Source: an optimization exercise on an open RTL-to-GDS flow (aim: small area and a short achievable clock period). Production flows keep margins and buffers that such runs may drop. Only simulation tests tie the RTL to the original design; equivalence was not proved. Not every run is shown, and edits may drop behaviour that the tests do not exercise.

==> design/flow/design.v <==
module pow2_LUT(
    input logic [1:0] selector, 
    output logic [31:0] out
);
always_comb 
begin
    case(selector)
        2'b00: out = 32'b1_0000000000000000000000000000000;
        2'b01: out = 32'b0_1101011101000100111111001100101;
        2'b10: out = 32'b0_1011010100000100111100110011001;
        2'b11: out = 32'b0_1001100000110111111100000101000;
        default: out = 'b0;
    endcase
end
endmodule
module LPW_pow2 #(
    parameter POW_FW = 15, 
    parameter POW_BW = 16,
    parameter BW = 8, 
    parameter FW = 2
)(
    input [BW-1:0] vec_in,
    output [POW_BW-1:0] vec_out
);
wire [BW-1:FW] int_part;
wire [FW-1:0] frac_part;
wire [BW-1:FW] shift_int;
wire [31:0] LUT_out;
wire [31:0] LUT_inter;
wire [BW-1:0] comp_in;
assign comp_in = ~vec_in + 1;
assign int_part = comp_in[BW-1:FW];
assign frac_part = comp_in[FW-1:0];
pow2_LUT LUT(
    .selector(frac_part),
    .out(LUT_out)
);
assign LUT_inter = LUT_out >> int_part;
assign vec_out = LUT_inter[31:16];
endmodule
module pow2 #(
    parameter BW = 8,
    parameter VEC_SIZE = 5,
    parameter FW = 2,
    parameter POW_BW = 16,
    parameter POW_FW = 15
)(
    input [VEC_SIZE-1:0][BW-1:0] vec_in,
    input [BW-1:0] max_in,
    output [VEC_SIZE-1:0][POW_BW-1:0] pow_out
);
wire [VEC_SIZE-1:0][BW-1:0] normed_in;
genvar i;
generate
    for(i = 0; i < VEC_SIZE; i++)
    begin : c
        assign normed_in[i] = vec_in[i] - max_in;
    end
endgenerate
generate
    for (i = 0; i < VEC_SIZE; i++)
    begin : pow_gen
        LPW_pow2 #(.BW(BW), .FW(FW), .POW_BW(POW_BW), .POW_FW(POW_FW)) power_linear (
            .vec_in(normed_in[i]),
            .vec_out(pow_out[i])
        );
    end
endgenerate
endmodule
module int_max #(
    parameter BW = 8,
    parameter FW = 2,
    parameter VEC_SIZE = 5
    )(
    input wire [VEC_SIZE-1:0][BW-1:0] int_max_in,
    output wire [BW-1:0] max_out
);
wire [2*VEC_SIZE-1:1][BW-1:0] int_max_tree;
function [BW-1:0] ciel;
    input [BW-1:0] in_val;
    begin
        if(in_val[FW-1:0] != 0)
        begin
            ciel = {in_val[BW-1:FW], 2'b00} + {{BW-3{1'b0}},3'b100};
        end
        else
        begin
            ciel = {in_val[BW-1:FW], 2'b00};
        end
    end
endfunction
genvar i;
generate
    for(i = 0; i < VEC_SIZE; i = i + 1)
    begin : base
        assign int_max_tree[i + VEC_SIZE] = ciel(int_max_in[i]);
    end
    for(i = VEC_SIZE-1; i > 0; i = i - 1)
    begin : rest
        assign int_max_tree[i] = ($signed(int_max_tree[i*2]) < $signed(int_max_tree[i*2 + 1]))? int_max_tree[i*2+1] : int_max_tree[i*2];
    end
endgenerate
assign max_out = int_max_tree[1];
endmodule
module reduction #(
    parameter BW = 16,
    parameter FW = 15,
    parameter OUT_BW = 16,
    parameter OUT_FW = 6,
    parameter VEC_SIZE = 5
)(
    input wire [VEC_SIZE-1:0][BW-1:0] vec_in,
    output wire [OUT_BW-1:0] vec_out
);
    wire [2*VEC_SIZE-1:1][31:0] tree;
    genvar i;
    generate
        for(i = 0; i < VEC_SIZE; i++)
        begin : a
            assign tree[i + VEC_SIZE] = {{(32-BW){1'b0}}, vec_in[i]};
        end
        for(i = VEC_SIZE-1; i > 0; i--)
        begin : b
            assign tree[i] = tree[2*i] + tree[2*i+1];
        end
    endgenerate
    assign vec_out = tree[1][24:9];
endmodule
module unnormed_softmax #(
    parameter BW = 8,
    parameter FW = 2,
    parameter POW_BW = 16,
    parameter POW_FW = 15,
    parameter ACCUM_BW = 16,
    parameter ACCUM_FW = 6,
    parameter VEC_SIZE = 4
)(
    input [VEC_SIZE-1:0][BW-1:0] vec_in,
    output [VEC_SIZE-1:0][POW_BW-1:0] vec_out,
    output [BW-1:0] max_out,
    output [ACCUM_BW-1:0] sum_out
);
    wire [BW-1:0] max_val;
    int_max #(.BW(BW), .FW(FW), .VEC_SIZE(VEC_SIZE)) max_instance(
        .int_max_in(vec_in),
        .max_out(max_val)
    );
    wire [VEC_SIZE-1:0][POW_BW-1:0] pow_vals;
    pow2 #( .BW(BW), .VEC_SIZE(VEC_SIZE), .FW(FW), .POW_BW(POW_BW), .POW_FW(POW_FW)) pow_2_unit(
        .vec_in(vec_in),
        .max_in(max_val),
        .pow_out(pow_vals)
    );
    wire [ACCUM_BW-1:0] sum;
    reduction #(.BW(POW_BW), .FW(POW_FW), .OUT_BW(ACCUM_BW), .OUT_FW(ACCUM_FW), .VEC_SIZE(VEC_SIZE)) accum_unit(
        .vec_in(pow_vals),
        .vec_out(sum)
    );
    assign vec_out = pow_vals;
    assign sum_out = sum;
    assign max_out = max_val;
endmodule
module reciep_MLUT (
    input logic [3:0] selector,
    output logic [15:0] value
);
always_comb 
begin  
    case(selector)
        'd0: value = 16'b1000000001000001;
        'd1: value = 16'b1111111111100000;
        'd2: value = 16'b1111111111110110;
        'd3: value = 16'b1111111111111011;
        'd4: value = 16'b1111111111111101;
        'd5: value = 16'b1111111111111110;
        'd6: value = 16'b1111111111111111;
        'd7: value = 16'b1111111111111111;
        'd8: value = 16'b0;
        'd9: value = 16'b0; 
        default:
        value = 'b0;
    endcase
end
endmodule
module reciep_CLUT (
    input logic [3:0] selector,
    output logic [31:0] value
);
always_comb 
begin  
    case(selector)
        'd0: value = 32'b00000000000111111111111111000000;
        'd1: value = 32'b00000000000000000001100000000000;
        'd2: value = 32'b00000000000000000000110101010101;
        'd3: value = 32'b00000000000000000000100101010101;
        'd4: value = 32'b00000000000000000000011100110011;
        'd5: value = 32'b00000000000000000000010111011101;
        'd6: value = 32'b00000000000000000000010001001001;
        'd7: value = 32'b00000000000000000000110101010101;
        'd8: value = 32'b00000000000000000000001111000111;
        'd9: value = 32'b00000000000000000000001101100000;
        default:
        value = 'b0;
    endcase
end
endmodule
module norm #(
    parameter BW = 8,
    parameter ACCUM_BW = 16,
    parameter ACCUM_FW = 6,
    parameter VEC_SIZE = 10
)(
    input [VEC_SIZE-1:0][ACCUM_BW-1:0] vec_in,
    input [ACCUM_BW-1:0] denom_in,
    input [BW-1:0] max,
    output [VEC_SIZE-1:0][31:0] vec_out
);
logic [3:0] sel_wire;
assign sel_wire = denom_in[ACCUM_FW+3:ACCUM_FW];
wire [15:0] m_val;
wire [31:0] c_val;
wire [31:0] reciep_val_mult;
wire [31:0] reciep_val;
reciep_MLUT MLUT(
    .selector(sel_wire),
    .value(m_val)
);
reciep_CLUT CLUT(
    .selector(sel_wire),
    .value(c_val)
);
assign reciep_val_mult = m_val *  denom_in;
assign reciep_val = reciep_val_mult + c_val;
wire [VEC_SIZE-1:0][31:0] div_out;
genvar i;
generate
    for(i = 0; i < VEC_SIZE; i++) 
    begin : a
        assign div_out[i] = vec_in[i] * reciep_val;
    end
endgenerate
generate
    for(i = 0; i < VEC_SIZE; i++) 
    begin : p
        assign vec_out[i] = div_out[i];
    end
endgenerate
endmodule
module softermax #(
    parameter BW = 8,
    parameter FW = 2,
    parameter POW_BW = 16,
    parameter POW_FW = 6,
    parameter ACCUM_BW = 16,
    parameter ACCUM_FW = 6,
    parameter VEC_SIZE = 10
)(
    input clk,
    input  [VEC_SIZE*BW-1:0] unnormed_in,
    output [VEC_SIZE*32-1:0] final_softmax
);
    logic [ACCUM_BW-1:0] sum_out;
    logic [VEC_SIZE-1:0][POW_BW-1:0] pow_out;
    logic [BW-1:0] max_out;
    logic [ACCUM_BW-1:0] sum_out_q;
    logic [VEC_SIZE-1:0][POW_BW-1:0] pow_out_q;
    logic [BW-1:0] max_out_q;
    logic [VEC_SIZE-1:0][31:0] soft_out;
    logic [VEC_SIZE-1:0][31:0] soft_out_q;
    logic [VEC_SIZE-1:0][BW-1:0] unnormed_in_q;
    always_ff @(posedge clk)
    begin
        unnormed_in_q <= unnormed_in;
        sum_out_q <= sum_out;
        pow_out_q <= pow_out;
        max_out_q <= max_out;
        soft_out_q <= soft_out;
    end
    unnormed_softmax #(.VEC_SIZE(VEC_SIZE), .BW(BW), .FW(FW), .POW_BW(POW_BW), .POW_FW(POW_FW), .ACCUM_BW(ACCUM_BW), .ACCUM_FW(ACCUM_FW)) unnormed_instance(
        .vec_in(unnormed_in_q),
        .vec_out(pow_out),
        .sum_out(sum_out),
        .max_out(max_out)
    );
    norm #(.VEC_SIZE(VEC_SIZE), .BW(BW), .ACCUM_BW(ACCUM_BW), .ACCUM_FW(ACCUM_FW)) norm_unit(
        .vec_in(pow_out_q),
        .denom_in(sum_out_q),
        .max(max_out_q),
        .vec_out(soft_out)
    );
    assign final_softmax = soft_out_q;
endmodule
==> design/flow/run.sh <==
#!/bin/bash
# synth_recipe.tcl (not shown) runs the flow's synth.tcl, then flattens the netlist and writes it again
# the make line also repeats each setting of config.mk as NAME=value (left out here)
make -C /OpenROAD-flow-scripts/flow DESIGN_CONFIG=/design/flow/config.mk WORK_HOME=/design/flow/orfs CLKGATE_MAP_FILE= SYNTH_SCRIPT=/design/flow/synth_recipe.tcl finish
==> design/flow/config.mk <==
export PLATFORM = sky130hd
export DESIGN_NAME = softermax
export DESIGN_NICKNAME = softermax
export VERILOG_FILES = /design/flow/design.v
export SDC_FILE = /design/flow/constraint.sdc
export NUM_CORES = 4
export LEC_CHECK = 0
export CAP_MARGIN = 20
export CORE_MARGIN = 2
export CORE_UTILIZATION = 40
export SLEW_MARGIN = 20
==> design/flow/constraint.sdc <==
create_clock -name core_clock -period 17.5 [get_ports {clk}]
set_input_delay 3.5000 -clock core_clock [delete_from_list [all_inputs] [get_ports {clk}]]
set_output_delay 3.5000 -clock core_clock [all_outputs]
set_load 0.01 [all_outputs]
### Wiring by layer, run 1

Only two layers are drawn.
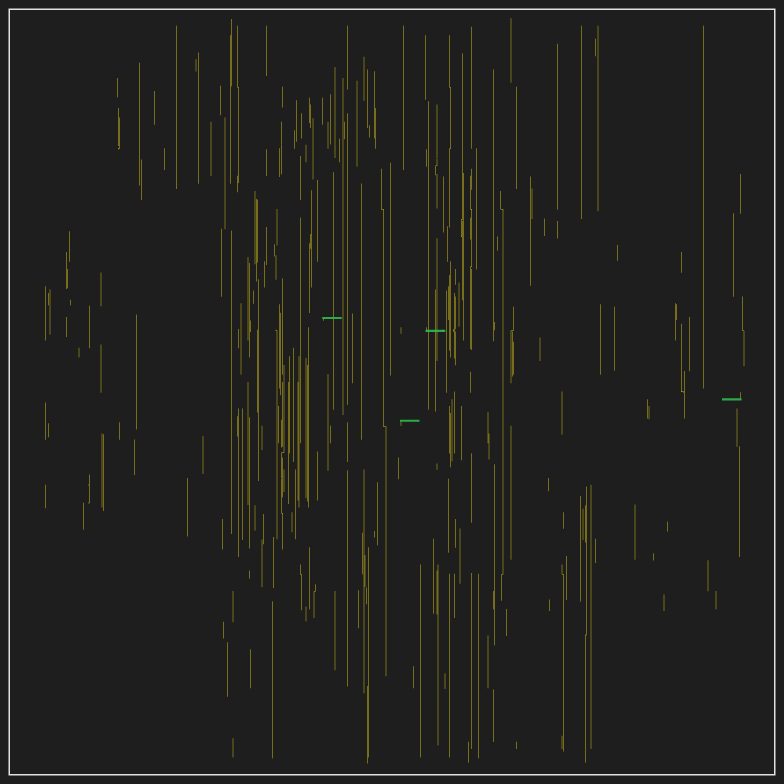
M5 -> green  # wire length 55.4 um
M4 -> yellow  # wire length 16100 um
Routed WL per cell: 20.10 um
Global Route Usage Sum: 24.11%

### Local utilization, run 1

Bar = 200 um. The die is cut into 30 by 30 equal tiles; dark purple is low, yellow is high, 0 to 100% covered.
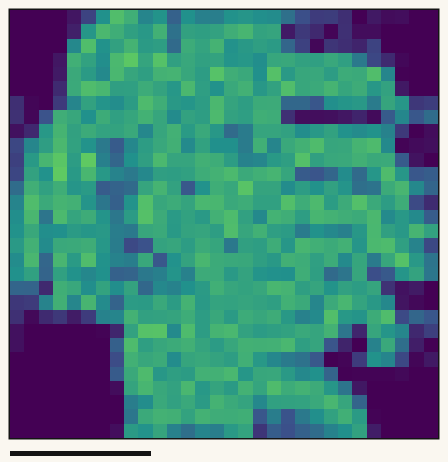
mean over tiles = 42%
tiles over 75% full = 0.20%
nearly empty tiles = 15%
Initial Util: 40.14%
fin util: 44.55%
Core ar.: 0.3620 mm^2

### Placement by cell class, run 1

Fill, decap, tap and diode cells in grey.
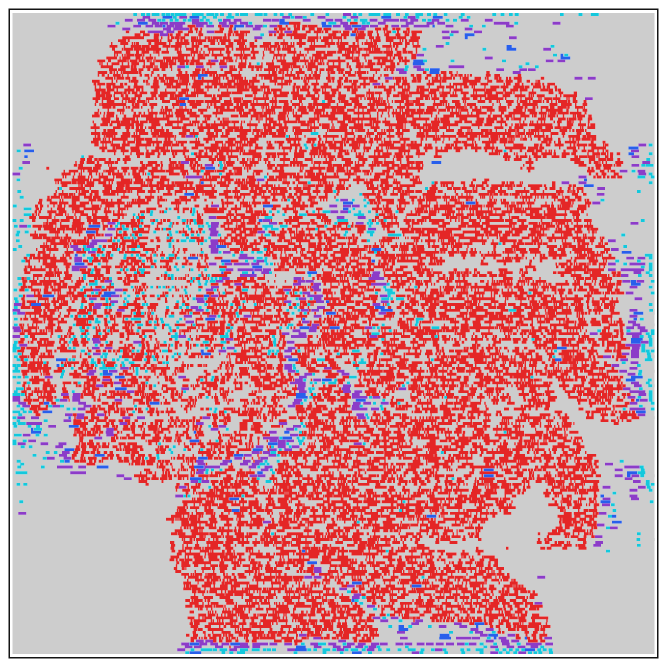
remaining buffers and delay cells -> cyan  # cells 986, share of their area 5.6%
remaining logic cells -> red  # cells 14898, share of their area 85%
clock drivers and dummy loads -> blue  # cells 151, share of their area 2.0%
sequential cells -> purple  # cells 592, share of their area 7.7%
Seq area share: 7.367%
post-route design area: 0.1612 mm^2

### Routing congestion map, run 1

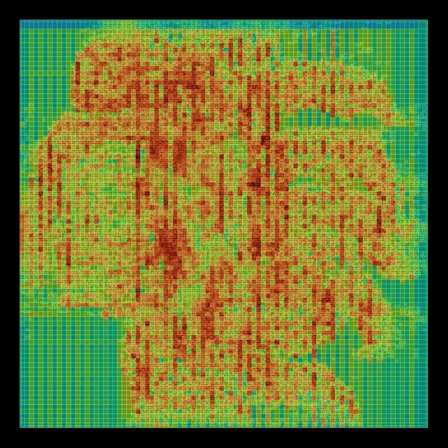
global-route met2 utilization: 39.65%
busiest layer in global routing: met2
met3 usage: 2.563%
grt met1 use: 33.15%

==> impl_metrics.csv, run 1 <==
group,metric,value,unit
placed_design,gp_congestion,0.9156,
synthesis,syn_area,0.1453,mm^2
placed_design,dp_cells,21220,
global_route,overflow,0,
placed_design,io_buffers,400,
clock_tree,post_cts.repair.setup_buffers,9,
placed_design,placed_area,0.1567,mm^2
worst_setup_path,cp.required,18.22,ns
worst_setup_path,ff2ff_setup_slack,0.64,ns
floorplanning,nWellTaps,4794,
finish,num-nonclk-inverters,3515,
floorplanning,die_area,0.3681,mm^2
timing,skew,0.09262,ns
finish,drive_gt1_share,6.375,%
route,maxUsedRoutingLayer,"met5",
finish,largest_registers,"soft_out_q (320), pow_out_q (160), unnormed_in_q (80)",
route,dr.pass1.iters,6,
clock_tree,holdBufCountCts,0,
worst_hold_path,holdCritPathClass,"flop to flop",
worst_setup_path,cp.depth,92,
clock_tree,clk_path_buf_depth,4,
clock_tree,clk_latency,0.88,ns
synthesis,synthCells,16380,
route,route.detailed.drc,0,
synthesis,synth_top_family_by_area,"adder cells",
timing,hold_viol_final,0,
status,status,"timing/DRC/antenna clean",
synthesis,yosysSeqAreaShare,8.156,%
global_route,antenna_found_initial,42,
worst_hold_path,hold_path_depth,1,
finish,num-nonclk-buffers,986,
## run 1: worst register-to-register path, delay by kind of cell (launching register included)
family	cells	cell delay [ns]
AOI/OAI and AO/OA	32	4.95
xor gates and xnor gates	3	0.56
adders and majority gates	16	5.30
buffers and inverters	19	1.86
DFF	1	0.31
muxes	5	1.42
and+or+nand+nor	17	2.33
## run 1: logic make-up (layout without fill, tap and decap cells)
family,Yosys count,count (layout)
xor+xnor,689,689
compound gates,1081,1081
fa+ha+maj,4250,4250
simple gates,5222,5222
other cells,0,21
mux,141,141
flops,592,592
buf+inv,4405,4652
## run 1: placed cells by master, fill, tap and decap left out, types with 120 or more instances in the layout
cell	count
xor2_1	132
xnor2_1	472
ha_1	973
dfxtp_1	570
and2_1	1180
buf_4	552
nor3_1	129
nand3_1	120
inv_1	3502
fa_1	3247
nor2_1	341
nand2b_1	139
o21ai_0	168
clkdlybuf4s50_1	400
nand2_1	2940
a21oi_1	341
nor2b_1	138
--- run 2 (changed files replaced; the others as in run 1) ---
==> design/flow/design.v <==
module softermax (
    input clk,
    input  [79:0] unnormed_in,
    output [319:0] final_softmax
);
    function automatic [15:0] pow_val(input [1:0] f, input [3:0] s, input z);
        logic [15:0] h;
        begin
            case (f)
                2'd0: h = 16'h8000;
                2'd1: h = 16'h6BA2;
                2'd2: h = 16'h5A82;
                default: h = 16'h4C1B;
            endcase
            pow_val = z ? 16'd0 : (h >> s);
        end
    endfunction
    genvar i;
    logic [9:0][5:0] u0;
    logic [9:0][1:0] f0;
    generate
        for (i = 0; i < 10; i++) begin : g_in
            wire [5:0] w = unnormed_in[8*i+2 +: 6] ^ 6'h20;
            wire       nz = |unnormed_in[8*i +: 2];
            assign u0[i][0] = w[0] ^ nz;
            assign u0[i][1] = w[1] ^ (nz & w[0]);
            assign u0[i][2] = w[2] ^ (nz & w[0] & w[1]);
            assign u0[i][3] = w[3] ^ (nz & w[0] & w[1] & w[2]);
            assign u0[i][4] = w[4] ^ ((nz & w[0]) & (w[1] & w[2] & w[3]));
            assign u0[i][5] = w[5] ^ ((nz & w[0]) & (w[1] & w[2]) & (w[3] & w[4]));
            assign f0[i] = 2'd0 - unnormed_in[8*i +: 2];
        end
    endgenerate
    logic [9:0] top;
    logic [5:0] mx0;
    generate
        for (i = 0; i < 10; i++) begin : g_top
            wire [9:0] ge;
            genvar j;
            for (j = 0; j < 10; j++) begin : g_ge
                if (j == i) begin : g_self
                    assign ge[j] = 1'b1;
                end else begin : g_other
                    assign ge[j] = u0[i] >= u0[j];
                end
            end
            assign top[i] = &ge;
        end
    endgenerate
    always_comb begin
        mx0 = 6'd0;
        for (int j = 0; j < 10; j++) mx0 = mx0 | ({6{top[j]}} & u0[j]);
    end
    logic [9:0][5:0] u_q;
    logic [9:0][1:0] f_q;
    logic [5:0]      mx;
    always_ff @(posedge clk) begin
        u_q <= u0;
        f_q <= f0;
        mx  <= mx0;
    end
    logic [9:0][15:0] p1;
    generate
        for (i = 0; i < 10; i++) begin : g_p
            wire [5:0] s = mx - u_q[i];
            assign p1[i] = pow_val(f_q[i], s[3:0], |s[5:4]);
        end
    endgenerate
    wire [18:0] sum1 = p1[0] + p1[1] + p1[2] + p1[3] + p1[4]
                     + p1[5] + p1[6] + p1[7] + p1[8] + p1[9];
    logic [9:0][15:0] p_q;
    logic [9:0]       d_q;
    always_ff @(posedge clk) begin
        p_q <= p1;
        d_q <= sum1[18:9];
    end
    logic [3:0]  k2;
    logic [5:0]  dl;
    logic [9:0]  rh;
    logic [12:0] rl;
    logic [12:0] rbase, rsub;
    assign k2 = d_q[9:6];
    assign dl = d_q[5:0];
    always_comb begin
        rbase = 13'd0;
        rsub  = 13'd0;
        case (k2)
            4'd1: begin rbase = 13'd4096; rsub = {2'd0, dl, 5'd0}; end
            4'd2: begin rbase = 13'd2133; rsub = {4'd0, dl, 3'd0} + {6'd0, dl, 1'd0}; end
            4'd3: begin rbase = 13'd1429; rsub = {5'd0, dl, 2'd0} + {7'd0, dl}; end
            4'd4: begin rbase = 13'd1075; rsub = {6'd0, dl, 1'd0} + {7'd0, dl}; end
            4'd5: begin rbase = 13'd861;  rsub = {6'd0, dl, 1'd0}; end
            4'd6: begin rbase = 13'd713;  rsub = {7'd0, dl}; end
            4'd7: begin rbase = 13'd2965; rsub = {7'd0, dl}; end
            4'd8: rbase = 13'd967;
            4'd9: rbase = 13'd864;
            default: ;
        endcase
    end
    always_comb begin
        if (k2 == 4'd0) begin
            rh = {4'd1, dl};
            rl = {1'b0, dl - 6'd1, dl};
        end else if (k2 <= 4'd7) begin
            rh = {d_q[8:0], 1'b0};
            rl = rbase - rsub;
        end else begin
            rh = 10'd0;
            rl = rbase;
        end
    end
    logic [11:0] rh3;
    logic [14:0] rl3;
    logic [14:0] rbase3, rsub3;
    always_comb begin
        rbase3 = 15'd0;
        rsub3  = 15'd0;
        case (k2)
            4'd1: begin rbase3 = 15'd12288; rsub3 = {3'd0, dl, 6'd0} + {4'd0, dl, 5'd0}; end
            4'd2: begin rbase3 = 15'd6399;  rsub3 = {4'd0, dl, 5'd0} - {8'd0, dl, 1'd0}; end
            4'd3: begin rbase3 = 15'd4287;  rsub3 = {5'd0, dl, 4'd0} - {9'd0, dl}; end
            4'd4: begin rbase3 = 15'd3225;  rsub3 = {6'd0, dl, 3'd0} + {9'd0, dl}; end
            4'd5: begin rbase3 = 15'd2583;  rsub3 = {7'd0, dl, 2'd0} + {8'd0, dl, 1'd0}; end
            4'd6: begin rbase3 = 15'd2139;  rsub3 = {8'd0, dl, 1'd0} + {9'd0, dl}; end
            4'd7: begin rbase3 = 15'd8895;  rsub3 = {8'd0, dl, 1'd0} + {9'd0, dl}; end
            4'd8: rbase3 = 15'd2901;
            4'd9: rbase3 = 15'd2592;
            default: ;
        endcase
    end
    always_comb begin
        if (k2 == 4'd0) begin
            rh3 = {4'd0, 2'b11, dl} + {5'd0, dl, 1'b0};   
            rl3 = {3'd0, dl - 6'd1, dl} + {2'd0, dl - 6'd1, dl, 1'b0};
        end else if (k2 <= 4'd7) begin
            rh3 = {2'b00, d_q[8:0], 1'b0} + {1'b0, d_q[8:0], 2'b00};
            rl3 = rbase3 - rsub3;
        end else begin
            rh3 = 12'd0;
            rl3 = rbase3;
        end
    end
    wire [24:0] r1 = {rh, 2'b00, rl};
    wire [26:0] r3 = {rh3, rl3};
    logic [9:0][31:0] y2;
    logic [9:0][7:0][31:0] rows;
    generate
        for (i = 0; i < 10; i++) begin : g_mul
            genvar t;
            for (t = 0; t < 8; t++) begin : g_row
                wire [1:0] dg = p_q[i][2*t+1 -: 2];
                wire sel1 = dg == 2'd1;
                wire sel2 = dg == 2'd2;
                wire sel3 = dg == 2'd3;
                wire [26:0] m = ({27{sel1}} & {2'b00, r1})
                              | ({27{sel2}} & {1'b0, r1, 1'b0})
                              | ({27{sel3}} & r3);
                assign rows[i][t] = {5'd0, m} << (2*t);
            end
            assign y2[i] = rows[i][0] + rows[i][1] + rows[i][2] + rows[i][3]
                         + rows[i][4] + rows[i][5] + rows[i][6] + rows[i][7];
        end
    endgenerate
    logic [319:0] y_q;
    always_ff @(posedge clk) y_q <= y2;
    assign final_softmax = y_q;
endmodule
==> run 2 against run 1 <==
  * Critical path depth down 56
  * Wire length increased by 17%
  * Count of clock-buffer cells in the layout is 4 lower
  * Sequential cell count is 16 lower
  * Still clean on timing, DRC and antenna
  * Clock skew rose by 0.0027 ns
==> impl_metrics.csv, run 2 <==
group,metric,value,unit
floorplanning,core,0.2908,mm^2
timing,slew_viol_final,0,
worst_hold_path,holdCritPathClass,"flop to flop",
timing,skew,0.09533,ns
clock_tree,post_cts.repair.setup_buffers,0,
route,route.detailed.drc,0,
route,drtAntennaViolNets,0,
clock_tree,cts_tree,"done",
synthesis,yosysSeqAreaShare,9.874,%
synthesis,synthFlopType,"dfxtp_1",
placed_design,placed_area,0.1246,mm^2
synthesis,synthCells,14960,
worst_setup_path,cp.depth,36,
clock_tree,clk_path_buf_depth,4,
route,dr.pass1.iters,9,
synthesis,async_flop_share,0,%
finish,drive_gt1_share,5.860,%
synthesis,avgSynthCellArea,7.809,um^2
floorplanning,start_util,40.15,%
global_route,busiest_layer,"met2",
timing,hold_viol_final,0,
global_route,overflow,0,
floorplanning,chipHeight,544.3,um
worst_hold_path,hold_path_depth,3,
timing,post-route-period-util,67.52,%
worst_setup_path,ff2ff_setup_slack,5.68,ns
finish,final_cell_mix,"1900 x inv_1, 1399 x fa_1, 1265 x nand2_1, 1246 x o21ai_0, 1044 x a21oi_1",
timing,postLayoutSetupSlackWorst,5.684,ns
status,status,"timing/DRC/antenna clean",
clock_tree,root_buffer,"clkbuf_16",
route,maxUsedRoutingLayer,"met5",
synthesis,syn_area,0.1168,mm^2
clock_tree,holdBufCountCts,0,
finish,mostFrequentLayoutCell,"inv_1",
global_route,antenna_found_initial,32,
placed_design,io_buffers,400,
placed_design,gp_congestion,1.021,
placed_design,dp_cells,18340,
clock_tree,clk_latency,0.90,ns
worst_setup_path,setup.worst_path.end,"y_q[254]$_DFF_P_",
finish,largest_registers,"y_q (320), p_q (160), u_q (60)",
placed_design,place_ws,6.136,ns
finish,fin_area,0.1275,mm^2
synthesis,synth_edf_count,0,
worst_setup_path,cp.required,18.20,ns
timing,period_minus_slack,11.82,ns
worst_hold_path,worstHoldStart,"p_q[129]$_DFF_P_",
floorplanning,die_area,0.2963,mm^2
run 2: changes by cell type after synthesis, moves of 496 or more:
cell / change
fa_1: -1854
nand2_1: -1672
inv_1: -1612
and2_1: -1096
o21ai_0: +1066
a21oi_1: +679
a22oi_1: +666
nor2_1: +496
run 2: area by class of cell:
class                      count  area, um^2
fill                       29510      163300
multi-input combinational  11140       93710
sequential                   576       11550
timing repair buffer         812        7288
inverter                    1913        7183
tap                         3900        4880
clock buffer                 103        2306
clock inverter                48       573.1
antenna                       19       47.55
run 2: cell families after synthesis:
| group | after synthesis | synth area share, % |
|---|---|---|
| AOI/OAI and AO/OA | 4609 | 25.29 |
| muxes | 369 | 3.210 |
| buffers and inverters | 3241 | 10.55 |
| adders and majority gates | 2383 | 34.52 |
| xor gates and xnor gates | 443 | 3.440 |
| DFF | 576 | 9.874 |
| and+or+nand+nor | 3334 | 13.12 |
### Wiring by layer, run 2

Only two layers are drawn.
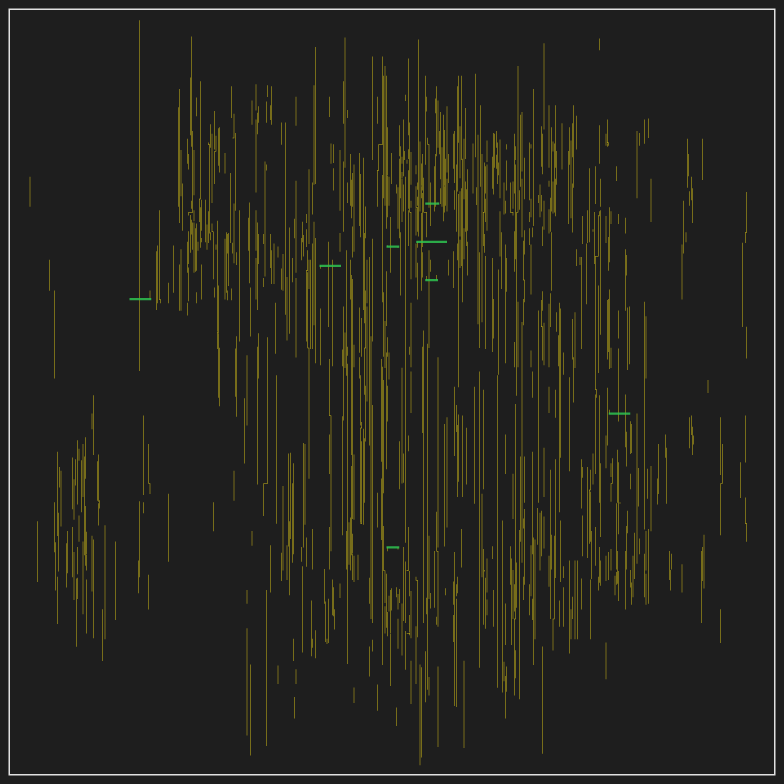
M5 -> green  # wire length 92.0 um
M4 -> yellow  # wire length 29.9 mm
Routed Wire Length: 503000 um
Global Route Usage Sum: 33.13%

### Routing congestion map, run 2

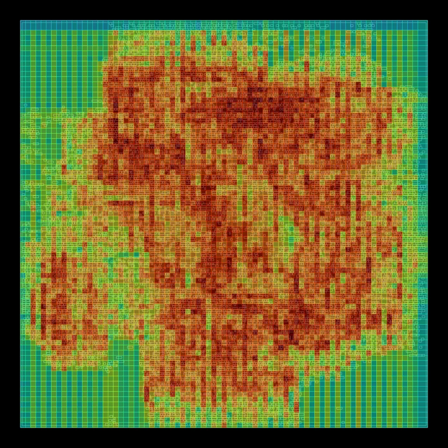
fin util: 43.85%
met3 usage: 9.579%
Routed WL per cell: 27.17 um
global-route met2 utilization: 48.87%
grt met1 use: 43.98%

### Sequential cells coloured by netlist name, run 2

Bar = 200 um. Other sequential cells in the stronger grey, the rest of the logic in the fainter grey.
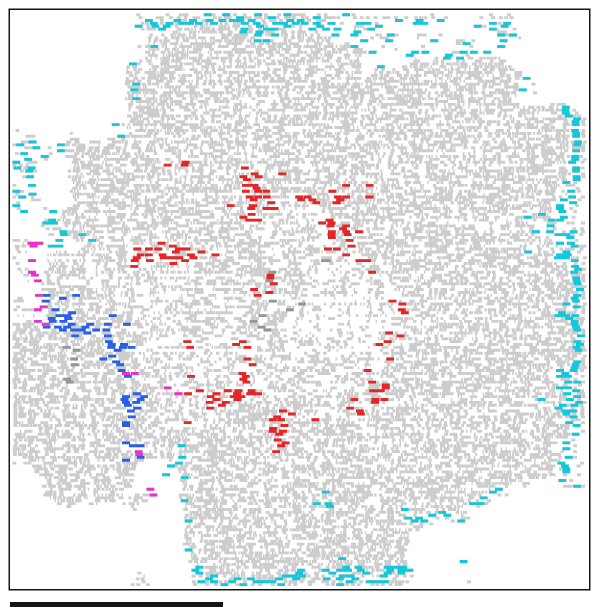
p_q -> red  # sequential cells 160
f_q -> magenta  # sequential cells 20, where left middle
y_q -> cyan  # sequential cells 320, where spread over the die
u_q -> blue  # sequential cells 60, where left middle
Seq. cell area: 0.01155 mm^2
Seq area share: 9.055%

## Run 3: files that changed since run 2, shown whole
==> design/flow/design.v <==
module softermax (
    input clk,
    input  [79:0] unnormed_in,
    output [319:0] final_softmax
);
    function automatic [15:0] pow_val(input [1:0] f, input [3:0] s, input z);
        logic [15:0] h;
        begin
            case (f)
                2'd0: h = 16'h8000;
                2'd1: h = 16'h6BA2;
                2'd2: h = 16'h5A82;
                default: h = 16'h4C1B;
            endcase
            pow_val = z ? 16'd0 : (h >> s);
        end
    endfunction
    genvar i, j;
    logic [9:0][6:0] key0;
    logic [9:0][5:0] u0;
    logic [9:0][1:0] f0;
    generate
        for (i = 0; i < 10; i++) begin : g_in
            wire [5:0] w = unnormed_in[8*i+2 +: 6] ^ 6'h20;
            wire       nz = |unnormed_in[8*i +: 2];
            wire       wrap = (&w) & nz;
            assign key0[i] = wrap ? 7'd0 : {w, nz};
            assign u0[i] = w + {5'd0, nz};
            assign f0[i] = 2'd0 - unnormed_in[8*i +: 2];
        end
    endgenerate
    logic [9:0] top;
    logic [6:0] kmx;
    logic [9:0][9:0] gt;    
    generate
        for (i = 0; i < 10; i++) begin : g_gt
            for (j = i + 1; j < 10; j++) begin : g_pair
                assign gt[j][i] = key0[j] > key0[i];
            end
        end
        for (i = 0; i < 10; i++) begin : g_top
            wire [9:0] ok;
            for (j = 0; j < 10; j++) begin : g_ok
                if (j < i) begin : g_before
                    assign ok[j] = gt[i][j];
                end else if (j > i) begin : g_after
                    assign ok[j] = ~gt[j][i];
                end else begin : g_self
                    assign ok[j] = 1'b1;
                end
            end
            assign top[i] = &ok;
        end
    endgenerate
    always_comb begin
        kmx = 7'd0;
        for (int k = 0; k < 10; k++) kmx = kmx | ({7{top[k]}} & key0[k]);
    end
    logic [9:0][3:0] s0;
    logic [9:0]      z0;
    generate
        for (i = 0; i < 10; i++) begin : g_s
            wire [5:0] s = kmx[6:1] - u0[i] + {5'd0, kmx[0]};
            assign s0[i] = s[3:0];
            assign z0[i] = |s[5:4];
        end
    endgenerate
    logic [9:0][1:0] f_q;
    logic [9:0][3:0] s_q;
    logic [9:0]      z_q;
    always_ff @(posedge clk) begin
        f_q <= f0;
        s_q <= s0;
        z_q <= z0;
    end
    logic [9:0][15:0] p1;
    generate
        for (i = 0; i < 10; i++) begin : g_p
            assign p1[i] = pow_val(f_q[i], s_q[i], z_q[i]);
        end
    endgenerate
    wire [18:0] sum1 = p1[0] + p1[1] + p1[2] + p1[3] + p1[4]
                     + p1[5] + p1[6] + p1[7] + p1[8] + p1[9];
    wire [9:0] d1 = sum1[18:9];
    logic [3:0]  k1;
    logic [5:0]  dl;
    assign k1 = d1[9:6];
    assign dl = d1[5:0];
    wire [12:0] rl_1 = 13'd4096 - {2'd0, dl, 5'd0};
    wire [12:0] rl_2 = 13'd2133 - ({4'd0, dl, 3'd0} + {6'd0, dl, 1'd0});
    wire [12:0] rl_3 = 13'd1429 - ({5'd0, dl, 2'd0} + {7'd0, dl});
    wire [12:0] rl_4 = 13'd1075 - ({6'd0, dl, 1'd0} + {7'd0, dl});
    wire [12:0] rl_5 = 13'd861  - {6'd0, dl, 1'd0};
    wire [12:0] rl_6 = 13'd713  - {7'd0, dl};
    wire [12:0] rl_7 = 13'd2965 - {7'd0, dl};
    wire [14:0] rl3_1 = 15'd12288 - ({3'd0, dl, 6'd0} + {4'd0, dl, 5'd0});
    wire [14:0] rl3_2 = 15'd6399  - ({4'd0, dl, 5'd0} - {8'd0, dl, 1'd0});
    wire [14:0] rl3_3 = 15'd4287  - ({5'd0, dl, 4'd0} - {9'd0, dl});
    wire [14:0] rl3_4 = 15'd3225  - ({6'd0, dl, 3'd0} + {9'd0, dl});
    wire [14:0] rl3_5 = 15'd2583  - ({7'd0, dl, 2'd0} + {8'd0, dl, 1'd0});
    wire [14:0] rl3_6 = 15'd2139  - ({8'd0, dl, 1'd0} + {9'd0, dl});
    wire [14:0] rl3_7 = 15'd8895  - ({8'd0, dl, 1'd0} + {9'd0, dl});
    wire [5:0]  dm1   = dl - 6'd1;
    wire [12:0] rl_0  = {1'b0, dm1, dl};
    wire [14:0] rl3_0 = {3'd0, dm1, dl} + {2'd0, dm1, dl, 1'b0};
    wire [11:0] rh3_0 = {4'd0, 2'b11, dl} + {5'd0, dl, 1'b0};
    wire [11:0] rh3_d = {2'b00, d1[8:0], 1'b0} + {1'b0, d1[8:0], 2'b00};
    logic [9:0]  rh;
    logic [12:0] rl;
    logic [11:0] rh3;
    logic [14:0] rl3;
    always_comb begin
        rh = 10'd0;
        rh3 = 12'd0;
        rl = 13'd0;
        rl3 = 15'd0;
        case (k1)
            4'd0: begin rh = {4'd1, dl}; rh3 = rh3_0; rl = rl_0; rl3 = rl3_0; end
            4'd1: begin rh = {d1[8:0], 1'b0}; rh3 = rh3_d; rl = rl_1; rl3 = rl3_1; end
            4'd2: begin rh = {d1[8:0], 1'b0}; rh3 = rh3_d; rl = rl_2; rl3 = rl3_2; end
            4'd3: begin rh = {d1[8:0], 1'b0}; rh3 = rh3_d; rl = rl_3; rl3 = rl3_3; end
            4'd4: begin rh = {d1[8:0], 1'b0}; rh3 = rh3_d; rl = rl_4; rl3 = rl3_4; end
            4'd5: begin rh = {d1[8:0], 1'b0}; rh3 = rh3_d; rl = rl_5; rl3 = rl3_5; end
            4'd6: begin rh = {d1[8:0], 1'b0}; rh3 = rh3_d; rl = rl_6; rl3 = rl3_6; end
            4'd7: begin rh = {d1[8:0], 1'b0}; rh3 = rh3_d; rl = rl_7; rl3 = rl3_7; end
            4'd8: begin rl = 13'd967; rl3 = 15'd2901; end
            4'd9: begin rl = 13'd864; rl3 = 15'd2592; end
            default: ;
        endcase
    end
    logic [9:0][15:0] p_q;
    logic [9:0]  rh_q;
    logic [12:0] rl_q;
    logic [11:0] rh3_q;
    logic [14:0] rl3_q;
    always_ff @(posedge clk) begin
        p_q   <= p1;
        rh_q  <= rh;
        rl_q  <= rl;
        rh3_q <= rh3;
        rl3_q <= rl3;
    end
    wire [24:0] r2 = {rh_q, 2'b00, rl_q};
    wire [26:0] r3 = {rh3_q, rl3_q};
    logic [9:0][31:0] y2;
    logic [9:0][7:0][31:0] rows;
    generate
        for (i = 0; i < 10; i++) begin : g_mul
            genvar t;
            for (t = 0; t < 8; t++) begin : g_row
                wire [1:0] dg = p_q[i][2*t+1 -: 2];
                wire sel1 = dg == 2'd1;
                wire sel2 = dg == 2'd2;
                wire sel3 = dg == 2'd3;
                wire [26:0] m = ({27{sel1}} & {2'b00, r2})
                              | ({27{sel2}} & {1'b0, r2, 1'b0})
                              | ({27{sel3}} & r3);
                assign rows[i][t] = {5'd0, m} << (2*t);
            end
            assign y2[i] = rows[i][0] + rows[i][1] + rows[i][2] + rows[i][3]
                         + rows[i][4] + rows[i][5] + rows[i][6] + rows[i][7];
        end
    endgenerate
    logic [319:0] y_q;
    always_ff @(posedge clk) y_q <= y2;
    assign final_softmax = y_q;
endmodule
==> design/flow/config.mk <==
export PLATFORM = sky130hd
export DESIGN_NAME = softermax
export DESIGN_NICKNAME = softermax
export VERILOG_FILES = /design/flow/design.v
export SDC_FILE = /design/flow/constraint.sdc
export NUM_CORES = 4
export LEC_CHECK = 0
export ABC_AREA = 1
export CAP_MARGIN = 20
export CORE_MARGIN = 2
export CORE_UTILIZATION = 40
export SLEW_MARGIN = 20
==> run 3 against run 2 <==
  * Critical endpoint is now rl3_q[11]$_SDFF_PN0_
  * Utilization up 0.26 points
  * Synthesized area decreased by 10%
  * Still clean on timing, DRC and antenna
  * Worst hold slack worse by 0.16 ns
  * Clock skew shrank 0.028 ns
  * Cell area decreased by 9.5%
  * Maximum frequency up 22%
  * Register-to-register slack better by 2.2 ns
==> impl_metrics.csv, run 3 <==
group,metric,value,unit
placed_design,io_buffers,400,
floorplanning,placementRows,188,
timing,postLayoutSetupSlackWorst,7.847,ns
finish,largest_registers,"y_q (320), p_q (160), s_q (40)",
route,maxUsedRoutingLayer,"met5",
global_route,busiest_layer,"met2",
worst_setup_path,setup.worst_path.end,"rl3_q[11]$_SDFF_PN0_",
clock_tree,clk_latency,0.81,ns
synthesis,syn_area,0.1050,mm^2
clock_tree,root_buffer,"clkbuf_16",
finish,n_fill_cell,26470,
clock_tree,cts_tree,"done",
clock_tree,post_cts.repair.setup_buffers,0,
floorplanning,core,0.2618,mm^2
global_route,overflow,0,
finish,final_cell_mix,"2241 x inv_1, 2058 x nand2_1, 1447 x a21oi_1, 1336 x fa_1, 1132 x ha_1",
synthesis,synthFlopType,"dfxtp_1",
clock_tree,holdBufCountCts,0,
timing,period_minus_slack,9.653,ns
finish,drive_gt1_share,4.786,%
timing,post-route-period-util,55.16,%
timing,slew_viol_final,0,
synthesis,async_flop_share,0,%
worst_hold_path,worstHoldStart,"s_q[39]$_DFF_P_",
placed_design,gp_congestion,1.029,
worst_setup_path,cp.depth,41,
placed_design,dp_cells,16970,
synthesis,avgSynthCellArea,7.678,um^2
floorplanning,chipHeight,516.4,um
floorplanning,die_area,0.2667,mm^2
global_route,antenna_found_initial,40,
status,status,"timing/DRC/antenna clean",
finish,mostFrequentLayoutCell,"inv_1",
worst_hold_path,holdCritPathClass,"flop to flop",
floorplanning,start_util,40.12,%
worst_hold_path,hold_path_depth,1,
finish,fin_area,0.1155,mm^2
route,drtAntennaViolNets,0,
route,route.detailed.drc,0,
worst_setup_path,cp.required,18.13,ns
clock_tree,clk_path_buf_depth,3,
## run 3: cell count changes after synthesis, moves of 328 or more
cell	change
o21ai_0	-889
o22ai_1	+894
a21oi_1	+396
mux2i_1	-333
inv_1	+362
a22oi_1	-651
o221ai_1	+575
nand2_1	+785
a22o_1	-328
## run 3: cells by family after synthesis
kind of cell	Yosys count	share of synthesized area [%]
AO/OA/AOI/OAI	3801	22.29
AND/OR/NAND/NOR	3155	12.31
XOR/XNOR	399	3.352
flip-flops	597	11.38
multiplexers	1	0.009530
adder cells (fa/ha/maj)	2468	38.95
buffers and inverters	3259	11.71
## run 3: layout make-up
class / instances / area (um^2) / share of cell area (%)
inverter: 2312 / 8720 / 7.550
multi-input combinational: 9824 / 80900 / 70.05
clock inverter: 45 / 678.2 / 0.5872
timing repair buffer: 720 / 6494 / 5.623
tap: 3515 / 4398 / 3.808
antenna: 20 / 50.05 / 0.04334
sequential: 597 / 12020 / 10.41
clock buffer: 103 / 2232 / 1.933
### Wiring by layer, run 3

Only two layers are drawn.
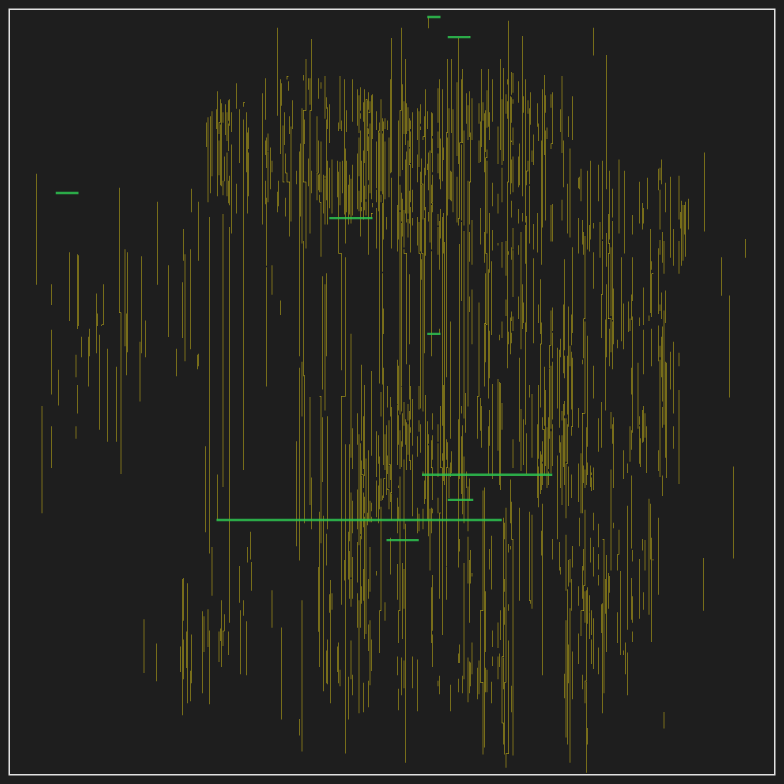
M5 -> green  # wire length 384 um
M4 -> yellow  # wire length 33.6 mm
Routed Wire Length: 472400 um
Routed WL per cell: 27.57 um
Via Count: 106.5k
Global Route Usage Sum: 34.50%

### Sequential cells coloured by netlist name, run 3

Bar = 200 um. Other sequential cells in the stronger grey, the rest of the logic in the fainter grey.
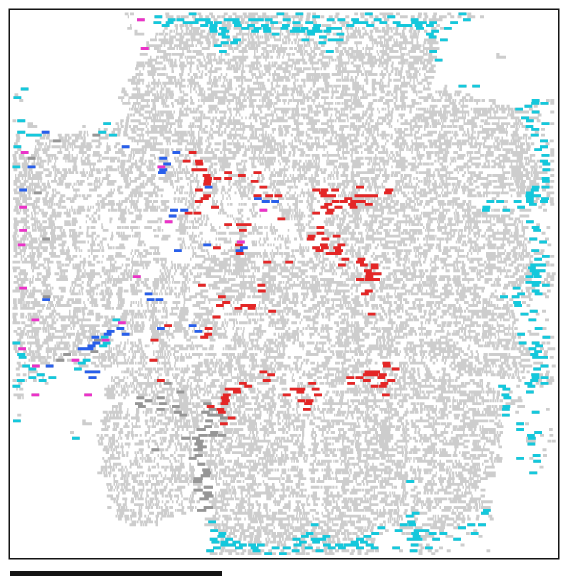
f_q -> magenta  # sequential cells 20
s_q -> blue  # sequential cells 40
p_q -> red  # sequential cells 160, where middle
y_q -> cyan  # sequential cells 320, where spread over the die

### Routing congestion map, run 3

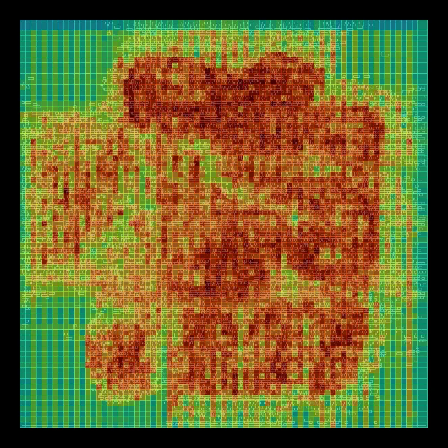
global-route met2 utilization: 49.13%
met3 usage: 11.95%
grt met1 use: 44.77%
fin util: 44.11%

--- run 4 (changed files replaced; the others as in run 3) ---
removed: design/flow/run.sh
==> design/flow/design.v <==
module softermax (
    input clk,
    input  [79:0] unnormed_in,
    output [319:0] final_softmax
);
    function automatic [15:0] pow_val(input [1:0] f, input [3:0] s, input z);
        logic [15:0] h;
        begin
            case (f)
                2'd0: h = 16'h8000;
                2'd1: h = 16'h6BA2;
                2'd2: h = 16'h5A82;
                default: h = 16'h4C1B;
            endcase
            pow_val = z ? 16'd0 : (h >> s);
        end
    endfunction
    function automatic [39:0] rk0(input [5:0] dl);
        case (dl)
            6'd0: rk0 = 40'h0c05e80fc0;
            6'd1: rk0 = 40'h0c30006001;
            6'd2: rk0 = 40'h0c6018c042;
            6'd3: rk0 = 40'h0c90312083;
            6'd4: rk0 = 40'h0cc04980c4;
            6'd5: rk0 = 40'h0cf061e105;
            6'd6: rk0 = 40'h0d207a4146;
            6'd7: rk0 = 40'h0d5092a187;
            6'd8: rk0 = 40'h0d80ab01c8;
            6'd9: rk0 = 40'h0db0c36209;
            6'd10: rk0 = 40'h0de0dbc24a;
            6'd11: rk0 = 40'h0e10f4228b;
            6'd12: rk0 = 40'h0e410c82cc;
            6'd13: rk0 = 40'h0e7124e30d;
            6'd14: rk0 = 40'h0ea13d434e;
            6'd15: rk0 = 40'h0ed155a38f;
            6'd16: rk0 = 40'h0f016e03d0;
            6'd17: rk0 = 40'h0f31866411;
            6'd18: rk0 = 40'h0f619ec452;
            6'd19: rk0 = 40'h0f91b72493;
            6'd20: rk0 = 40'h0fc1cf84d4;
            6'd21: rk0 = 40'h0ff1e7e515;
            6'd22: rk0 = 40'h1022004556;
            6'd23: rk0 = 40'h105218a597;
            6'd24: rk0 = 40'h10823105d8;
            6'd25: rk0 = 40'h10b2496619;
            6'd26: rk0 = 40'h10e261c65a;
            6'd27: rk0 = 40'h11127a269b;
            6'd28: rk0 = 40'h11429286dc;
            6'd29: rk0 = 40'h1172aae71d;
            6'd30: rk0 = 40'h11a2c3475e;
            6'd31: rk0 = 40'h11d2dba79f;
            6'd32: rk0 = 40'h1202f407e0;
            6'd33: rk0 = 40'h12330c6821;
            6'd34: rk0 = 40'h126324c862;
            6'd35: rk0 = 40'h12933d28a3;
            6'd36: rk0 = 40'h12c35588e4;
            6'd37: rk0 = 40'h12f36de925;
            6'd38: rk0 = 40'h1323864966;
            6'd39: rk0 = 40'h13539ea9a7;
            6'd40: rk0 = 40'h1383b709e8;
            6'd41: rk0 = 40'h13b3cf6a29;
            6'd42: rk0 = 40'h13e3e7ca6a;
            6'd43: rk0 = 40'h1414002aab;
            6'd44: rk0 = 40'h1444188aec;
            6'd45: rk0 = 40'h147430eb2d;
            6'd46: rk0 = 40'h14a4494b6e;
            6'd47: rk0 = 40'h14d461abaf;
            6'd48: rk0 = 40'h15047a0bf0;
            6'd49: rk0 = 40'h1534926c31;
            6'd50: rk0 = 40'h1564aacc72;
            6'd51: rk0 = 40'h1594c32cb3;
            6'd52: rk0 = 40'h15c4db8cf4;
            6'd53: rk0 = 40'h15f4f3ed35;
            6'd54: rk0 = 40'h16250c4d76;
            6'd55: rk0 = 40'h165524adb7;
            6'd56: rk0 = 40'h16853d0df8;
            6'd57: rk0 = 40'h16b5556e39;
            6'd58: rk0 = 40'h16e56dce7a;
            6'd59: rk0 = 40'h1715862ebb;
            6'd60: rk0 = 40'h17459e8efc;
            6'd61: rk0 = 40'h1775b6ef3d;
            6'd62: rk0 = 40'h17a5cf4f7e;
            6'd63: rk0 = 40'h17d5e7afbf;
            default: rk0 = 40'h0;
        endcase
    endfunction
    function automatic [39:0] rk1(input [5:0] dl);
        case (dl)
            6'd0: rk1 = 40'h1806001000;
            6'd1: rk1 = 40'h1865f40fe0;
            6'd2: rk1 = 40'h18c5e80fc0;
            6'd3: rk1 = 40'h1925dc0fa0;
            6'd4: rk1 = 40'h1985d00f80;
            6'd5: rk1 = 40'h19e5c40f60;
            6'd6: rk1 = 40'h1a45b80f40;
            6'd7: rk1 = 40'h1aa5ac0f20;
            6'd8: rk1 = 40'h1b05a00f00;
            6'd9: rk1 = 40'h1b65940ee0;
            6'd10: rk1 = 40'h1bc5880ec0;
            6'd11: rk1 = 40'h1c257c0ea0;
            6'd12: rk1 = 40'h1c85700e80;
            6'd13: rk1 = 40'h1ce5640e60;
            6'd14: rk1 = 40'h1d45580e40;
            6'd15: rk1 = 40'h1da54c0e20;
            6'd16: rk1 = 40'h1e05400e00;
            6'd17: rk1 = 40'h1e65340de0;
            6'd18: rk1 = 40'h1ec5280dc0;
            6'd19: rk1 = 40'h1f251c0da0;
            6'd20: rk1 = 40'h1f85100d80;
            6'd21: rk1 = 40'h1fe5040d60;
            6'd22: rk1 = 40'h2044f80d40;
            6'd23: rk1 = 40'h20a4ec0d20;
            6'd24: rk1 = 40'h2104e00d00;
            6'd25: rk1 = 40'h2164d40ce0;
            6'd26: rk1 = 40'h21c4c80cc0;
            6'd27: rk1 = 40'h2224bc0ca0;
            6'd28: rk1 = 40'h2284b00c80;
            6'd29: rk1 = 40'h22e4a40c60;
            6'd30: rk1 = 40'h2344980c40;
            6'd31: rk1 = 40'h23a48c0c20;
            6'd32: rk1 = 40'h2404800c00;
            6'd33: rk1 = 40'h2464740be0;
            6'd34: rk1 = 40'h24c4680bc0;
            6'd35: rk1 = 40'h25245c0ba0;
            6'd36: rk1 = 40'h2584500b80;
            6'd37: rk1 = 40'h25e4440b60;
            6'd38: rk1 = 40'h2644380b40;
            6'd39: rk1 = 40'h26a42c0b20;
            6'd40: rk1 = 40'h2704200b00;
            6'd41: rk1 = 40'h2764140ae0;
            6'd42: rk1 = 40'h27c4080ac0;
            6'd43: rk1 = 40'h2823fc0aa0;
            6'd44: rk1 = 40'h2883f00a80;
            6'd45: rk1 = 40'h28e3e40a60;
            6'd46: rk1 = 40'h2943d80a40;
            6'd47: rk1 = 40'h29a3cc0a20;
            6'd48: rk1 = 40'h2a03c00a00;
            6'd49: rk1 = 40'h2a63b409e0;
            6'd50: rk1 = 40'h2ac3a809c0;
            6'd51: rk1 = 40'h2b239c09a0;
            6'd52: rk1 = 40'h2b83900980;
            6'd53: rk1 = 40'h2be3840960;
            6'd54: rk1 = 40'h2c43780940;
            6'd55: rk1 = 40'h2ca36c0920;
            6'd56: rk1 = 40'h2d03600900;
            6'd57: rk1 = 40'h2d635408e0;
            6'd58: rk1 = 40'h2dc34808c0;
            6'd59: rk1 = 40'h2e233c08a0;
            6'd60: rk1 = 40'h2e83300880;
            6'd61: rk1 = 40'h2ee3240860;
            6'd62: rk1 = 40'h2f43180840;
            6'd63: rk1 = 40'h2fa30c0820;
            default: rk1 = 40'h0;
        endcase
    endfunction
    function automatic [39:0] rk2(input [5:0] dl);
        case (dl)
            6'd0: rk2 = 40'h30031fe855;
            6'd1: rk2 = 40'h30631c284b;
            6'd2: rk2 = 40'h30c3186841;
            6'd3: rk2 = 40'h312314a837;
            6'd4: rk2 = 40'h318310e82d;
            6'd5: rk2 = 40'h31e30d2823;
            6'd6: rk2 = 40'h3243096819;
            6'd7: rk2 = 40'h32a305a80f;
            6'd8: rk2 = 40'h330301e805;
            6'd9: rk2 = 40'h3362fe27fb;
            6'd10: rk2 = 40'h33c2fa67f1;
            6'd11: rk2 = 40'h3422f6a7e7;
            6'd12: rk2 = 40'h3482f2e7dd;
            6'd13: rk2 = 40'h34e2ef27d3;
            6'd14: rk2 = 40'h3542eb67c9;
            6'd15: rk2 = 40'h35a2e7a7bf;
            6'd16: rk2 = 40'h3602e3e7b5;
            6'd17: rk2 = 40'h3662e027ab;
            6'd18: rk2 = 40'h36c2dc67a1;
            6'd19: rk2 = 40'h3722d8a797;
            6'd20: rk2 = 40'h3782d4e78d;
            6'd21: rk2 = 40'h37e2d12783;
            6'd22: rk2 = 40'h3842cd6779;
            6'd23: rk2 = 40'h38a2c9a76f;
            6'd24: rk2 = 40'h3902c5e765;
            6'd25: rk2 = 40'h3962c2275b;
            6'd26: rk2 = 40'h39c2be6751;
            6'd27: rk2 = 40'h3a22baa747;
            6'd28: rk2 = 40'h3a82b6e73d;
            6'd29: rk2 = 40'h3ae2b32733;
            6'd30: rk2 = 40'h3b42af6729;
            6'd31: rk2 = 40'h3ba2aba71f;
            6'd32: rk2 = 40'h3c02a7e715;
            6'd33: rk2 = 40'h3c62a4270b;
            6'd34: rk2 = 40'h3cc2a06701;
            6'd35: rk2 = 40'h3d229ca6f7;
            6'd36: rk2 = 40'h3d8298e6ed;
            6'd37: rk2 = 40'h3de29526e3;
            6'd38: rk2 = 40'h3e429166d9;
            6'd39: rk2 = 40'h3ea28da6cf;
            6'd40: rk2 = 40'h3f0289e6c5;
            6'd41: rk2 = 40'h3f628626bb;
            6'd42: rk2 = 40'h3fc28266b1;
            6'd43: rk2 = 40'h40227ea6a7;
            6'd44: rk2 = 40'h40827ae69d;
            6'd45: rk2 = 40'h40e2772693;
            6'd46: rk2 = 40'h4142736689;
            6'd47: rk2 = 40'h41a26fa67f;
            6'd48: rk2 = 40'h42026be675;
            6'd49: rk2 = 40'h426268266b;
            6'd50: rk2 = 40'h42c2646661;
            6'd51: rk2 = 40'h432260a657;
            6'd52: rk2 = 40'h43825ce64d;
            6'd53: rk2 = 40'h43e2592643;
            6'd54: rk2 = 40'h4442556639;
            6'd55: rk2 = 40'h44a251a62f;
            6'd56: rk2 = 40'h45024de625;
            6'd57: rk2 = 40'h45624a261b;
            6'd58: rk2 = 40'h45c2466611;
            6'd59: rk2 = 40'h462242a607;
            6'd60: rk2 = 40'h46823ee5fd;
            6'd61: rk2 = 40'h46e23b25f3;
            6'd62: rk2 = 40'h47423765e9;
            6'd63: rk2 = 40'h47a233a5df;
            default: rk2 = 40'h0;
        endcase
    endfunction
    function automatic [39:0] rk3(input [5:0] dl);
        case (dl)
            6'd0: rk3 = 40'h480217e595;
            6'd1: rk3 = 40'h4862160590;
            6'd2: rk3 = 40'h48c214258b;
            6'd3: rk3 = 40'h4922124586;
            6'd4: rk3 = 40'h4982106581;
            6'd5: rk3 = 40'h49e20e857c;
            6'd6: rk3 = 40'h4a420ca577;
            6'd7: rk3 = 40'h4aa20ac572;
            6'd8: rk3 = 40'h4b0208e56d;
            6'd9: rk3 = 40'h4b62070568;
            6'd10: rk3 = 40'h4bc2052563;
            6'd11: rk3 = 40'h4c2203455e;
            6'd12: rk3 = 40'h4c82016559;
            6'd13: rk3 = 40'h4ce1ff8554;
            6'd14: rk3 = 40'h4d41fda54f;
            6'd15: rk3 = 40'h4da1fbc54a;
            6'd16: rk3 = 40'h4e01f9e545;
            6'd17: rk3 = 40'h4e61f80540;
            6'd18: rk3 = 40'h4ec1f6253b;
            6'd19: rk3 = 40'h4f21f44536;
            6'd20: rk3 = 40'h4f81f26531;
            6'd21: rk3 = 40'h4fe1f0852c;
            6'd22: rk3 = 40'h5041eea527;
            6'd23: rk3 = 40'h50a1ecc522;
            6'd24: rk3 = 40'h5101eae51d;
            6'd25: rk3 = 40'h5161e90518;
            6'd26: rk3 = 40'h51c1e72513;
            6'd27: rk3 = 40'h5221e5450e;
            6'd28: rk3 = 40'h5281e36509;
            6'd29: rk3 = 40'h52e1e18504;
            6'd30: rk3 = 40'h5341dfa4ff;
            6'd31: rk3 = 40'h53a1ddc4fa;
            6'd32: rk3 = 40'h5401dbe4f5;
            6'd33: rk3 = 40'h5461da04f0;
            6'd34: rk3 = 40'h54c1d824eb;
            6'd35: rk3 = 40'h5521d644e6;
            6'd36: rk3 = 40'h5581d464e1;
            6'd37: rk3 = 40'h55e1d284dc;
            6'd38: rk3 = 40'h5641d0a4d7;
            6'd39: rk3 = 40'h56a1cec4d2;
            6'd40: rk3 = 40'h5701cce4cd;
            6'd41: rk3 = 40'h5761cb04c8;
            6'd42: rk3 = 40'h57c1c924c3;
            6'd43: rk3 = 40'h5821c744be;
            6'd44: rk3 = 40'h5881c564b9;
            6'd45: rk3 = 40'h58e1c384b4;
            6'd46: rk3 = 40'h5941c1a4af;
            6'd47: rk3 = 40'h59a1bfc4aa;
            6'd48: rk3 = 40'h5a01bde4a5;
            6'd49: rk3 = 40'h5a61bc04a0;
            6'd50: rk3 = 40'h5ac1ba249b;
            6'd51: rk3 = 40'h5b21b84496;
            6'd52: rk3 = 40'h5b81b66491;
            6'd53: rk3 = 40'h5be1b4848c;
            6'd54: rk3 = 40'h5c41b2a487;
            6'd55: rk3 = 40'h5ca1b0c482;
            6'd56: rk3 = 40'h5d01aee47d;
            6'd57: rk3 = 40'h5d61ad0478;
            6'd58: rk3 = 40'h5dc1ab2473;
            6'd59: rk3 = 40'h5e21a9446e;
            6'd60: rk3 = 40'h5e81a76469;
            6'd61: rk3 = 40'h5ee1a58464;
            6'd62: rk3 = 40'h5f41a3a45f;
            6'd63: rk3 = 40'h5fa1a1c45a;
            default: rk3 = 40'h0;
        endcase
    endfunction
    function automatic [39:0] rk4(input [5:0] dl);
        case (dl)
            6'd0: rk4 = 40'h6001932433;
            6'd1: rk4 = 40'h6061920430;
            6'd2: rk4 = 40'h60c190e42d;
            6'd3: rk4 = 40'h61218fc42a;
            6'd4: rk4 = 40'h61818ea427;
            6'd5: rk4 = 40'h61e18d8424;
            6'd6: rk4 = 40'h62418c6421;
            6'd7: rk4 = 40'h62a18b441e;
            6'd8: rk4 = 40'h63018a241b;
            6'd9: rk4 = 40'h6361890418;
            6'd10: rk4 = 40'h63c187e415;
            6'd11: rk4 = 40'h642186c412;
            6'd12: rk4 = 40'h648185a40f;
            6'd13: rk4 = 40'h64e184840c;
            6'd14: rk4 = 40'h6541836409;
            6'd15: rk4 = 40'h65a1824406;
            6'd16: rk4 = 40'h6601812403;
            6'd17: rk4 = 40'h6661800400;
            6'd18: rk4 = 40'h66c17ee3fd;
            6'd19: rk4 = 40'h67217dc3fa;
            6'd20: rk4 = 40'h67817ca3f7;
            6'd21: rk4 = 40'h67e17b83f4;
            6'd22: rk4 = 40'h68417a63f1;
            6'd23: rk4 = 40'h68a17943ee;
            6'd24: rk4 = 40'h69017823eb;
            6'd25: rk4 = 40'h69617703e8;
            6'd26: rk4 = 40'h69c175e3e5;
            6'd27: rk4 = 40'h6a2174c3e2;
            6'd28: rk4 = 40'h6a8173a3df;
            6'd29: rk4 = 40'h6ae17283dc;
            6'd30: rk4 = 40'h6b417163d9;
            6'd31: rk4 = 40'h6ba17043d6;
            6'd32: rk4 = 40'h6c016f23d3;
            6'd33: rk4 = 40'h6c616e03d0;
            6'd34: rk4 = 40'h6cc16ce3cd;
            6'd35: rk4 = 40'h6d216bc3ca;
            6'd36: rk4 = 40'h6d816aa3c7;
            6'd37: rk4 = 40'h6de16983c4;
            6'd38: rk4 = 40'h6e416863c1;
            6'd39: rk4 = 40'h6ea16743be;
            6'd40: rk4 = 40'h6f016623bb;
            6'd41: rk4 = 40'h6f616503b8;
            6'd42: rk4 = 40'h6fc163e3b5;
            6'd43: rk4 = 40'h702162c3b2;
            6'd44: rk4 = 40'h708161a3af;
            6'd45: rk4 = 40'h70e16083ac;
            6'd46: rk4 = 40'h71415f63a9;
            6'd47: rk4 = 40'h71a15e43a6;
            6'd48: rk4 = 40'h72015d23a3;
            6'd49: rk4 = 40'h72615c03a0;
            6'd50: rk4 = 40'h72c15ae39d;
            6'd51: rk4 = 40'h732159c39a;
            6'd52: rk4 = 40'h738158a397;
            6'd53: rk4 = 40'h73e1578394;
            6'd54: rk4 = 40'h7441566391;
            6'd55: rk4 = 40'h74a155438e;
            6'd56: rk4 = 40'h750154238b;
            6'd57: rk4 = 40'h7561530388;
            6'd58: rk4 = 40'h75c151e385;
            6'd59: rk4 = 40'h762150c382;
            6'd60: rk4 = 40'h76814fa37f;
            6'd61: rk4 = 40'h76e14e837c;
            6'd62: rk4 = 40'h77414d6379;
            6'd63: rk4 = 40'h77a14c4376;
            default: rk4 = 40'h0;
        endcase
    endfunction
    function automatic [39:0] rk5(input [5:0] dl);
        case (dl)
            6'd0: rk5 = 40'h780142e35d;
            6'd1: rk5 = 40'h786142235b;
            6'd2: rk5 = 40'h78c1416359;
            6'd3: rk5 = 40'h792140a357;
            6'd4: rk5 = 40'h79813fe355;
            6'd5: rk5 = 40'h79e13f2353;
            6'd6: rk5 = 40'h7a413e6351;
            6'd7: rk5 = 40'h7aa13da34f;
            6'd8: rk5 = 40'h7b013ce34d;
            6'd9: rk5 = 40'h7b613c234b;
            6'd10: rk5 = 40'h7bc13b6349;
            6'd11: rk5 = 40'h7c213aa347;
            6'd12: rk5 = 40'h7c8139e345;
            6'd13: rk5 = 40'h7ce1392343;
            6'd14: rk5 = 40'h7d41386341;
            6'd15: rk5 = 40'h7da137a33f;
            6'd16: rk5 = 40'h7e0136e33d;
            6'd17: rk5 = 40'h7e6136233b;
            6'd18: rk5 = 40'h7ec1356339;
            6'd19: rk5 = 40'h7f2134a337;
            6'd20: rk5 = 40'h7f8133e335;
            6'd21: rk5 = 40'h7fe1332333;
            6'd22: rk5 = 40'h8041326331;
            6'd23: rk5 = 40'h80a131a32f;
            6'd24: rk5 = 40'h810130e32d;
            6'd25: rk5 = 40'h816130232b;
            6'd26: rk5 = 40'h81c12f6329;
            6'd27: rk5 = 40'h82212ea327;
            6'd28: rk5 = 40'h82812de325;
            6'd29: rk5 = 40'h82e12d2323;
            6'd30: rk5 = 40'h83412c6321;
            6'd31: rk5 = 40'h83a12ba31f;
            6'd32: rk5 = 40'h84012ae31d;
            6'd33: rk5 = 40'h84612a231b;
            6'd34: rk5 = 40'h84c1296319;
            6'd35: rk5 = 40'h852128a317;
            6'd36: rk5 = 40'h858127e315;
            6'd37: rk5 = 40'h85e1272313;
            6'd38: rk5 = 40'h8641266311;
            6'd39: rk5 = 40'h86a125a30f;
            6'd40: rk5 = 40'h870124e30d;
            6'd41: rk5 = 40'h876124230b;
            6'd42: rk5 = 40'h87c1236309;
            6'd43: rk5 = 40'h882122a307;
            6'd44: rk5 = 40'h888121e305;
            6'd45: rk5 = 40'h88e1212303;
            6'd46: rk5 = 40'h8941206301;
            6'd47: rk5 = 40'h89a11fa2ff;
            6'd48: rk5 = 40'h8a011ee2fd;
            6'd49: rk5 = 40'h8a611e22fb;
            6'd50: rk5 = 40'h8ac11d62f9;
            6'd51: rk5 = 40'h8b211ca2f7;
            6'd52: rk5 = 40'h8b811be2f5;
            6'd53: rk5 = 40'h8be11b22f3;
            6'd54: rk5 = 40'h8c411a62f1;
            6'd55: rk5 = 40'h8ca119a2ef;
            6'd56: rk5 = 40'h8d0118e2ed;
            6'd57: rk5 = 40'h8d611822eb;
            6'd58: rk5 = 40'h8dc11762e9;
            6'd59: rk5 = 40'h8e2116a2e7;
            6'd60: rk5 = 40'h8e8115e2e5;
            6'd61: rk5 = 40'h8ee11522e3;
            6'd62: rk5 = 40'h8f411462e1;
            6'd63: rk5 = 40'h8fa113a2df;
            default: rk5 = 40'h0;
        endcase
    endfunction
    function automatic [39:0] rk6(input [5:0] dl);
        case (dl)
            6'd0: rk6 = 40'h90010b62c9;
            6'd1: rk6 = 40'h90610b02c8;
            6'd2: rk6 = 40'h90c10aa2c7;
            6'd3: rk6 = 40'h91210a42c6;
            6'd4: rk6 = 40'h918109e2c5;
            6'd5: rk6 = 40'h91e10982c4;
            6'd6: rk6 = 40'h92410922c3;
            6'd7: rk6 = 40'h92a108c2c2;
            6'd8: rk6 = 40'h93010862c1;
            6'd9: rk6 = 40'h93610802c0;
            6'd10: rk6 = 40'h93c107a2bf;
            6'd11: rk6 = 40'h94210742be;
            6'd12: rk6 = 40'h948106e2bd;
            6'd13: rk6 = 40'h94e10682bc;
            6'd14: rk6 = 40'h95410622bb;
            6'd15: rk6 = 40'h95a105c2ba;
            6'd16: rk6 = 40'h96010562b9;
            6'd17: rk6 = 40'h96610502b8;
            6'd18: rk6 = 40'h96c104a2b7;
            6'd19: rk6 = 40'h97210442b6;
            6'd20: rk6 = 40'h978103e2b5;
            6'd21: rk6 = 40'h97e10382b4;
            6'd22: rk6 = 40'h98410322b3;
            6'd23: rk6 = 40'h98a102c2b2;
            6'd24: rk6 = 40'h99010262b1;
            6'd25: rk6 = 40'h99610202b0;
            6'd26: rk6 = 40'h99c101a2af;
            6'd27: rk6 = 40'h9a210142ae;
            6'd28: rk6 = 40'h9a8100e2ad;
            6'd29: rk6 = 40'h9ae10082ac;
            6'd30: rk6 = 40'h9b410022ab;
            6'd31: rk6 = 40'h9ba0ffc2aa;
            6'd32: rk6 = 40'h9c00ff62a9;
            6'd33: rk6 = 40'h9c60ff02a8;
            6'd34: rk6 = 40'h9cc0fea2a7;
            6'd35: rk6 = 40'h9d20fe42a6;
            6'd36: rk6 = 40'h9d80fde2a5;
            6'd37: rk6 = 40'h9de0fd82a4;
            6'd38: rk6 = 40'h9e40fd22a3;
            6'd39: rk6 = 40'h9ea0fcc2a2;
            6'd40: rk6 = 40'h9f00fc62a1;
            6'd41: rk6 = 40'h9f60fc02a0;
            6'd42: rk6 = 40'h9fc0fba29f;
            6'd43: rk6 = 40'ha020fb429e;
            6'd44: rk6 = 40'ha080fae29d;
            6'd45: rk6 = 40'ha0e0fa829c;
            6'd46: rk6 = 40'ha140fa229b;
            6'd47: rk6 = 40'ha1a0f9c29a;
            6'd48: rk6 = 40'ha200f96299;
            6'd49: rk6 = 40'ha260f90298;
            6'd50: rk6 = 40'ha2c0f8a297;
            6'd51: rk6 = 40'ha320f84296;
            6'd52: rk6 = 40'ha380f7e295;
            6'd53: rk6 = 40'ha3e0f78294;
            6'd54: rk6 = 40'ha440f72293;
            6'd55: rk6 = 40'ha4a0f6c292;
            6'd56: rk6 = 40'ha500f66291;
            6'd57: rk6 = 40'ha560f60290;
            6'd58: rk6 = 40'ha5c0f5a28f;
            6'd59: rk6 = 40'ha620f5428e;
            6'd60: rk6 = 40'ha680f4e28d;
            6'd61: rk6 = 40'ha6e0f4828c;
            6'd62: rk6 = 40'ha740f4228b;
            6'd63: rk6 = 40'ha7a0f3c28a;
            default: rk6 = 40'h0;
        endcase
    endfunction
    function automatic [39:0] rk7(input [5:0] dl);
        case (dl)
            6'd0: rk7 = 40'ha80457eb95;
            6'd1: rk7 = 40'ha864578b94;
            6'd2: rk7 = 40'ha8c4572b93;
            6'd3: rk7 = 40'ha92456cb92;
            6'd4: rk7 = 40'ha984566b91;
            6'd5: rk7 = 40'ha9e4560b90;
            6'd6: rk7 = 40'haa4455ab8f;
            6'd7: rk7 = 40'haaa4554b8e;
            6'd8: rk7 = 40'hab0454eb8d;
            6'd9: rk7 = 40'hab64548b8c;
            6'd10: rk7 = 40'habc4542b8b;
            6'd11: rk7 = 40'hac2453cb8a;
            6'd12: rk7 = 40'hac84536b89;
            6'd13: rk7 = 40'hace4530b88;
            6'd14: rk7 = 40'had4452ab87;
            6'd15: rk7 = 40'hada4524b86;
            6'd16: rk7 = 40'hae0451eb85;
            6'd17: rk7 = 40'hae64518b84;
            6'd18: rk7 = 40'haec4512b83;
            6'd19: rk7 = 40'haf2450cb82;
            6'd20: rk7 = 40'haf84506b81;
            6'd21: rk7 = 40'hafe4500b80;
            6'd22: rk7 = 40'hb0444fab7f;
            6'd23: rk7 = 40'hb0a44f4b7e;
            6'd24: rk7 = 40'hb1044eeb7d;
            6'd25: rk7 = 40'hb1644e8b7c;
            6'd26: rk7 = 40'hb1c44e2b7b;
            6'd27: rk7 = 40'hb2244dcb7a;
            6'd28: rk7 = 40'hb2844d6b79;
            6'd29: rk7 = 40'hb2e44d0b78;
            6'd30: rk7 = 40'hb3444cab77;
            6'd31: rk7 = 40'hb3a44c4b76;
            6'd32: rk7 = 40'hb4044beb75;
            6'd33: rk7 = 40'hb4644b8b74;
            6'd34: rk7 = 40'hb4c44b2b73;
            6'd35: rk7 = 40'hb5244acb72;
            6'd36: rk7 = 40'hb5844a6b71;
            6'd37: rk7 = 40'hb5e44a0b70;
            6'd38: rk7 = 40'hb64449ab6f;
            6'd39: rk7 = 40'hb6a4494b6e;
            6'd40: rk7 = 40'hb70448eb6d;
            6'd41: rk7 = 40'hb764488b6c;
            6'd42: rk7 = 40'hb7c4482b6b;
            6'd43: rk7 = 40'hb82447cb6a;
            6'd44: rk7 = 40'hb884476b69;
            6'd45: rk7 = 40'hb8e4470b68;
            6'd46: rk7 = 40'hb94446ab67;
            6'd47: rk7 = 40'hb9a4464b66;
            6'd48: rk7 = 40'hba0445eb65;
            6'd49: rk7 = 40'hba64458b64;
            6'd50: rk7 = 40'hbac4452b63;
            6'd51: rk7 = 40'hbb2444cb62;
            6'd52: rk7 = 40'hbb84446b61;
            6'd53: rk7 = 40'hbbe4440b60;
            6'd54: rk7 = 40'hbc4443ab5f;
            6'd55: rk7 = 40'hbca4434b5e;
            6'd56: rk7 = 40'hbd0442eb5d;
            6'd57: rk7 = 40'hbd64428b5c;
            6'd58: rk7 = 40'hbdc4422b5b;
            6'd59: rk7 = 40'hbe2441cb5a;
            6'd60: rk7 = 40'hbe84416b59;
            6'd61: rk7 = 40'hbee4410b58;
            6'd62: rk7 = 40'hbf4440ab57;
            6'd63: rk7 = 40'hbfa4404b56;
            default: rk7 = 40'h0;
        endcase
    endfunction
    genvar i, j;
    logic [9:0][6:0] key0;
    logic [9:0][5:0] u0;
    logic [9:0][1:0] f0;
    generate
        for (i = 0; i < 10; i++) begin : g_in
            wire [5:0] w = unnormed_in[8*i+2 +: 6] ^ 6'h20;
            wire       nz = |unnormed_in[8*i +: 2];
            wire       wrap = (&w) & nz;
            assign key0[i] = wrap ? 7'd0 : {w, nz};
            assign u0[i] = w + {5'd0, nz};
            assign f0[i] = 2'd0 - unnormed_in[8*i +: 2];
        end
    endgenerate
    logic [9:0] top;
    logic [6:0] kmx0;
    logic [9:0][9:0] gt;    
    generate
        for (i = 0; i < 10; i++) begin : g_gt
            for (j = i + 1; j < 10; j++) begin : g_pair
                assign gt[j][i] = key0[j] > key0[i];
            end
        end
        for (i = 0; i < 10; i++) begin : g_top
            wire [9:0] ok;
            for (j = 0; j < 10; j++) begin : g_ok
                if (j < i) begin : g_before
                    assign ok[j] = gt[i][j];
                end else if (j > i) begin : g_after
                    assign ok[j] = ~gt[j][i];
                end else begin : g_self
                    assign ok[j] = 1'b1;
                end
            end
            assign top[i] = &ok;
        end
    endgenerate
    always_comb begin
        kmx0 = 7'd0;
        for (int k = 0; k < 10; k++) kmx0 = kmx0 | ({7{top[k]}} & key0[k]);
    end
    wire [5:0] m0 = kmx0[6:1] + {5'd0, kmx0[0]};
    logic [9:0][5:0] u_q;
    logic [9:0][1:0] f_q;
    logic [5:0]      m_q;
    always_ff @(posedge clk) begin
        u_q <= u0;
        f_q <= f0;
        m_q <= m0;
    end
    logic [9:0][15:0] p1;
    generate
        for (i = 0; i < 10; i++) begin : g_p
            wire [5:0] s = m_q - u_q[i];
            assign p1[i] = pow_val(f_q[i], s[3:0], |s[5:4]);
        end
    endgenerate
    wire [18:0] sum1 = p1[0] + p1[1] + p1[2] + p1[3] + p1[4]
                     + p1[5] + p1[6] + p1[7] + p1[8] + p1[9];
    wire [5:0] dl1 = sum1[14:9];
    logic [7:0][39:0] tk1;
    assign tk1[0] = rk0(dl1);
    assign tk1[1] = rk1(dl1);
    assign tk1[2] = rk2(dl1);
    assign tk1[3] = rk3(dl1);
    assign tk1[4] = rk4(dl1);
    assign tk1[5] = rk5(dl1);
    assign tk1[6] = rk6(dl1);
    assign tk1[7] = rk7(dl1);
    logic [9:0][15:0] p_q;
    logic [9:0]       d_q;
    logic [7:0][39:0] tk_q;
    always_ff @(posedge clk) begin
        p_q  <= p1;
        d_q  <= sum1[18:9];
        tk_q <= tk1;
    end
    wire [3:0] k2 = d_q[9:6];
    wire [5:0] dl = d_q[5:0];
    logic [9:0]  rh;
    logic [12:0] rl;
    logic [11:0] rh3;
    logic [14:0] rl3;
    always_comb begin
        rh = 10'd0;
        {rh3, rl3, rl} = 40'd0;
        if (k2 <= 4'd7) begin
            rh = (k2 == 4'd0) ? {4'd1, dl} : {d_q[8:0], 1'b0};
            {rh3, rl3, rl} = tk_q[k2[2:0]];
        end else if (k2 == 4'd8) begin
            rl3 = 15'd2901;
            rl  = 13'd967;
        end else if (k2 == 4'd9) begin
            rl3 = 15'd2592;
            rl  = 13'd864;
        end
    end
    wire [24:0] r2 = {rh, 2'b00, rl};
    wire [26:0] r3 = {rh3, rl3};
    logic [9:0][31:0] y2;
    logic [9:0][7:0][31:0] rows;
    generate
        for (i = 0; i < 10; i++) begin : g_mul
            genvar t;
            for (t = 0; t < 8; t++) begin : g_row
                wire [1:0] dg = p_q[i][2*t+1 -: 2];
                wire sel1 = dg == 2'd1;
                wire sel2 = dg == 2'd2;
                wire sel3 = dg == 2'd3;
                wire [26:0] m = ({27{sel1}} & {2'b00, r2})
                              | ({27{sel2}} & {1'b0, r2, 1'b0})
                              | ({27{sel3}} & r3);
                assign rows[i][t] = {5'd0, m} << (2*t);
            end
            assign y2[i] = rows[i][0] + rows[i][1] + rows[i][2] + rows[i][3]
                         + rows[i][4] + rows[i][5] + rows[i][6] + rows[i][7];
        end
    endgenerate
    logic [319:0] y_q;
    always_ff @(posedge clk) y_q <= y2;
    assign final_softmax = y_q;
endmodule
==> design/flow/flow/run.sh <==
#!/bin/bash
set -euo pipefail
bash standard.sh SETUP_SLACK_MARGIN=11.5 TNS_END_PERCENT=10 finish > standard_flow.log 2>&1
==> design/flow/standard.sh <==
#!/bin/bash
# synth_recipe.tcl (not shown) runs the flow's synth.tcl, then flattens the netlist and writes it again
# the make line also repeats each setting of config.mk as NAME=value (left out here)
make -C /OpenROAD-flow-scripts/flow DESIGN_CONFIG=/design/flow/config.mk WORK_HOME=/design/flow/orfs CLKGATE_MAP_FILE= SYNTH_SCRIPT=/design/flow/synth_recipe.tcl "${@:-finish}"
==> design/flow/config.mk <==
export PLATFORM = sky130hd
export DESIGN_NAME = softermax
export DESIGN_NICKNAME = softermax
export VERILOG_FILES = /design/flow/design.v
export SDC_FILE = /design/flow/constraint.sdc
export NUM_CORES = 4
export LEC_CHECK = 0
export ABC_AREA = 1
export CAP_MARGIN = 20
export CORE_MARGIN = 2
export CORE_UTILIZATION = 60
export PLACE_DENSITY = 0.72
export SLEW_MARGIN = 20
==> run 4 against run 3 <==
  * The flow now stops in global routing
  * Synthesized area grew 4.3%
  * Synthesized cell count increased by 5.8%
==> impl_metrics.csv, run 4 <==
group,metric,value,unit
synthesis,ys_top_cells_by_count,"2676 x nand2_1, 2341 x inv_1, 1314 x fa_1",
global_route,grtUsageTotal,64.44,%
timing,grt_worst_setup_endpoint,"tk_q[101]$_DFF_P_/D",
clock_tree,root_buffer,"clkbuf_16",
synthesis,synth_top_cell_by_area,"fa_1",
global_route,grt_max_degree,140,
floorplanning,ios,401,
synthesis,syn_area,0.1095,mm^2
clock_tree,cts_repair_resize_count,610,
clock_tree,cts_made_buffers,83,
floorplanning,start_util,60.46,%
placed_design,gp_congestion,1.091,
synthesis,yosysSeqAreaShare,12.47,%
clock_tree,holdBufCountCts,0,
synthesis,yosysMostFrequentCell,"nand2_1",
placed_design,io_buffers,400,
synthesis,synth_edf_count,0,
placed_design,place_ws,8.756,ns
clock_tree,htreeDepth,3,
synthesis,yosysUniqueCellTypes,71,
placed_design,dp_cells,16600,
placed_design,hpwlAfterDp,361500,um
synthesis,async_flop_share,0,%
status,stop_error,"[ERROR GRT-0232] Routing congestion too high. Check the congestion heatmap in the GUI.",
synthesis,yosysTopAreaCellShare,24.02,%
placed_design,placed_area,0.1157,mm^2
synthesis,yosys-top-cells-area,"fa_1 24%, dfxtp_1 12%, ha_1 12%",
global_route,overflow,9,
floorplanning,placementRows,156,
synthesis,yosys_warnings,1,
status,flow.stopped_at,"global routing",
synthesis,avgSynthCellArea,7.565,um^2
timing,worstEpCategory,"register input",
synthesis,synth_nets,16930,
synthesis,synthCells,14480,
status,status,"stopped before the end",
floorplanning,die_x,431.2,um
clock_tree,cts_sinks,682,
clock_tree,post_cts.repair.setup_buffers,188,
clock_tree,clk_path_buf_depth,3,
floorplanning,chipHeight,431.2,um
synthesis,synthFlopType,"dfxtp_1",
synthesis,synth-seq-cells,682,
## run 4: cell types whose count changed after synthesis, sizes merged, moves of 70 or more
cell / change
nand2: +610
o22ai: -562
a21oi: -440
a22oi: +267
o21ai: +263
nor2: +195
nand3: +145
clkbuf: -124
clkinv: +86
dfxtp: +85
ha: -78
a221oi: +71
inv: +70
## run 4: logic make-up after synthesis
| group | count (synthesis) | share of synthesized area [%] |
|---|---|---|
| xor gates and xnor gates | 403 | 3.280 |
| AOI/OAI and AO/OA | 3566 | 21.01 |
| muxes | 14 | 0.1280 |
| buffers and inverters | 3324 | 11.70 |
| adders and majority gates | 2368 | 36.06 |
| and+or+nand+nor | 4119 | 15.35 |
| DFF | 682 | 12.47 |
## run 4: per-layer routing
layer  GRT usage, %  GRT overflow
met1          70.00             0
met2          80.47             3
met3          47.85             2
met4          52.61             4
met5          20.24             0
==> run 4 -> run 5 <==
--- a/design/flow/design.v
+++ b/design/flow/design.v
@@ -584,3 +584,2 @@
     logic [9:0] top;
-    logic [6:0] kmx0;
     logic [9:0][9:0] gt;    
@@ -606,14 +605,23 @@
     endgenerate
+    logic [5:0] m0;
     always_comb begin
-        kmx0 = 7'd0;
-        for (int k = 0; k < 10; k++) kmx0 = kmx0 | ({7{top[k]}} & key0[k]);
+        m0 = 6'd0;
+        for (int k = 0; k < 10; k++) m0 = m0 | ({6{top[k]}} & u0[k]);
     end
-    wire [5:0] m0 = kmx0[6:1] + {5'd0, kmx0[0]};
-    logic [9:0][5:0] u_q;
+    logic [9:0][3:0] s0;
+    logic [9:0]      z0;
+    generate
+        for (i = 0; i < 10; i++) begin : g_s
+            wire [6:0] u16 = {1'b0, u0[i]} + 7'd16;
+            assign s0[i] = m0[3:0] - u0[i][3:0];
+            assign z0[i] = {1'b0, m0} >= u16;
+        end
+    endgenerate
     logic [9:0][1:0] f_q;
-    logic [5:0]      m_q;
+    logic [9:0][3:0] s_q;
+    logic [9:0]      z_q;
     always_ff @(posedge clk) begin
-        u_q <= u0;
         f_q <= f0;
-        m_q <= m0;
+        s_q <= s0;
+        z_q <= z0;
     end
@@ -622,4 +630,3 @@
         for (i = 0; i < 10; i++) begin : g_p
-            wire [5:0] s = m_q - u_q[i];
-            assign p1[i] = pow_val(f_q[i], s[3:0], |s[5:4]);
+            assign p1[i] = pow_val(f_q[i], s_q[i], z_q[i]);
         end
@@ -628,3 +635,5 @@
                      + p1[5] + p1[6] + p1[7] + p1[8] + p1[9];
-    wire [5:0] dl1 = sum1[14:9];
+    wire [9:0] d1 = sum1[18:9];
+    wire [3:0] k1 = d1[9:6];
+    wire [5:0] dl1 = d1[5:0];
     logic [7:0][39:0] tk1;
@@ -638,12 +647,2 @@
     assign tk1[7] = rk7(dl1);
-    logic [9:0][15:0] p_q;
-    logic [9:0]       d_q;
-    logic [7:0][39:0] tk_q;
-    always_ff @(posedge clk) begin
-        p_q  <= p1;
-        d_q  <= sum1[18:9];
-        tk_q <= tk1;
-    end
-    wire [3:0] k2 = d_q[9:6];
-    wire [5:0] dl = d_q[5:0];
     logic [9:0]  rh;
@@ -655,9 +654,9 @@
         {rh3, rl3, rl} = 40'd0;
-        if (k2 <= 4'd7) begin
-            rh = (k2 == 4'd0) ? {4'd1, dl} : {d_q[8:0], 1'b0};
-            {rh3, rl3, rl} = tk_q[k2[2:0]];
-        end else if (k2 == 4'd8) begin
+        if (k1 <= 4'd7) begin
+            rh = (k1 == 4'd0) ? {4'd1, dl1} : {d1[8:0], 1'b0};
+            {rh3, rl3, rl} = tk1[k1[2:0]];
+        end else if (k1 == 4'd8) begin
             rl3 = 15'd2901;
             rl  = 13'd967;
-        end else if (k2 == 4'd9) begin
+        end else if (k1 == 4'd9) begin
             rl3 = 15'd2592;
@@ -666,4 +665,16 @@
     end
-    wire [24:0] r2 = {rh, 2'b00, rl};
-    wire [26:0] r3 = {rh3, rl3};
+    logic [9:0][15:0] p_q;
+    logic [9:0]  rh_q;
+    logic [12:0] rl_q;
+    logic [11:0] rh3_q;
+    logic [14:0] rl3_q;
+    always_ff @(posedge clk) begin
+        p_q   <= p1;
+        rh_q  <= rh;
+        rl_q  <= rl;
+        rh3_q <= rh3;
+        rl3_q <= rl3;
+    end
+    wire [24:0] r2 = {rh_q, 2'b00, rl_q};
+    wire [26:0] r3 = {rh3_q, rl3_q};
     logic [9:0][31:0] y2;
==> design/flow/flow/run.sh (replaced) <==
#!/bin/bash
set -euo pipefail
bash standard.sh SETUP_SLACK_MARGIN=10.5 TNS_END_PERCENT=0 finish > standard_flow.log 2>&1
--- a/design/flow/config.mk
+++ b/design/flow/config.mk
@@ -10,4 +10,3 @@
 export CORE_MARGIN = 2
-export CORE_UTILIZATION = 60
-export PLACE_DENSITY = 0.72
+export CORE_UTILIZATION = 40
 export SLEW_MARGIN = 20
==> run 5 against run 4 <==
  * Now clean on timing, DRC and antenna
  * Synthesized cell count fell by 4.3%
  * Synthesized area fell by 4.1%
==> impl_metrics.csv, run 5 <==
group,metric,value,unit
placed_design,hpwlAfterDp,352400,um
floorplanning,ios,401,
route,dr.pass1.iters,9,
finish,syn_to_final_growth,13.97,%
synthesis,synth_compound_area_share,23.12,%
synthesis,yosysSeqAreaShare,11.40,%
timing,slew_viol_final,0,
global_route,busiest_layer,"met2",
synthesis,yosys-top-cells-area,"fa_1 25%, ha_1 13%, dfxtp_1 11%",
synthesis,yosysUniqueCellTypes,62,
placed_design,place_ws,8.309,ns
synthesis,muxShareOfSynthArea,0.009535,%
placed_design,gp_congestion,1.069,
synthesis,synth-seq-cells,598,
global_route,grt_max_degree,61,
floorplanning,start_util,40.10,%
clock_tree,htreeDepth,3,
finish,drive_gt1_share,9.014,%
synthesis,synth_edf_count,0,
floorplanning,chipHeight,516.3,um
placed_design,io_buffers,400,
worst_setup_path,path_class,"primary input to flop",
clock_tree,cts_sinks,598,
synthesis,synth_top_family_by_area,"adder cells",
finish,regArea,0.01210,mm^2
worst_setup_path,start_kind,"primary input",
floorplanning,placementRows,188,
route,vias_per_cell,6.273,
route,routed_wl,496500,um
clock_tree,cts_repair_resize_count,562,
synthesis,async_flop_share,0,%
synthesis,synthFlopType,"dfxtp_1",
synthesis,synth_nets,16330,
synthesis,avgSynthCellArea,7.575,um^2
synthesis,synthSimpleGateAreaFrac,12.34,%
synthesis,synth-adder-area-share,37.83,%
synthesis,synth_top_cell_by_area,"fa_1",
clock_tree,post_cts.repair.setup_buffers,125,
global_route,met3_usage,12.99,%
synthesis,yosysTopAreaCellShare,25.06,%
floorplanning,die_x,516.3,um
synthesis,ys_top_cells_by_count,"2302 x inv_1, 2106 x nand2_1, 1489 x a21oi_1",
global_route,grt_use_met2,50.97,%
clock_tree,cts_made_buffers,82,
synthesis,yosysMostFrequentCell,"inv_1",
synthesis,synthCells,13860,
placed_design,dp_cells,17100,
clock_tree,clk_path_buf_depth,3,
global_route,overflow,0,
global_route,gr-usage-met1,45.73,%
clock_tree,holdBufCountCts,0,
clock_tree,root_buffer,"clkbuf_16",
synthesis,syn_area,0.1050,mm^2
placed_design,placed_area,0.1122,mm^2
status,status,"timing/DRC/antenna clean",
synthesis,synthXorXnorAreaFrac,3.261,%
synthesis,yosys_warnings,1,
finish,stdcell_count,17440,
run 5: cell count changes after synthesis, moves of 107 or more:
cell / previous run / this run
clkbuf_1: 649 / 828
nand2_1: 2676 / 2106
o21ai_0: 628 / 425
a21oi_1: 1005 / 1489
o22ai_1: 501 / 1140
nor2_1: 733 / 503
nand3_1: 422 / 315
a22oi_1: 287 / 14
run 5: worst min-delay path by stage:
stage,startpoint,to,slack [ns],cells after the start
detailed placement,p_q[80]$_DFF_P_,y_q[160]$_DFF_P_,0.57,2
global route,z_q[2]$_DFF_P_,p_q[38]$_DFF_P_,0.60,1
finish,z_q[2]$_DFF_P_,p_q[38]$_DFF_P_,0.59,1
floorplan,s_q[39]$_DFF_P_,p_q[158]$_DFF_P_,0.43,1
global placement,p_q[80]$_DFF_P_,y_q[160]$_DFF_P_,0.56,2
CTS,z_q[2]$_DFF_P_,p_q[38]$_DFF_P_,0.57,1
run 5: cell type report:
cell class | count | share of cell area (%)
diodes | 11 | 0.02301
inverters | 2348 | 7.507
repair buffers | 890 | 6.937
flip-flops and latches | 598 | 10.11
clock buffers | 102 | 1.845
multi-input cells | 9924 | 69.43
well taps | 3515 | 3.676
clock inverters | 50 | 0.4695
### Sequential cells coloured by netlist name, run 5

Bar = 200 um. Other sequential cells in the stronger grey, the rest of the logic in the fainter grey.
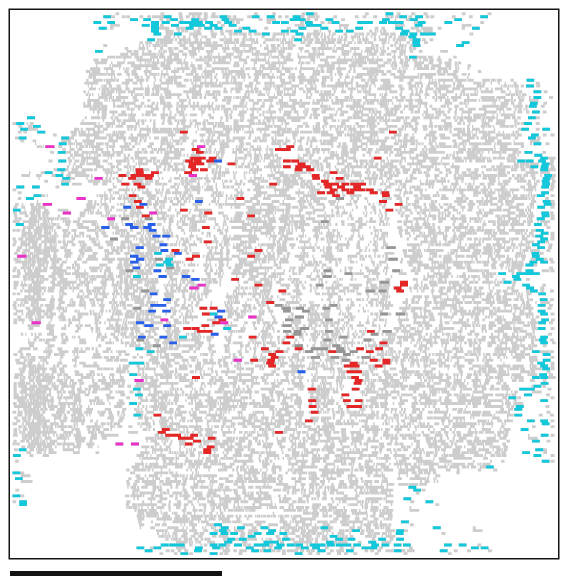
p_q -> red  # sequential cells 160
f_q -> magenta  # sequential cells 20, where left middle
y_q -> cyan  # sequential cells 320, where spread over the die
s_q -> blue  # sequential cells 40, where left middle

### Local utilization, run 5

Bar = 200 um. The die is cut into 26 by 26 equal tiles; dark purple is low, yellow is high, 0 to 100% covered.
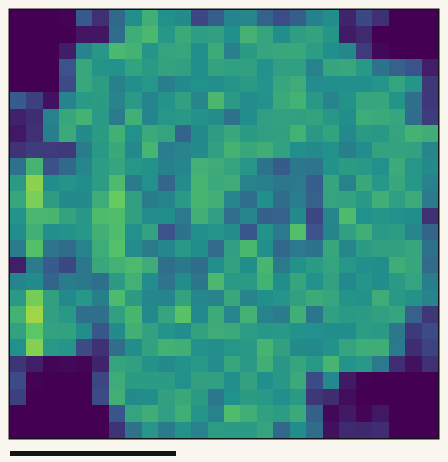
fullest tile = 85%
tiles over 75% full = 0.90%
mean over tiles = 43%
nearly empty tiles = 9.8%

### Wiring by layer, run 5

Only two layers are drawn.
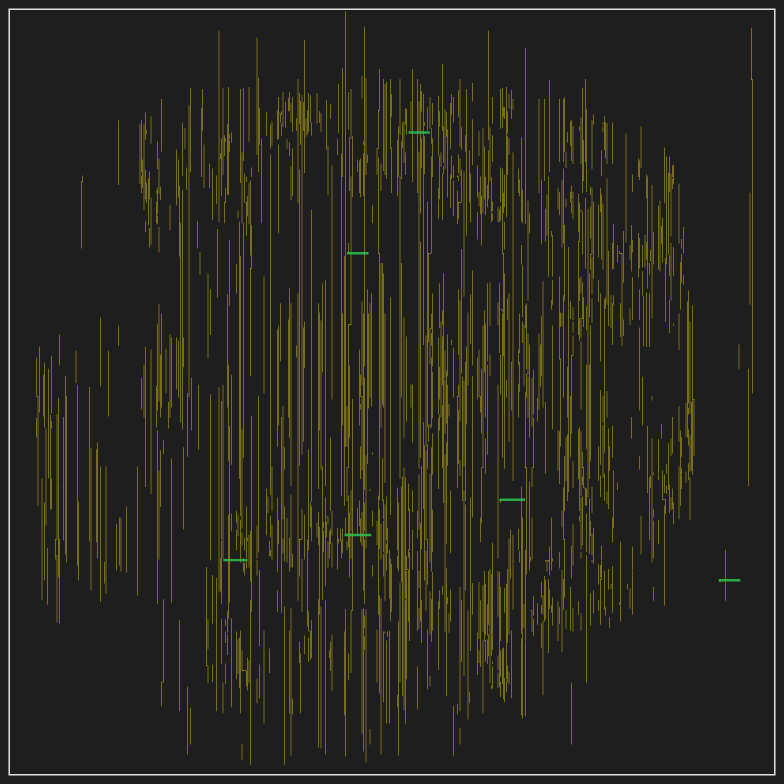
M4 -> yellow  # wire length 42.0 mm
M5 -> green  # wire length 85.6 um
Via Count: 109.4k
Global Route Usage Sum: 36.08%
Routed WL per cell: 28.47 um

==> run 5 -> run 6 <==
==> design/flow/run.sh (new file) <==
#!/bin/bash
# synth_recipe.tcl (not shown) runs the flow's synth.tcl, then flattens the netlist and writes it again
# the make line also repeats each setting of config.mk as NAME=value (left out here)
make -C /OpenROAD-flow-scripts/flow DESIGN_CONFIG=/design/flow/config.mk WORK_HOME=/design/flow/orfs CLKGATE_MAP_FILE= SYNTH_SCRIPT=/design/flow/synth_recipe.tcl finish
removed: design/flow/flow/run.sh
removed: design/flow/standard.sh
==> run 6 against run 5 <==
  * Synthesized cell count unchanged
  * Die area unchanged
  * Wire length about the same
  * Sequential cell count unchanged
  * Still clean on timing, DRC and antenna
  * Highest routed layer unchanged
  * Via count decreased by 1.0%
  * Count of clock-buffer cells in the layout decreased by 2
  * Synthesized area unchanged
  * Register-to-register slack got worse by 1.7 ns
  * Global-route usage increased by 0.072 points
==> impl_metrics.csv, run 6 <==
group,metric,value,unit
global_route,gr-usage-met1,46.26,%
route,dr.pass1.iters,10,
worst_hold_path,worstHoldStart,"p_q[32]$_DFF_P_",
synthesis,yosys-top-cells-area,"fa_1 25%, ha_1 13%, dfxtp_1 11%",
synthesis,async_flop_share,0,%
status,status,"timing/DRC/antenna clean",
synthesis,yosysMostFrequentCell,"inv_1",
floorplanning,placementRows,188,
synthesis,synth_top_family_by_area,"adder cells",
global_route,met3_usage,12.11,%
clock_tree,holdBufCountCts,0,
synthesis,synth-adder-area-share,37.83,%
floorplanning,start_util,40.10,%
clock_tree,cts_repair_resize_count,0,
timing,slew_viol_final,0,
synthesis,synth_compound_area_share,23.12,%
placed_design,place_ws,8.016,ns
global_route,grt_max_degree,54,
synthesis,yosysSeqAreaShare,11.40,%
worst_setup_path,path_class,"flop to flop",
finish,stdcell_count,17260,
clock_tree,cts_made_buffers,79,
route,avgRoutedWirePerCell,28.77,um
floorplanning,ios,401,
synthesis,synthCells,13860,
placed_design,hpwlAfterDp,358900,um
route,routed_wl,496400,um
synthesis,yosysUniqueCellTypes,62,
synthesis,yosysTopAreaCellShare,25.06,%
global_route,overflow,0,
clock_tree,post_cts.repair.setup_buffers,0,
-- run 6: cell counts after synthesis --
Identical to the previous run, type by type.
-- run 6: final cells by class --
type	count	area (um^2)	area share (%)
multi-input cells	9922	80420	70.01
flip-flops and latches	598	12040	10.48
inverters	2348	8860	7.713
repair buffers	722	6434	5.601
well taps	3515	4398	3.829
clock buffers	100	2137	1.860
clock inverters	39	550.5	0.4793
diodes	13	32.53	0.02832
-- run 6: worst max-delay path by stage --
stage                          from               end  slack (ns)  cells after the start
floorplan           unnormed_in[21]    z_q[8]$_DFF_P_       10.12                     23
global placement    unnormed_in[56]    z_q[0]$_DFF_P_        8.14                     25
detailed placement  unnormed_in[56]    z_q[3]$_DFF_P_        8.02                     25
CTS                 unnormed_in[56]    z_q[3]$_DFF_P_        8.81                     25
global route         f_q[8]$_DFF_P_  rl3_q[9]$_DFF_P_        8.32                     37
finish              f_q[10]$_DFF_P_  rl3_q[9]$_DFF_P_        8.59                     36
-- run 6: worst max-delay path, delay by kind of cell (launching register included) --
kind            cells  cell delay, ns
compound gates      3            0.41
xor+xnor            1            0.57
fa+ha+maj           7            3.07
buf+inv             7            1.05
flops               1            0.58
simple gates       18            3.13
### Placement by cell class, run 6

Fill, decap, tap and diode cells in grey.
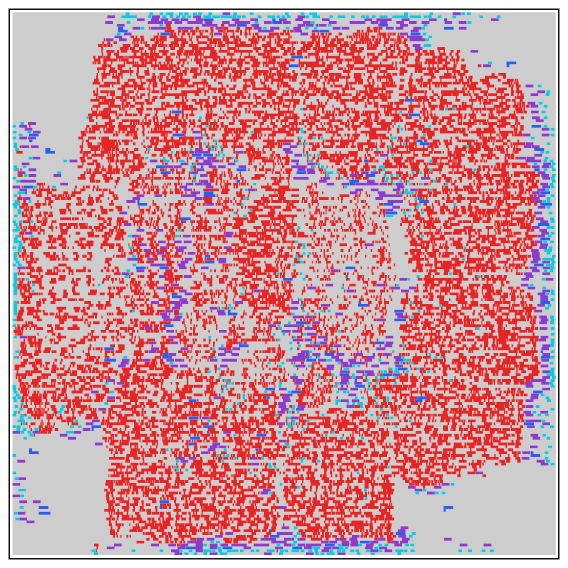
sequential cells -> purple  # cells 598, share of their area 11%
remaining logic cells -> red  # cells 12270, share of their area 81%
remaining buffers and delay cells -> cyan  # cells 722, share of their area 5.8%
clock drivers and dummy loads -> blue  # cells 139, share of their area 2.4%

### Sequential cells coloured by netlist name, run 6

Bar = 200 um. Other sequential cells in the stronger grey, the rest of the logic in the fainter grey.
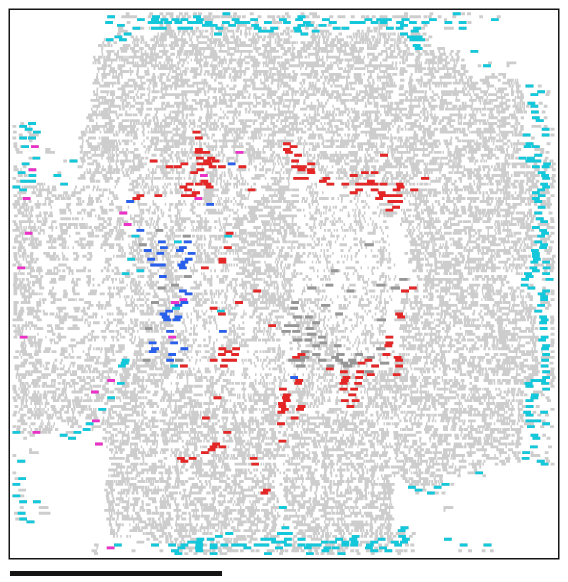
f_q -> magenta  # sequential cells 20
y_q -> cyan  # sequential cells 320, where spread over the die
p_q -> red  # sequential cells 160
s_q -> blue  # sequential cells 40
not coloured = 58
fin util: 43.88%
Seq. cell area: 0.01204 mm^2
Seq area share: 10.48%

### Wiring by layer, run 6

Only two layers are drawn.
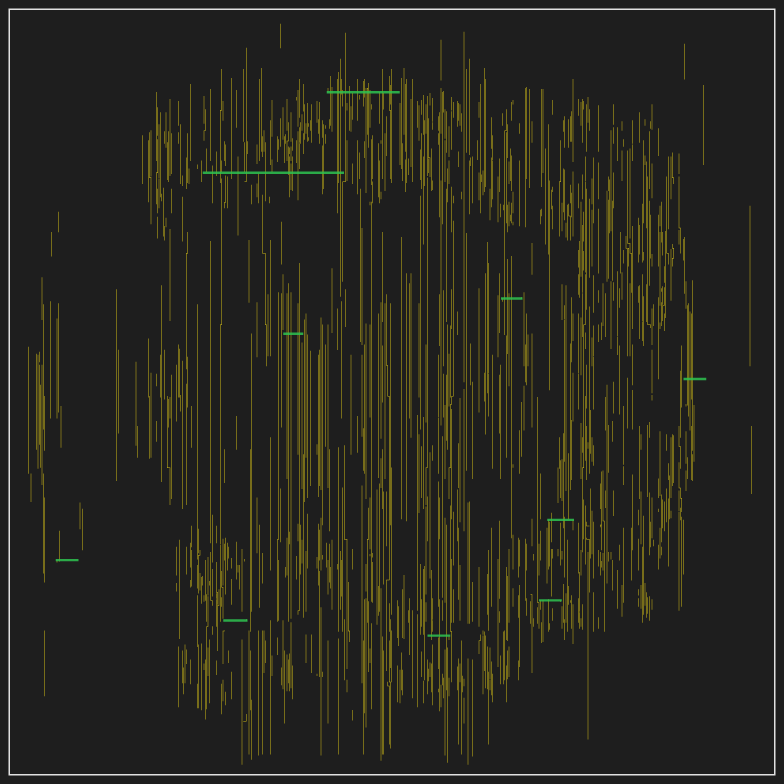
M5 -> green  # wire length 253 um
M4 -> yellow  # wire length 38.4 mm

==> run 6 -> run 7 <==
==> design/flow/flow/run.sh (new file) <==
#!/bin/bash
set -euo pipefail
bash standard.sh SETUP_SLACK_MARGIN=12 TNS_END_PERCENT=0 finish > standard_flow.log 2>&1
==> design/flow/standard.sh (new file) <==
#!/bin/bash
# synth_recipe.tcl (not shown) runs the flow's synth.tcl, then flattens the netlist and writes it again
# the make line also repeats each setting of config.mk as NAME=value (left out here)
make -C /OpenROAD-flow-scripts/flow DESIGN_CONFIG=/design/flow/config.mk WORK_HOME=/design/flow/orfs CLKGATE_MAP_FILE= SYNTH_SCRIPT=/design/flow/synth_recipe.tcl "${@:-finish}"
removed: design/flow/run.sh
==> run 7 against run 6 <==
  * Final cell count up 2.2%
  * Still clean
  * Synthesized cell count stayed put
  * Non-clock buffer count up 359
  * Sequential cell count is the same
  * Sequential share of layout area down 0.69 points
  * Count of clock-buffer cells in the layout down 5
==> impl_metrics.csv, run 7 <==
group,metric,value,unit
synthesis,yosysTopAreaCellShare,25.06,%
global_route,met3_usage,13.67,%
finish,stdcell_count,17640,
status,status,"timing/DRC/antenna clean",
finish,fin_util,47.36,%
floorplanning,start_util,40.10,%
synthesis,yosys-top-cells-area,"fa_1 25%, ha_1 13%, dfxtp_1 11%",
route,dr.pass1.iters,10,
worst_setup_path,worstSetupStartpoint,"unnormed_in[0]",
synthesis,async_flop_share,0,%
worst_setup_path,path_class,"primary input to flop",
finish,clk_share,2.335,%
worst_setup_path,cp.depth,27,
clock_tree,holdBufCountCts,0,
global_route,grt_max_degree,68,
finish,multi_input_area_share,68.91,%
placed_design,place_ws,8.187,ns
worst_hold_path,worstHoldStart,"z_q[2]$_DFF_P_",
finish,regArea,0.01214,mm^2
floorplanning,placementRows,188,
global_route,gr-usage-met1,46.12,%
floorplanning,nWellTaps,3515,
synthesis,yosysSeqAreaShare,11.40,%
finish,multi_input_cells,9928,
finish,buffer_area_share,8.018,%
run 7: cells by family (layout without fill, tap and decap cells):
group / count (synthesis) / after routing / synth area share, %
fa+ha+maj: 2386 / 2386 / 37.83
compound gates: 3965 / 3965 / 23.12
mux: 1 / 1 / 0.009535
xor+xnor: 387 / 387 / 3.261
flops: 598 / 598 / 11.40
buf+inv: 3339 / 3579 / 12.03
other cells: 0 / 15 / 0
simple gates: 3183 / 3189 / 12.34
run 7: timing repair:
action / in CTS / in global routing
resized for setup: 679 / 951
endpoints found under the setup margin: 289 / 294
cloned: 6 / 11
hold endpoints to repair: 0 / 0
pin swaps: 116 / 298
setup buffers: 142 / 214
run 7: worst register-to-register path, delay by kind of cell (launching register included):
kind | cells | cell delay, ns
and+or+nand+nor | 4 | 0.47
adders and majority gates | 5 | 2.38
AOI/OAI and AO/OA | 8 | 1.81
DFF | 1 | 0.63
xor gates and xnor gates | 1 | 0.47
buffers and inverters | 3 | 1.01
### Routing congestion map, run 7

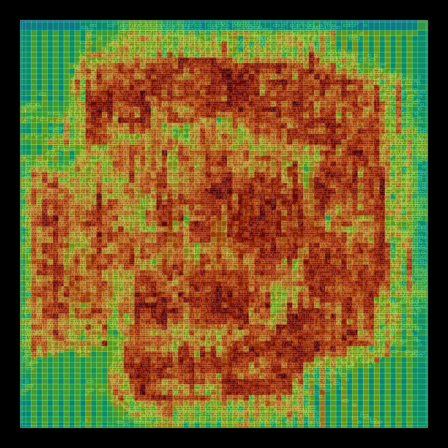
Routed WL per cell: 28.77 um
global-route met2 utilization: 51.76%

### Placement by cell class, run 7

Fill, decap, tap and diode cells in grey.
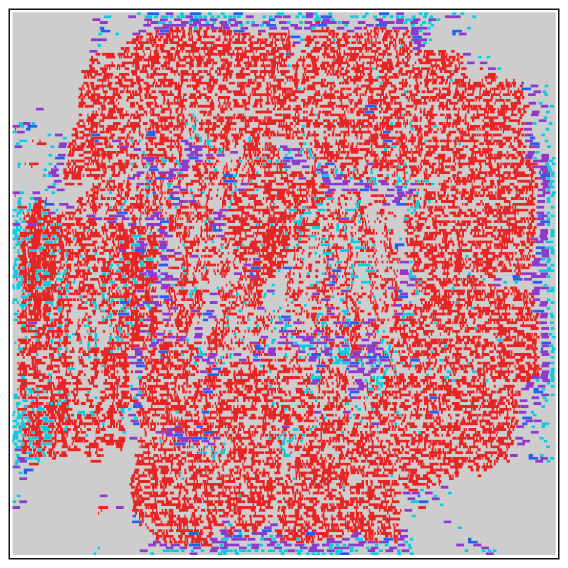
sequential cells -> purple  # cells 598, share of their area 10%
remaining buffers and delay cells -> cyan  # cells 1081, share of their area 8.3%
remaining logic cells -> red  # cells 12278, share of their area 79%
clock drivers and dummy loads -> blue  # cells 148, share of their area 2.4%

### Wiring by layer, run 7

Only two layers are drawn.
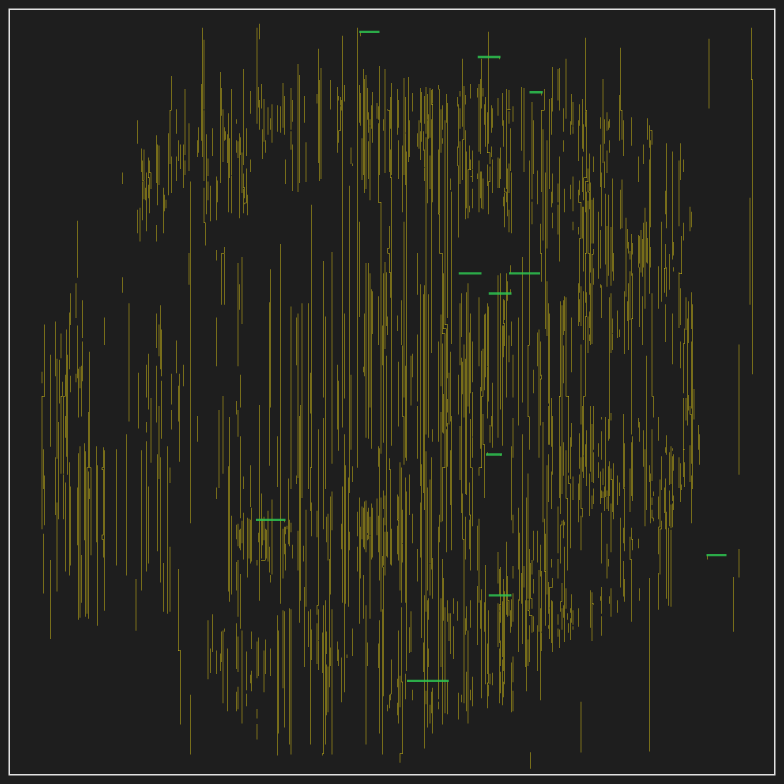
M5 -> green  # wire length 160 um
M4 -> yellow  # wire length 40.8 mm
Via Count: 111.0k
Global Route Usage Sum: 36.43%
Routed Wire Length: 507300 um

==> run 7 -> run 8 <==
==> design/flow/flow/run.sh (replaced) <==
#!/bin/bash
# The standard layout (standard.sh: the standard synthesis, then ORFS from
# floorplan to finish) with two changes to how it is made:
#  - ORFS's timing repair is asked to keep a setup margin, so that it sizes and
#    buffers the worst paths (the SDC and clock period stay the design's);
#  - every port is still buffered, but with a plain buffer cell rather than the
#    delay cell buffer_ports picks on its own.
# Each tool's output is in standard_flow.log and in ORFS's own logs under orfs/logs.
set -euo pipefail
bash standard.sh SETUP_SLACK_MARGIN=11 TNS_END_PERCENT=0 \
  "BUFFER_PORTS_ARGS=-buffer_cell sky130_fd_sc_hd__buf_1" finish > standard_flow.log 2>&1
==> run 8 against run 7 <==
  * Worst hold slack better by 0.0047 ns
  * Critical path depth fell by 6
  * Clock skew decreased by 0.00097 ns
  * Die area unchanged
  * Wire length down 0.48%
  * Via count is 1.0% lower
==> impl_metrics.csv, run 8 <==
group,metric,value,unit
worst_hold_path,holdCritPathClass,"flop to flop",
route,dr.pass1.iters,9,
synthesis,async_flop_share,0,%
floorplanning,start_util,40.10,%
synthesis,yosys-top-cells-area,"fa_1 25%, ha_1 13%, dfxtp_1 11%",
synthesis,synth_nets,16330,
global_route,grtUsageTotal,36.37,%
status,status,"timing/DRC/antenna clean",
floorplanning,placementRows,188,
synthesis,synth-adder-area-share,37.83,%
placed_design,place_ws,8.361,ns
worst_setup_path,worst_path_most_repeated_cell,"fa_1",
route,routed_wl,504900,um
worst_setup_path,worstSetupStartpoint,"rl_q[10]$_SDFF_PP0_",
route,num_vias,109900,
route,avgRoutedWirePerCell,28.78,um
worst_setup_path,cp.depth,21,
worst_setup_path,path_class,"flop to flop",
synthesis,synth_compound_area_share,23.12,%
global_route,grt_max_degree,74,
worst_setup_path,reg2reg_depth,21,
synthesis,muxShareOfSynthArea,0.009535,%
synthesis,synth_top_family_by_area,"adder cells",
synthesis,yosysTopAreaCellShare,25.06,%
synthesis,synthSimpleGateAreaFrac,12.34,%
synthesis,synthXorXnorAreaFrac,3.261,%
synthesis,yosysSeqAreaShare,11.40,%
## run 8: cell counts after synthesis
No cell type changed its count.
## run 8: cell type report
type	instances	area share, %
timing repair buffer	982	5.785
inverter	2348	7.588
sequential	598	10.12
timing repair inverter	4	0.02087
tap	3515	3.668
multi-input combinational	9923	70.42
clock inverter	42	0.4748
clock buffer	104	1.871
antenna	26	0.05426
## run 8: what timing repair did
| action | in CTS | in global routing |
|---|---|---|
| endpoints found under the setup margin | 195 | 197 |
| gates resized for setup | 667 | 569 |
| pin swaps | 103 | 137 |
| endpoints found under the hold margin | 0 | 0 |
| gates cloned | 9 | 9 |
| buffers inserted | 158 | 109 |
## run 8: metal layers
metal / GRT usage, % / part of all wire [%] / vias up
met2: 52.47 / 40 / 8664
met1: 46.11 / 37 / 51680
met3: 12.30 / 14 / 2380
met4: 23.59 / 8.3 / 25
met5: 0 / 0.071 / -
li1: - / - / 47120
### Local utilization, run 8

Bar = 200 um. The die is cut into 26 by 26 equal tiles; dark purple is low, yellow is high, 0 to 100% covered.
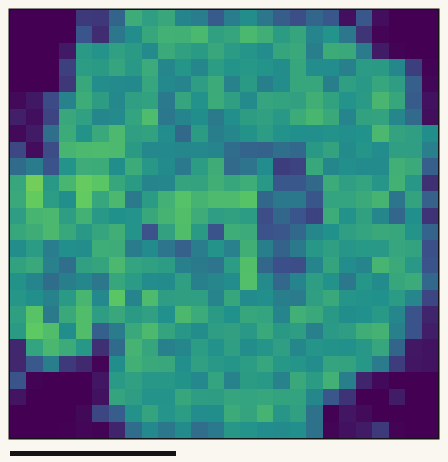
mean over tiles = 43%
nearly empty tiles = 9.5%
tiles over 75% full = 0.60%
fullest tile = 78%

### Sequential cells coloured by netlist name, run 8

Bar = 200 um. Other sequential cells in the stronger grey, the rest of the logic in the fainter grey.
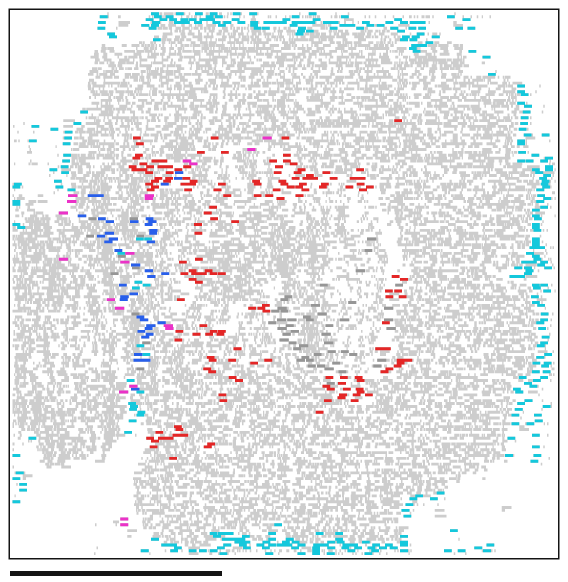
s_q -> blue  # sequential cells 40, where left middle
f_q -> magenta  # sequential cells 20
p_q -> red  # sequential cells 160
y_q -> cyan  # sequential cells 320, where spread over the die
Seq. cell area: 0.01214 mm^2
Seq area share: 10.12%
fin util: 45.80%

### Placement by cell class, run 8

Fill, decap, tap and diode cells in grey.
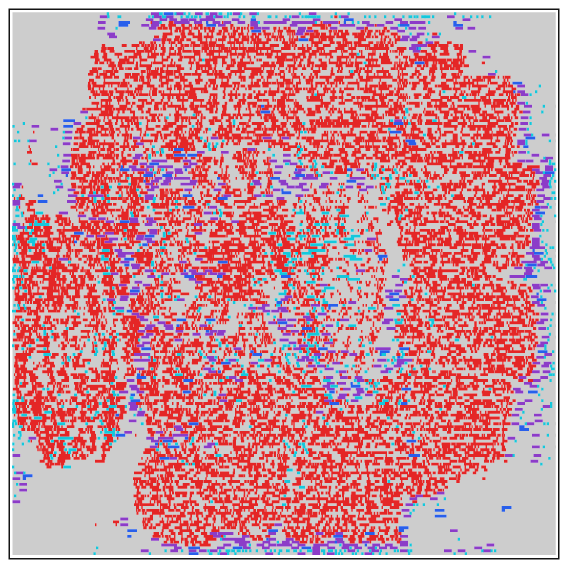
clock drivers and dummy loads -> blue  # cells 146, share of their area 2.4%
remaining buffers and delay cells -> cyan  # cells 982, share of their area 6.0%
remaining logic cells -> red  # cells 12275, share of their area 81%
sequential cells -> purple  # cells 598, share of their area 11%

==> run 8 -> run 9 <==
==> design/flow/flow/run.sh (replaced) <==
#!/bin/bash
# The standard layout (standard.sh: the standard synthesis, then ORFS from
# floorplan to finish) with these changes to how it is made:
#  - after the standard synthesis, fapol.py sets the polarity of each full adder
#    (a full adder is self-dual) so that fewer inverters sit between adders; it
#    touches only inverters and adder input wiring, never a register or port;
#  - every port is still buffered, but with a plain buffer cell rather than the
#    delay cell buffer_ports picks on its own;
#  - ORFS's timing repair is asked to keep a setup margin, so that it sizes and
#    buffers the worst paths (the SDC and clock period stay the design's).
# Each tool's output goes to a log of its own here (synth.log, fapol.log,
# layout.log) and to ORFS's logs under orfs/logs.
set -euo pipefail
RES=orfs/results/${FLOW_PLATFORM:-sky130hd}/softermax/base
bash standard.sh synth > synth.log 2>&1
if python3 flow/fapol.py "$RES/1_2_yosys.v" "$RES/1_2_yosys.fapol.v" > fapol.log 2>&1; then
  cp "$RES/1_2_yosys.v" "$RES/1_2_yosys.standard.v"
  mv "$RES/1_2_yosys.fapol.v" "$RES/1_2_yosys.v"
  rm -f "$RES/1_synth.odb" "$RES/1_synth.sdc"
fi
bash standard.sh SETUP_SLACK_MARGIN=11 TNS_END_PERCENT=0 \
  "BUFFER_PORTS_ARGS=-buffer_cell sky130_fd_sc_hd__buf_1" finish > layout.log 2>&1
==> design/flow/flow/fapol.py (new file) <==
#!/usr/bin/env python3
"""Re-balance the polarity of full adders in a flat gate netlist.

A full adder is self-dual: FA(~a, ~b, ~c) = (~sum, ~cout). Yosys' adder
extraction leaves an inverter between many adders. This script removes every
inverter, picks for each full adder whether it works on true or complemented
signals (greedy local search that lowers the number of signals needed in both
polarities), and puts back one inverter for each signal that some pin needs
complemented. Registers, ports and all other cells are kept as they are.

usage: fapol.py IN.v OUT.v  (used by run.sh on the standard synthesis netlist)
"""
import re, sys, random

src = open(sys.argv[1]).read()
cell_re = re.compile(r'^  (sky130_fd_sc_hd__\w+) (\S+)\s+\((.*?)\n  \);\n', re.S | re.M)
pin_re = re.compile(r'\.(\w+)\(([^()]*)\)')
OUTPINS = {'X', 'Y', 'Q', 'Q_N', 'SUM', 'COUT', 'HI', 'LO'}

cells = []
for m in cell_re.finditer(src):
    typ, name, body = m.group(1), m.group(2), m.group(3)
    pins = [(p, n.strip()) for p, n in pin_re.findall(body)]
    cells.append([typ, name, pins, m.start(), m.end()])

def is_inv(typ):
    return re.fullmatch(r'sky130_fd_sc_hd__(inv|clkinv)_\d+', typ) is not None
def is_fa(typ):
    return typ == 'sky130_fd_sc_hd__fa_1' or re.fullmatch(r'sky130_fd_sc_hd__fa_\d+', typ)

hdr = src[:src.index(');') + 2]
portnames = set(re.findall(r'\b(\w+)\b', hdr.split('(', 1)[1]))
def is_port_net(n):
    base = n.split('[')[0].strip().lstrip('\\')
    return base in portnames

driver = {}
loads = {}
for ci, (typ, name, pins, s, e) in enumerate(cells):
    for p, n in pins:
        if p in OUTPINS:
            driver[n] = (ci, p)
        else:
            loads.setdefault(n, []).append((ci, p))

inv_cells = set()
for ci, c in enumerate(cells):
    if is_inv(c[0]):
        outn = dict(c[2])['Y']
        if is_port_net(outn):
            continue  # keep inverters that drive ports
        inv_cells.add(ci)

# root and parity of each net seen through removable inverters
memo = {}
def root(n):
    if n in memo:
        return memo[n]
    seen = 0
    r, par = n, 0
    while r in driver and driver[r][0] in inv_cells:
        ci = driver[r][0]
        r = dict(cells[ci][2])['A']
        par ^= 1
        seen += 1
        if seen > 1000:
            raise SystemExit('inverter loop')
    memo[n] = (r, par)
    return memo[n]

fa_cells = [ci for ci, c in enumerate(cells) if is_fa(c[0])]
fa_set = set(fa_cells)
mode = {ci: 0 for ci in fa_cells}

# consumers of each root: list of (ci, pin, parity)
cons = {}
for ci, c in enumerate(cells):
    if ci in inv_cells:
        continue
    for p, n in c[2]:
        if p in OUTPINS:
            continue
        r, par = root(n)
        cons.setdefault(r, []).append((ci, p, par))
# ports that read a net (outputs): nets that are ports and are read through inverters
# are handled by keeping such inverters (above); a port net read directly is a root.

def drv_q(r):
    d = driver.get(r)
    if d and d[0] in fa_set:
        return mode[d[0]]
    return 0

def root_cost(r):
    q = drv_q(r)
    for ci, p, par in cons.get(r, ()):
        m = mode[ci] if ci in fa_set else 0
        if par ^ m ^ q:
            return 1
    return 0

# roots touched by each FA (its inputs' roots and its outputs)
touch = {}
for ci in fa_cells:
    rs = set()
    for p, n in cells[ci][2]:
        if p in OUTPINS:
            rs.add(n)
        else:
            rs.add(root(n)[0])
    touch[ci] = rs

before = sum(root_cost(r) for r in cons)
random.seed(1)
for it in range(20):
    changed = 0
    order = fa_cells[:]
    random.shuffle(order)
    for ci in order:
        rs = touch[ci]
        c0 = sum(root_cost(r) for r in rs)
        mode[ci] ^= 1
        c1 = sum(root_cost(r) for r in rs)
        if c1 < c0:
            changed += 1
        else:
            mode[ci] ^= 1
    if not changed:
        break
after = sum(root_cost(r) for r in cons)
sys.stderr.write(f'inverters kept for ports: {sum(1 for ci, c in enumerate(cells) if is_inv(c[0])) - len(inv_cells)}; removable {len(inv_cells)}; '
                 f'signals needing an inverter: before {before}, after {after}; adders flipped {sum(mode.values())}\n')

# rewrite
def esc(n):
    return n + ' ' if n.startswith('\\') else n
newnets = []
newcells = []
neg = {}
def negnet(r):
    if r not in neg:
        base = r.lstrip('\\').replace('[', '_').replace(']', '_').replace('.', '_').replace(' ', '')
        nn = f'_fapol_n{len(neg)}_'
        neg[r] = nn
        newnets.append(nn)
        newcells.append(f'  sky130_fd_sc_hd__inv_1 _fapol_i{len(neg)}_ (\n    .A({esc(r)}),\n    .Y({nn})\n  );\n')
    return neg[r]

out = []
pos = 0
for ci, (typ, name, pins, s, e) in enumerate(cells):
    out.append(src[pos:s])
    pos = e
    if ci in inv_cells:
        continue
    newpins = []
    for p, n in pins:
        if p in OUTPINS:
            newpins.append((p, n))
        else:
            r, par = root(n)
            m = mode[ci] if ci in fa_set else 0
            need = par ^ m ^ drv_q(r)
            newpins.append((p, negnet(r) if need else r))
    body = ',\n'.join(f'    .{p}({esc(n)})' for p, n in newpins)
    out.append(f'  {typ} {esc(name)} (\n{body}\n  );\n')
out.append(src[pos:])
res = ''.join(out)
# declare new nets and add new cells before endmodule
decl = ''.join(f'  wire {n};\n' for n in newnets)
i = res.index(';', res.index('module')) + 1
res = res[:i] + '\n' + decl + res[i + 1:]
j = res.rindex('endmodule')
res = res[:j] + ''.join(newcells) + res[j:]
open(sys.argv[2], 'w').write(res)
==> run 9 against run 8 <==
  * Still clean on timing, DRC and antenna
  * Worst hold slack got worse by 0.091 ns
  * Maximum frequency is 0.17% higher
  * Register-to-register slack is essentially flat
  * First-iteration DRC count increased by 1.4%
  * Count of clock-buffer cells in the layout increased by 1
  * Critical endpoint is now y_q[94]$_DFF_P_
  * Largest cell class unchanged
  * Highest routed layer unchanged
==> impl_metrics.csv, run 9 <==
group,metric,value,unit
worst_setup_path,worstSetupStartpoint,"rl_q[10]$_SDFF_PP0_",
route,num_vias,107900,
status,status,"timing/DRC/antenna clean",
finish,num-nonclk-inverters,1682,
worst_setup_path,cp.depth,20,
finish,num_antenna_cells,40,
route,dr.pass1.iters,8,
finish,num-nonclk-buffers,979,
finish,clk_share,2.458,%
floorplanning,start_util,40.28,%
worst_setup_path,reg2reg_depth,20,
worst_setup_path,worst_path_most_repeated_cell,"fa_1",
route,routed_wl,494100,um
finish,nClkBuffers,105,
-- run 9: per-layer routing --
layer | GRT usage [%] | share of wire (%)
met2 | 51.15 | 39
met4 | 25.31 | 8.5
met1 | 45.70 | 37
met5 | 0.03655 | 0.035
met3 | 15.01 | 15
-- run 9: metrics by stage --
| step | cells | hold slack (ns) | utilization, % |
|---|---|---|---|
| 2_1_floorplan | 13190 | 0.4296 | - |
| 3_3_place_gp | 16290 | 0.5177 | 42.09 |
| 3_5_place_dp | 16290 | 0.4983 | 42.09 |
| 4_1_cts | 16620 | 0.4939 | 44.89 |
| 5_1_grt | 16730 | 0.5290 | 45.61 |
| 6_report | 16740 | 0.5018 | 45.62 |
### Local utilization, run 9

Bar = 200 um. The die is cut into 26 by 26 equal tiles; dark purple is low, yellow is high, 0 to 100% covered.
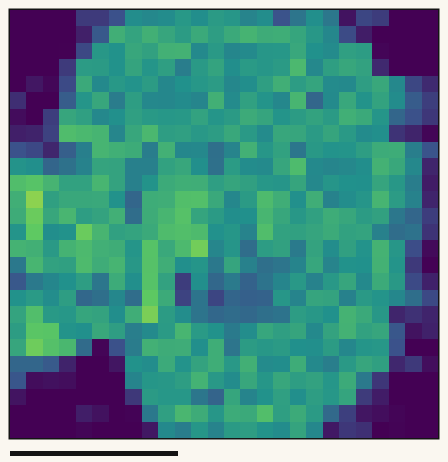
nearly empty tiles = 11%
mean over tiles = 43%
tiles over 75% full = 0.90%
fullest tile = 82%

### Placement by cell class, run 9

Fill, decap, tap and diode cells in grey.
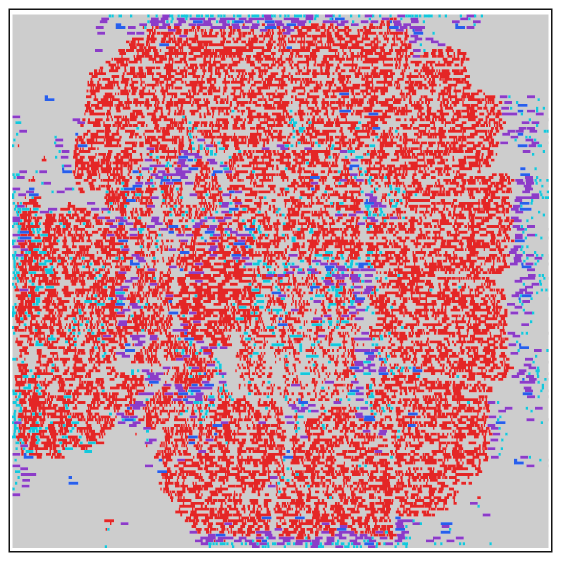
remaining buffers and delay cells -> cyan  # cells 979, share of their area 6.0%
sequential cells -> purple  # cells 598, share of their area 11%
clock drivers and dummy loads -> blue  # cells 148, share of their area 2.6%
remaining logic cells -> red  # cells 11607, share of their area 81%
fin util: 45.62%
Core ar.: 0.2544 mm^2
FP Rows: 185

### Sequential cells coloured by netlist name, run 9

Bar = 200 um. Other sequential cells in the stronger grey, the rest of the logic in the fainter grey.
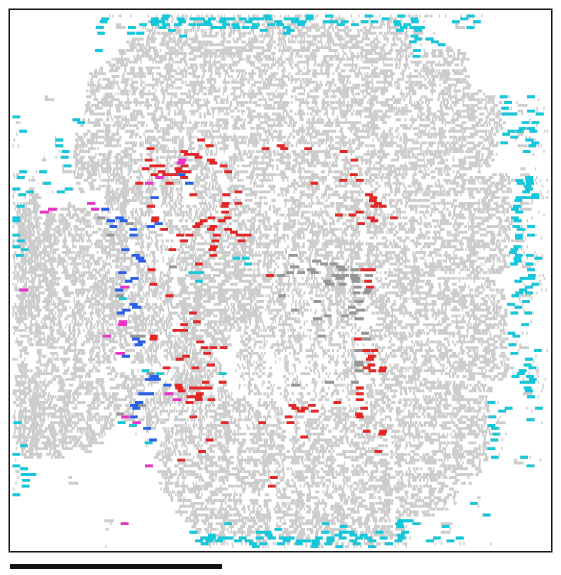
f_q -> magenta  # sequential cells 20
p_q -> red  # sequential cells 160
s_q -> blue  # sequential cells 40, where left middle
y_q -> cyan  # sequential cells 320, where spread over the die
not coloured = 58
Seq area share: 10.45%
Seq. cell area: 0.01213 mm^2

[re-timing with driven ports]
How much do the figures lean on ideal ports? The routed layouts below were timed once more, with nothing changed but the port constraints. Step 1, drivers: a clkbuf_16 drives clk and a buf_2 each remaining input, both assumed. Step 2 times the ports against the registers' clock, not the clock port: input delays grow and output delays shrink by t, the midpoint of the rising clock arrivals with the driver on. Three values: no drivers, after step 1, after step 2; two values: the first two.
| run | t (ns) | setup WS [ns] | hold slack, ns |
|---|---|---|---|
| run 1 | 0.942 | 0.643 / 0.643 / 0.643 | 0.789 / 0.789 / 0.789 |
| run 2 | 0.960 | 5.684 / 5.684 / 5.684 | 0.825 / 0.825 / 0.825 |
| run 3 | 0.864 | 7.847 / 7.847 / 7.361 | 0.666 / 0.666 / 0.666 |
| run 5 | 0.865 | 10.238 / 10.256 / 9.458 | 0.589 / 0.589 / 0.589 |
| run 6 | 0.866 | 8.595 / 8.595 / 7.930 | 0.554 / 0.554 / 0.554 |
| run 7 | 0.869 | 10.537 / 10.560 / 9.716 | 0.588 / 0.588 / 0.588 |
| run 8 | 0.872 | 10.327 / 10.327 / 9.717 | 0.593 / 0.593 / 0.593 |
| run 9 | 0.854 | 10.339 / 10.339 / 9.695 | 0.502 / 0.502 / 0.502 |
After both steps every run listed still meets setup and hold. The setup slack of run 7, which loses most, moves by +0.023 ns with the drivers and by -0.821 ns with both steps.
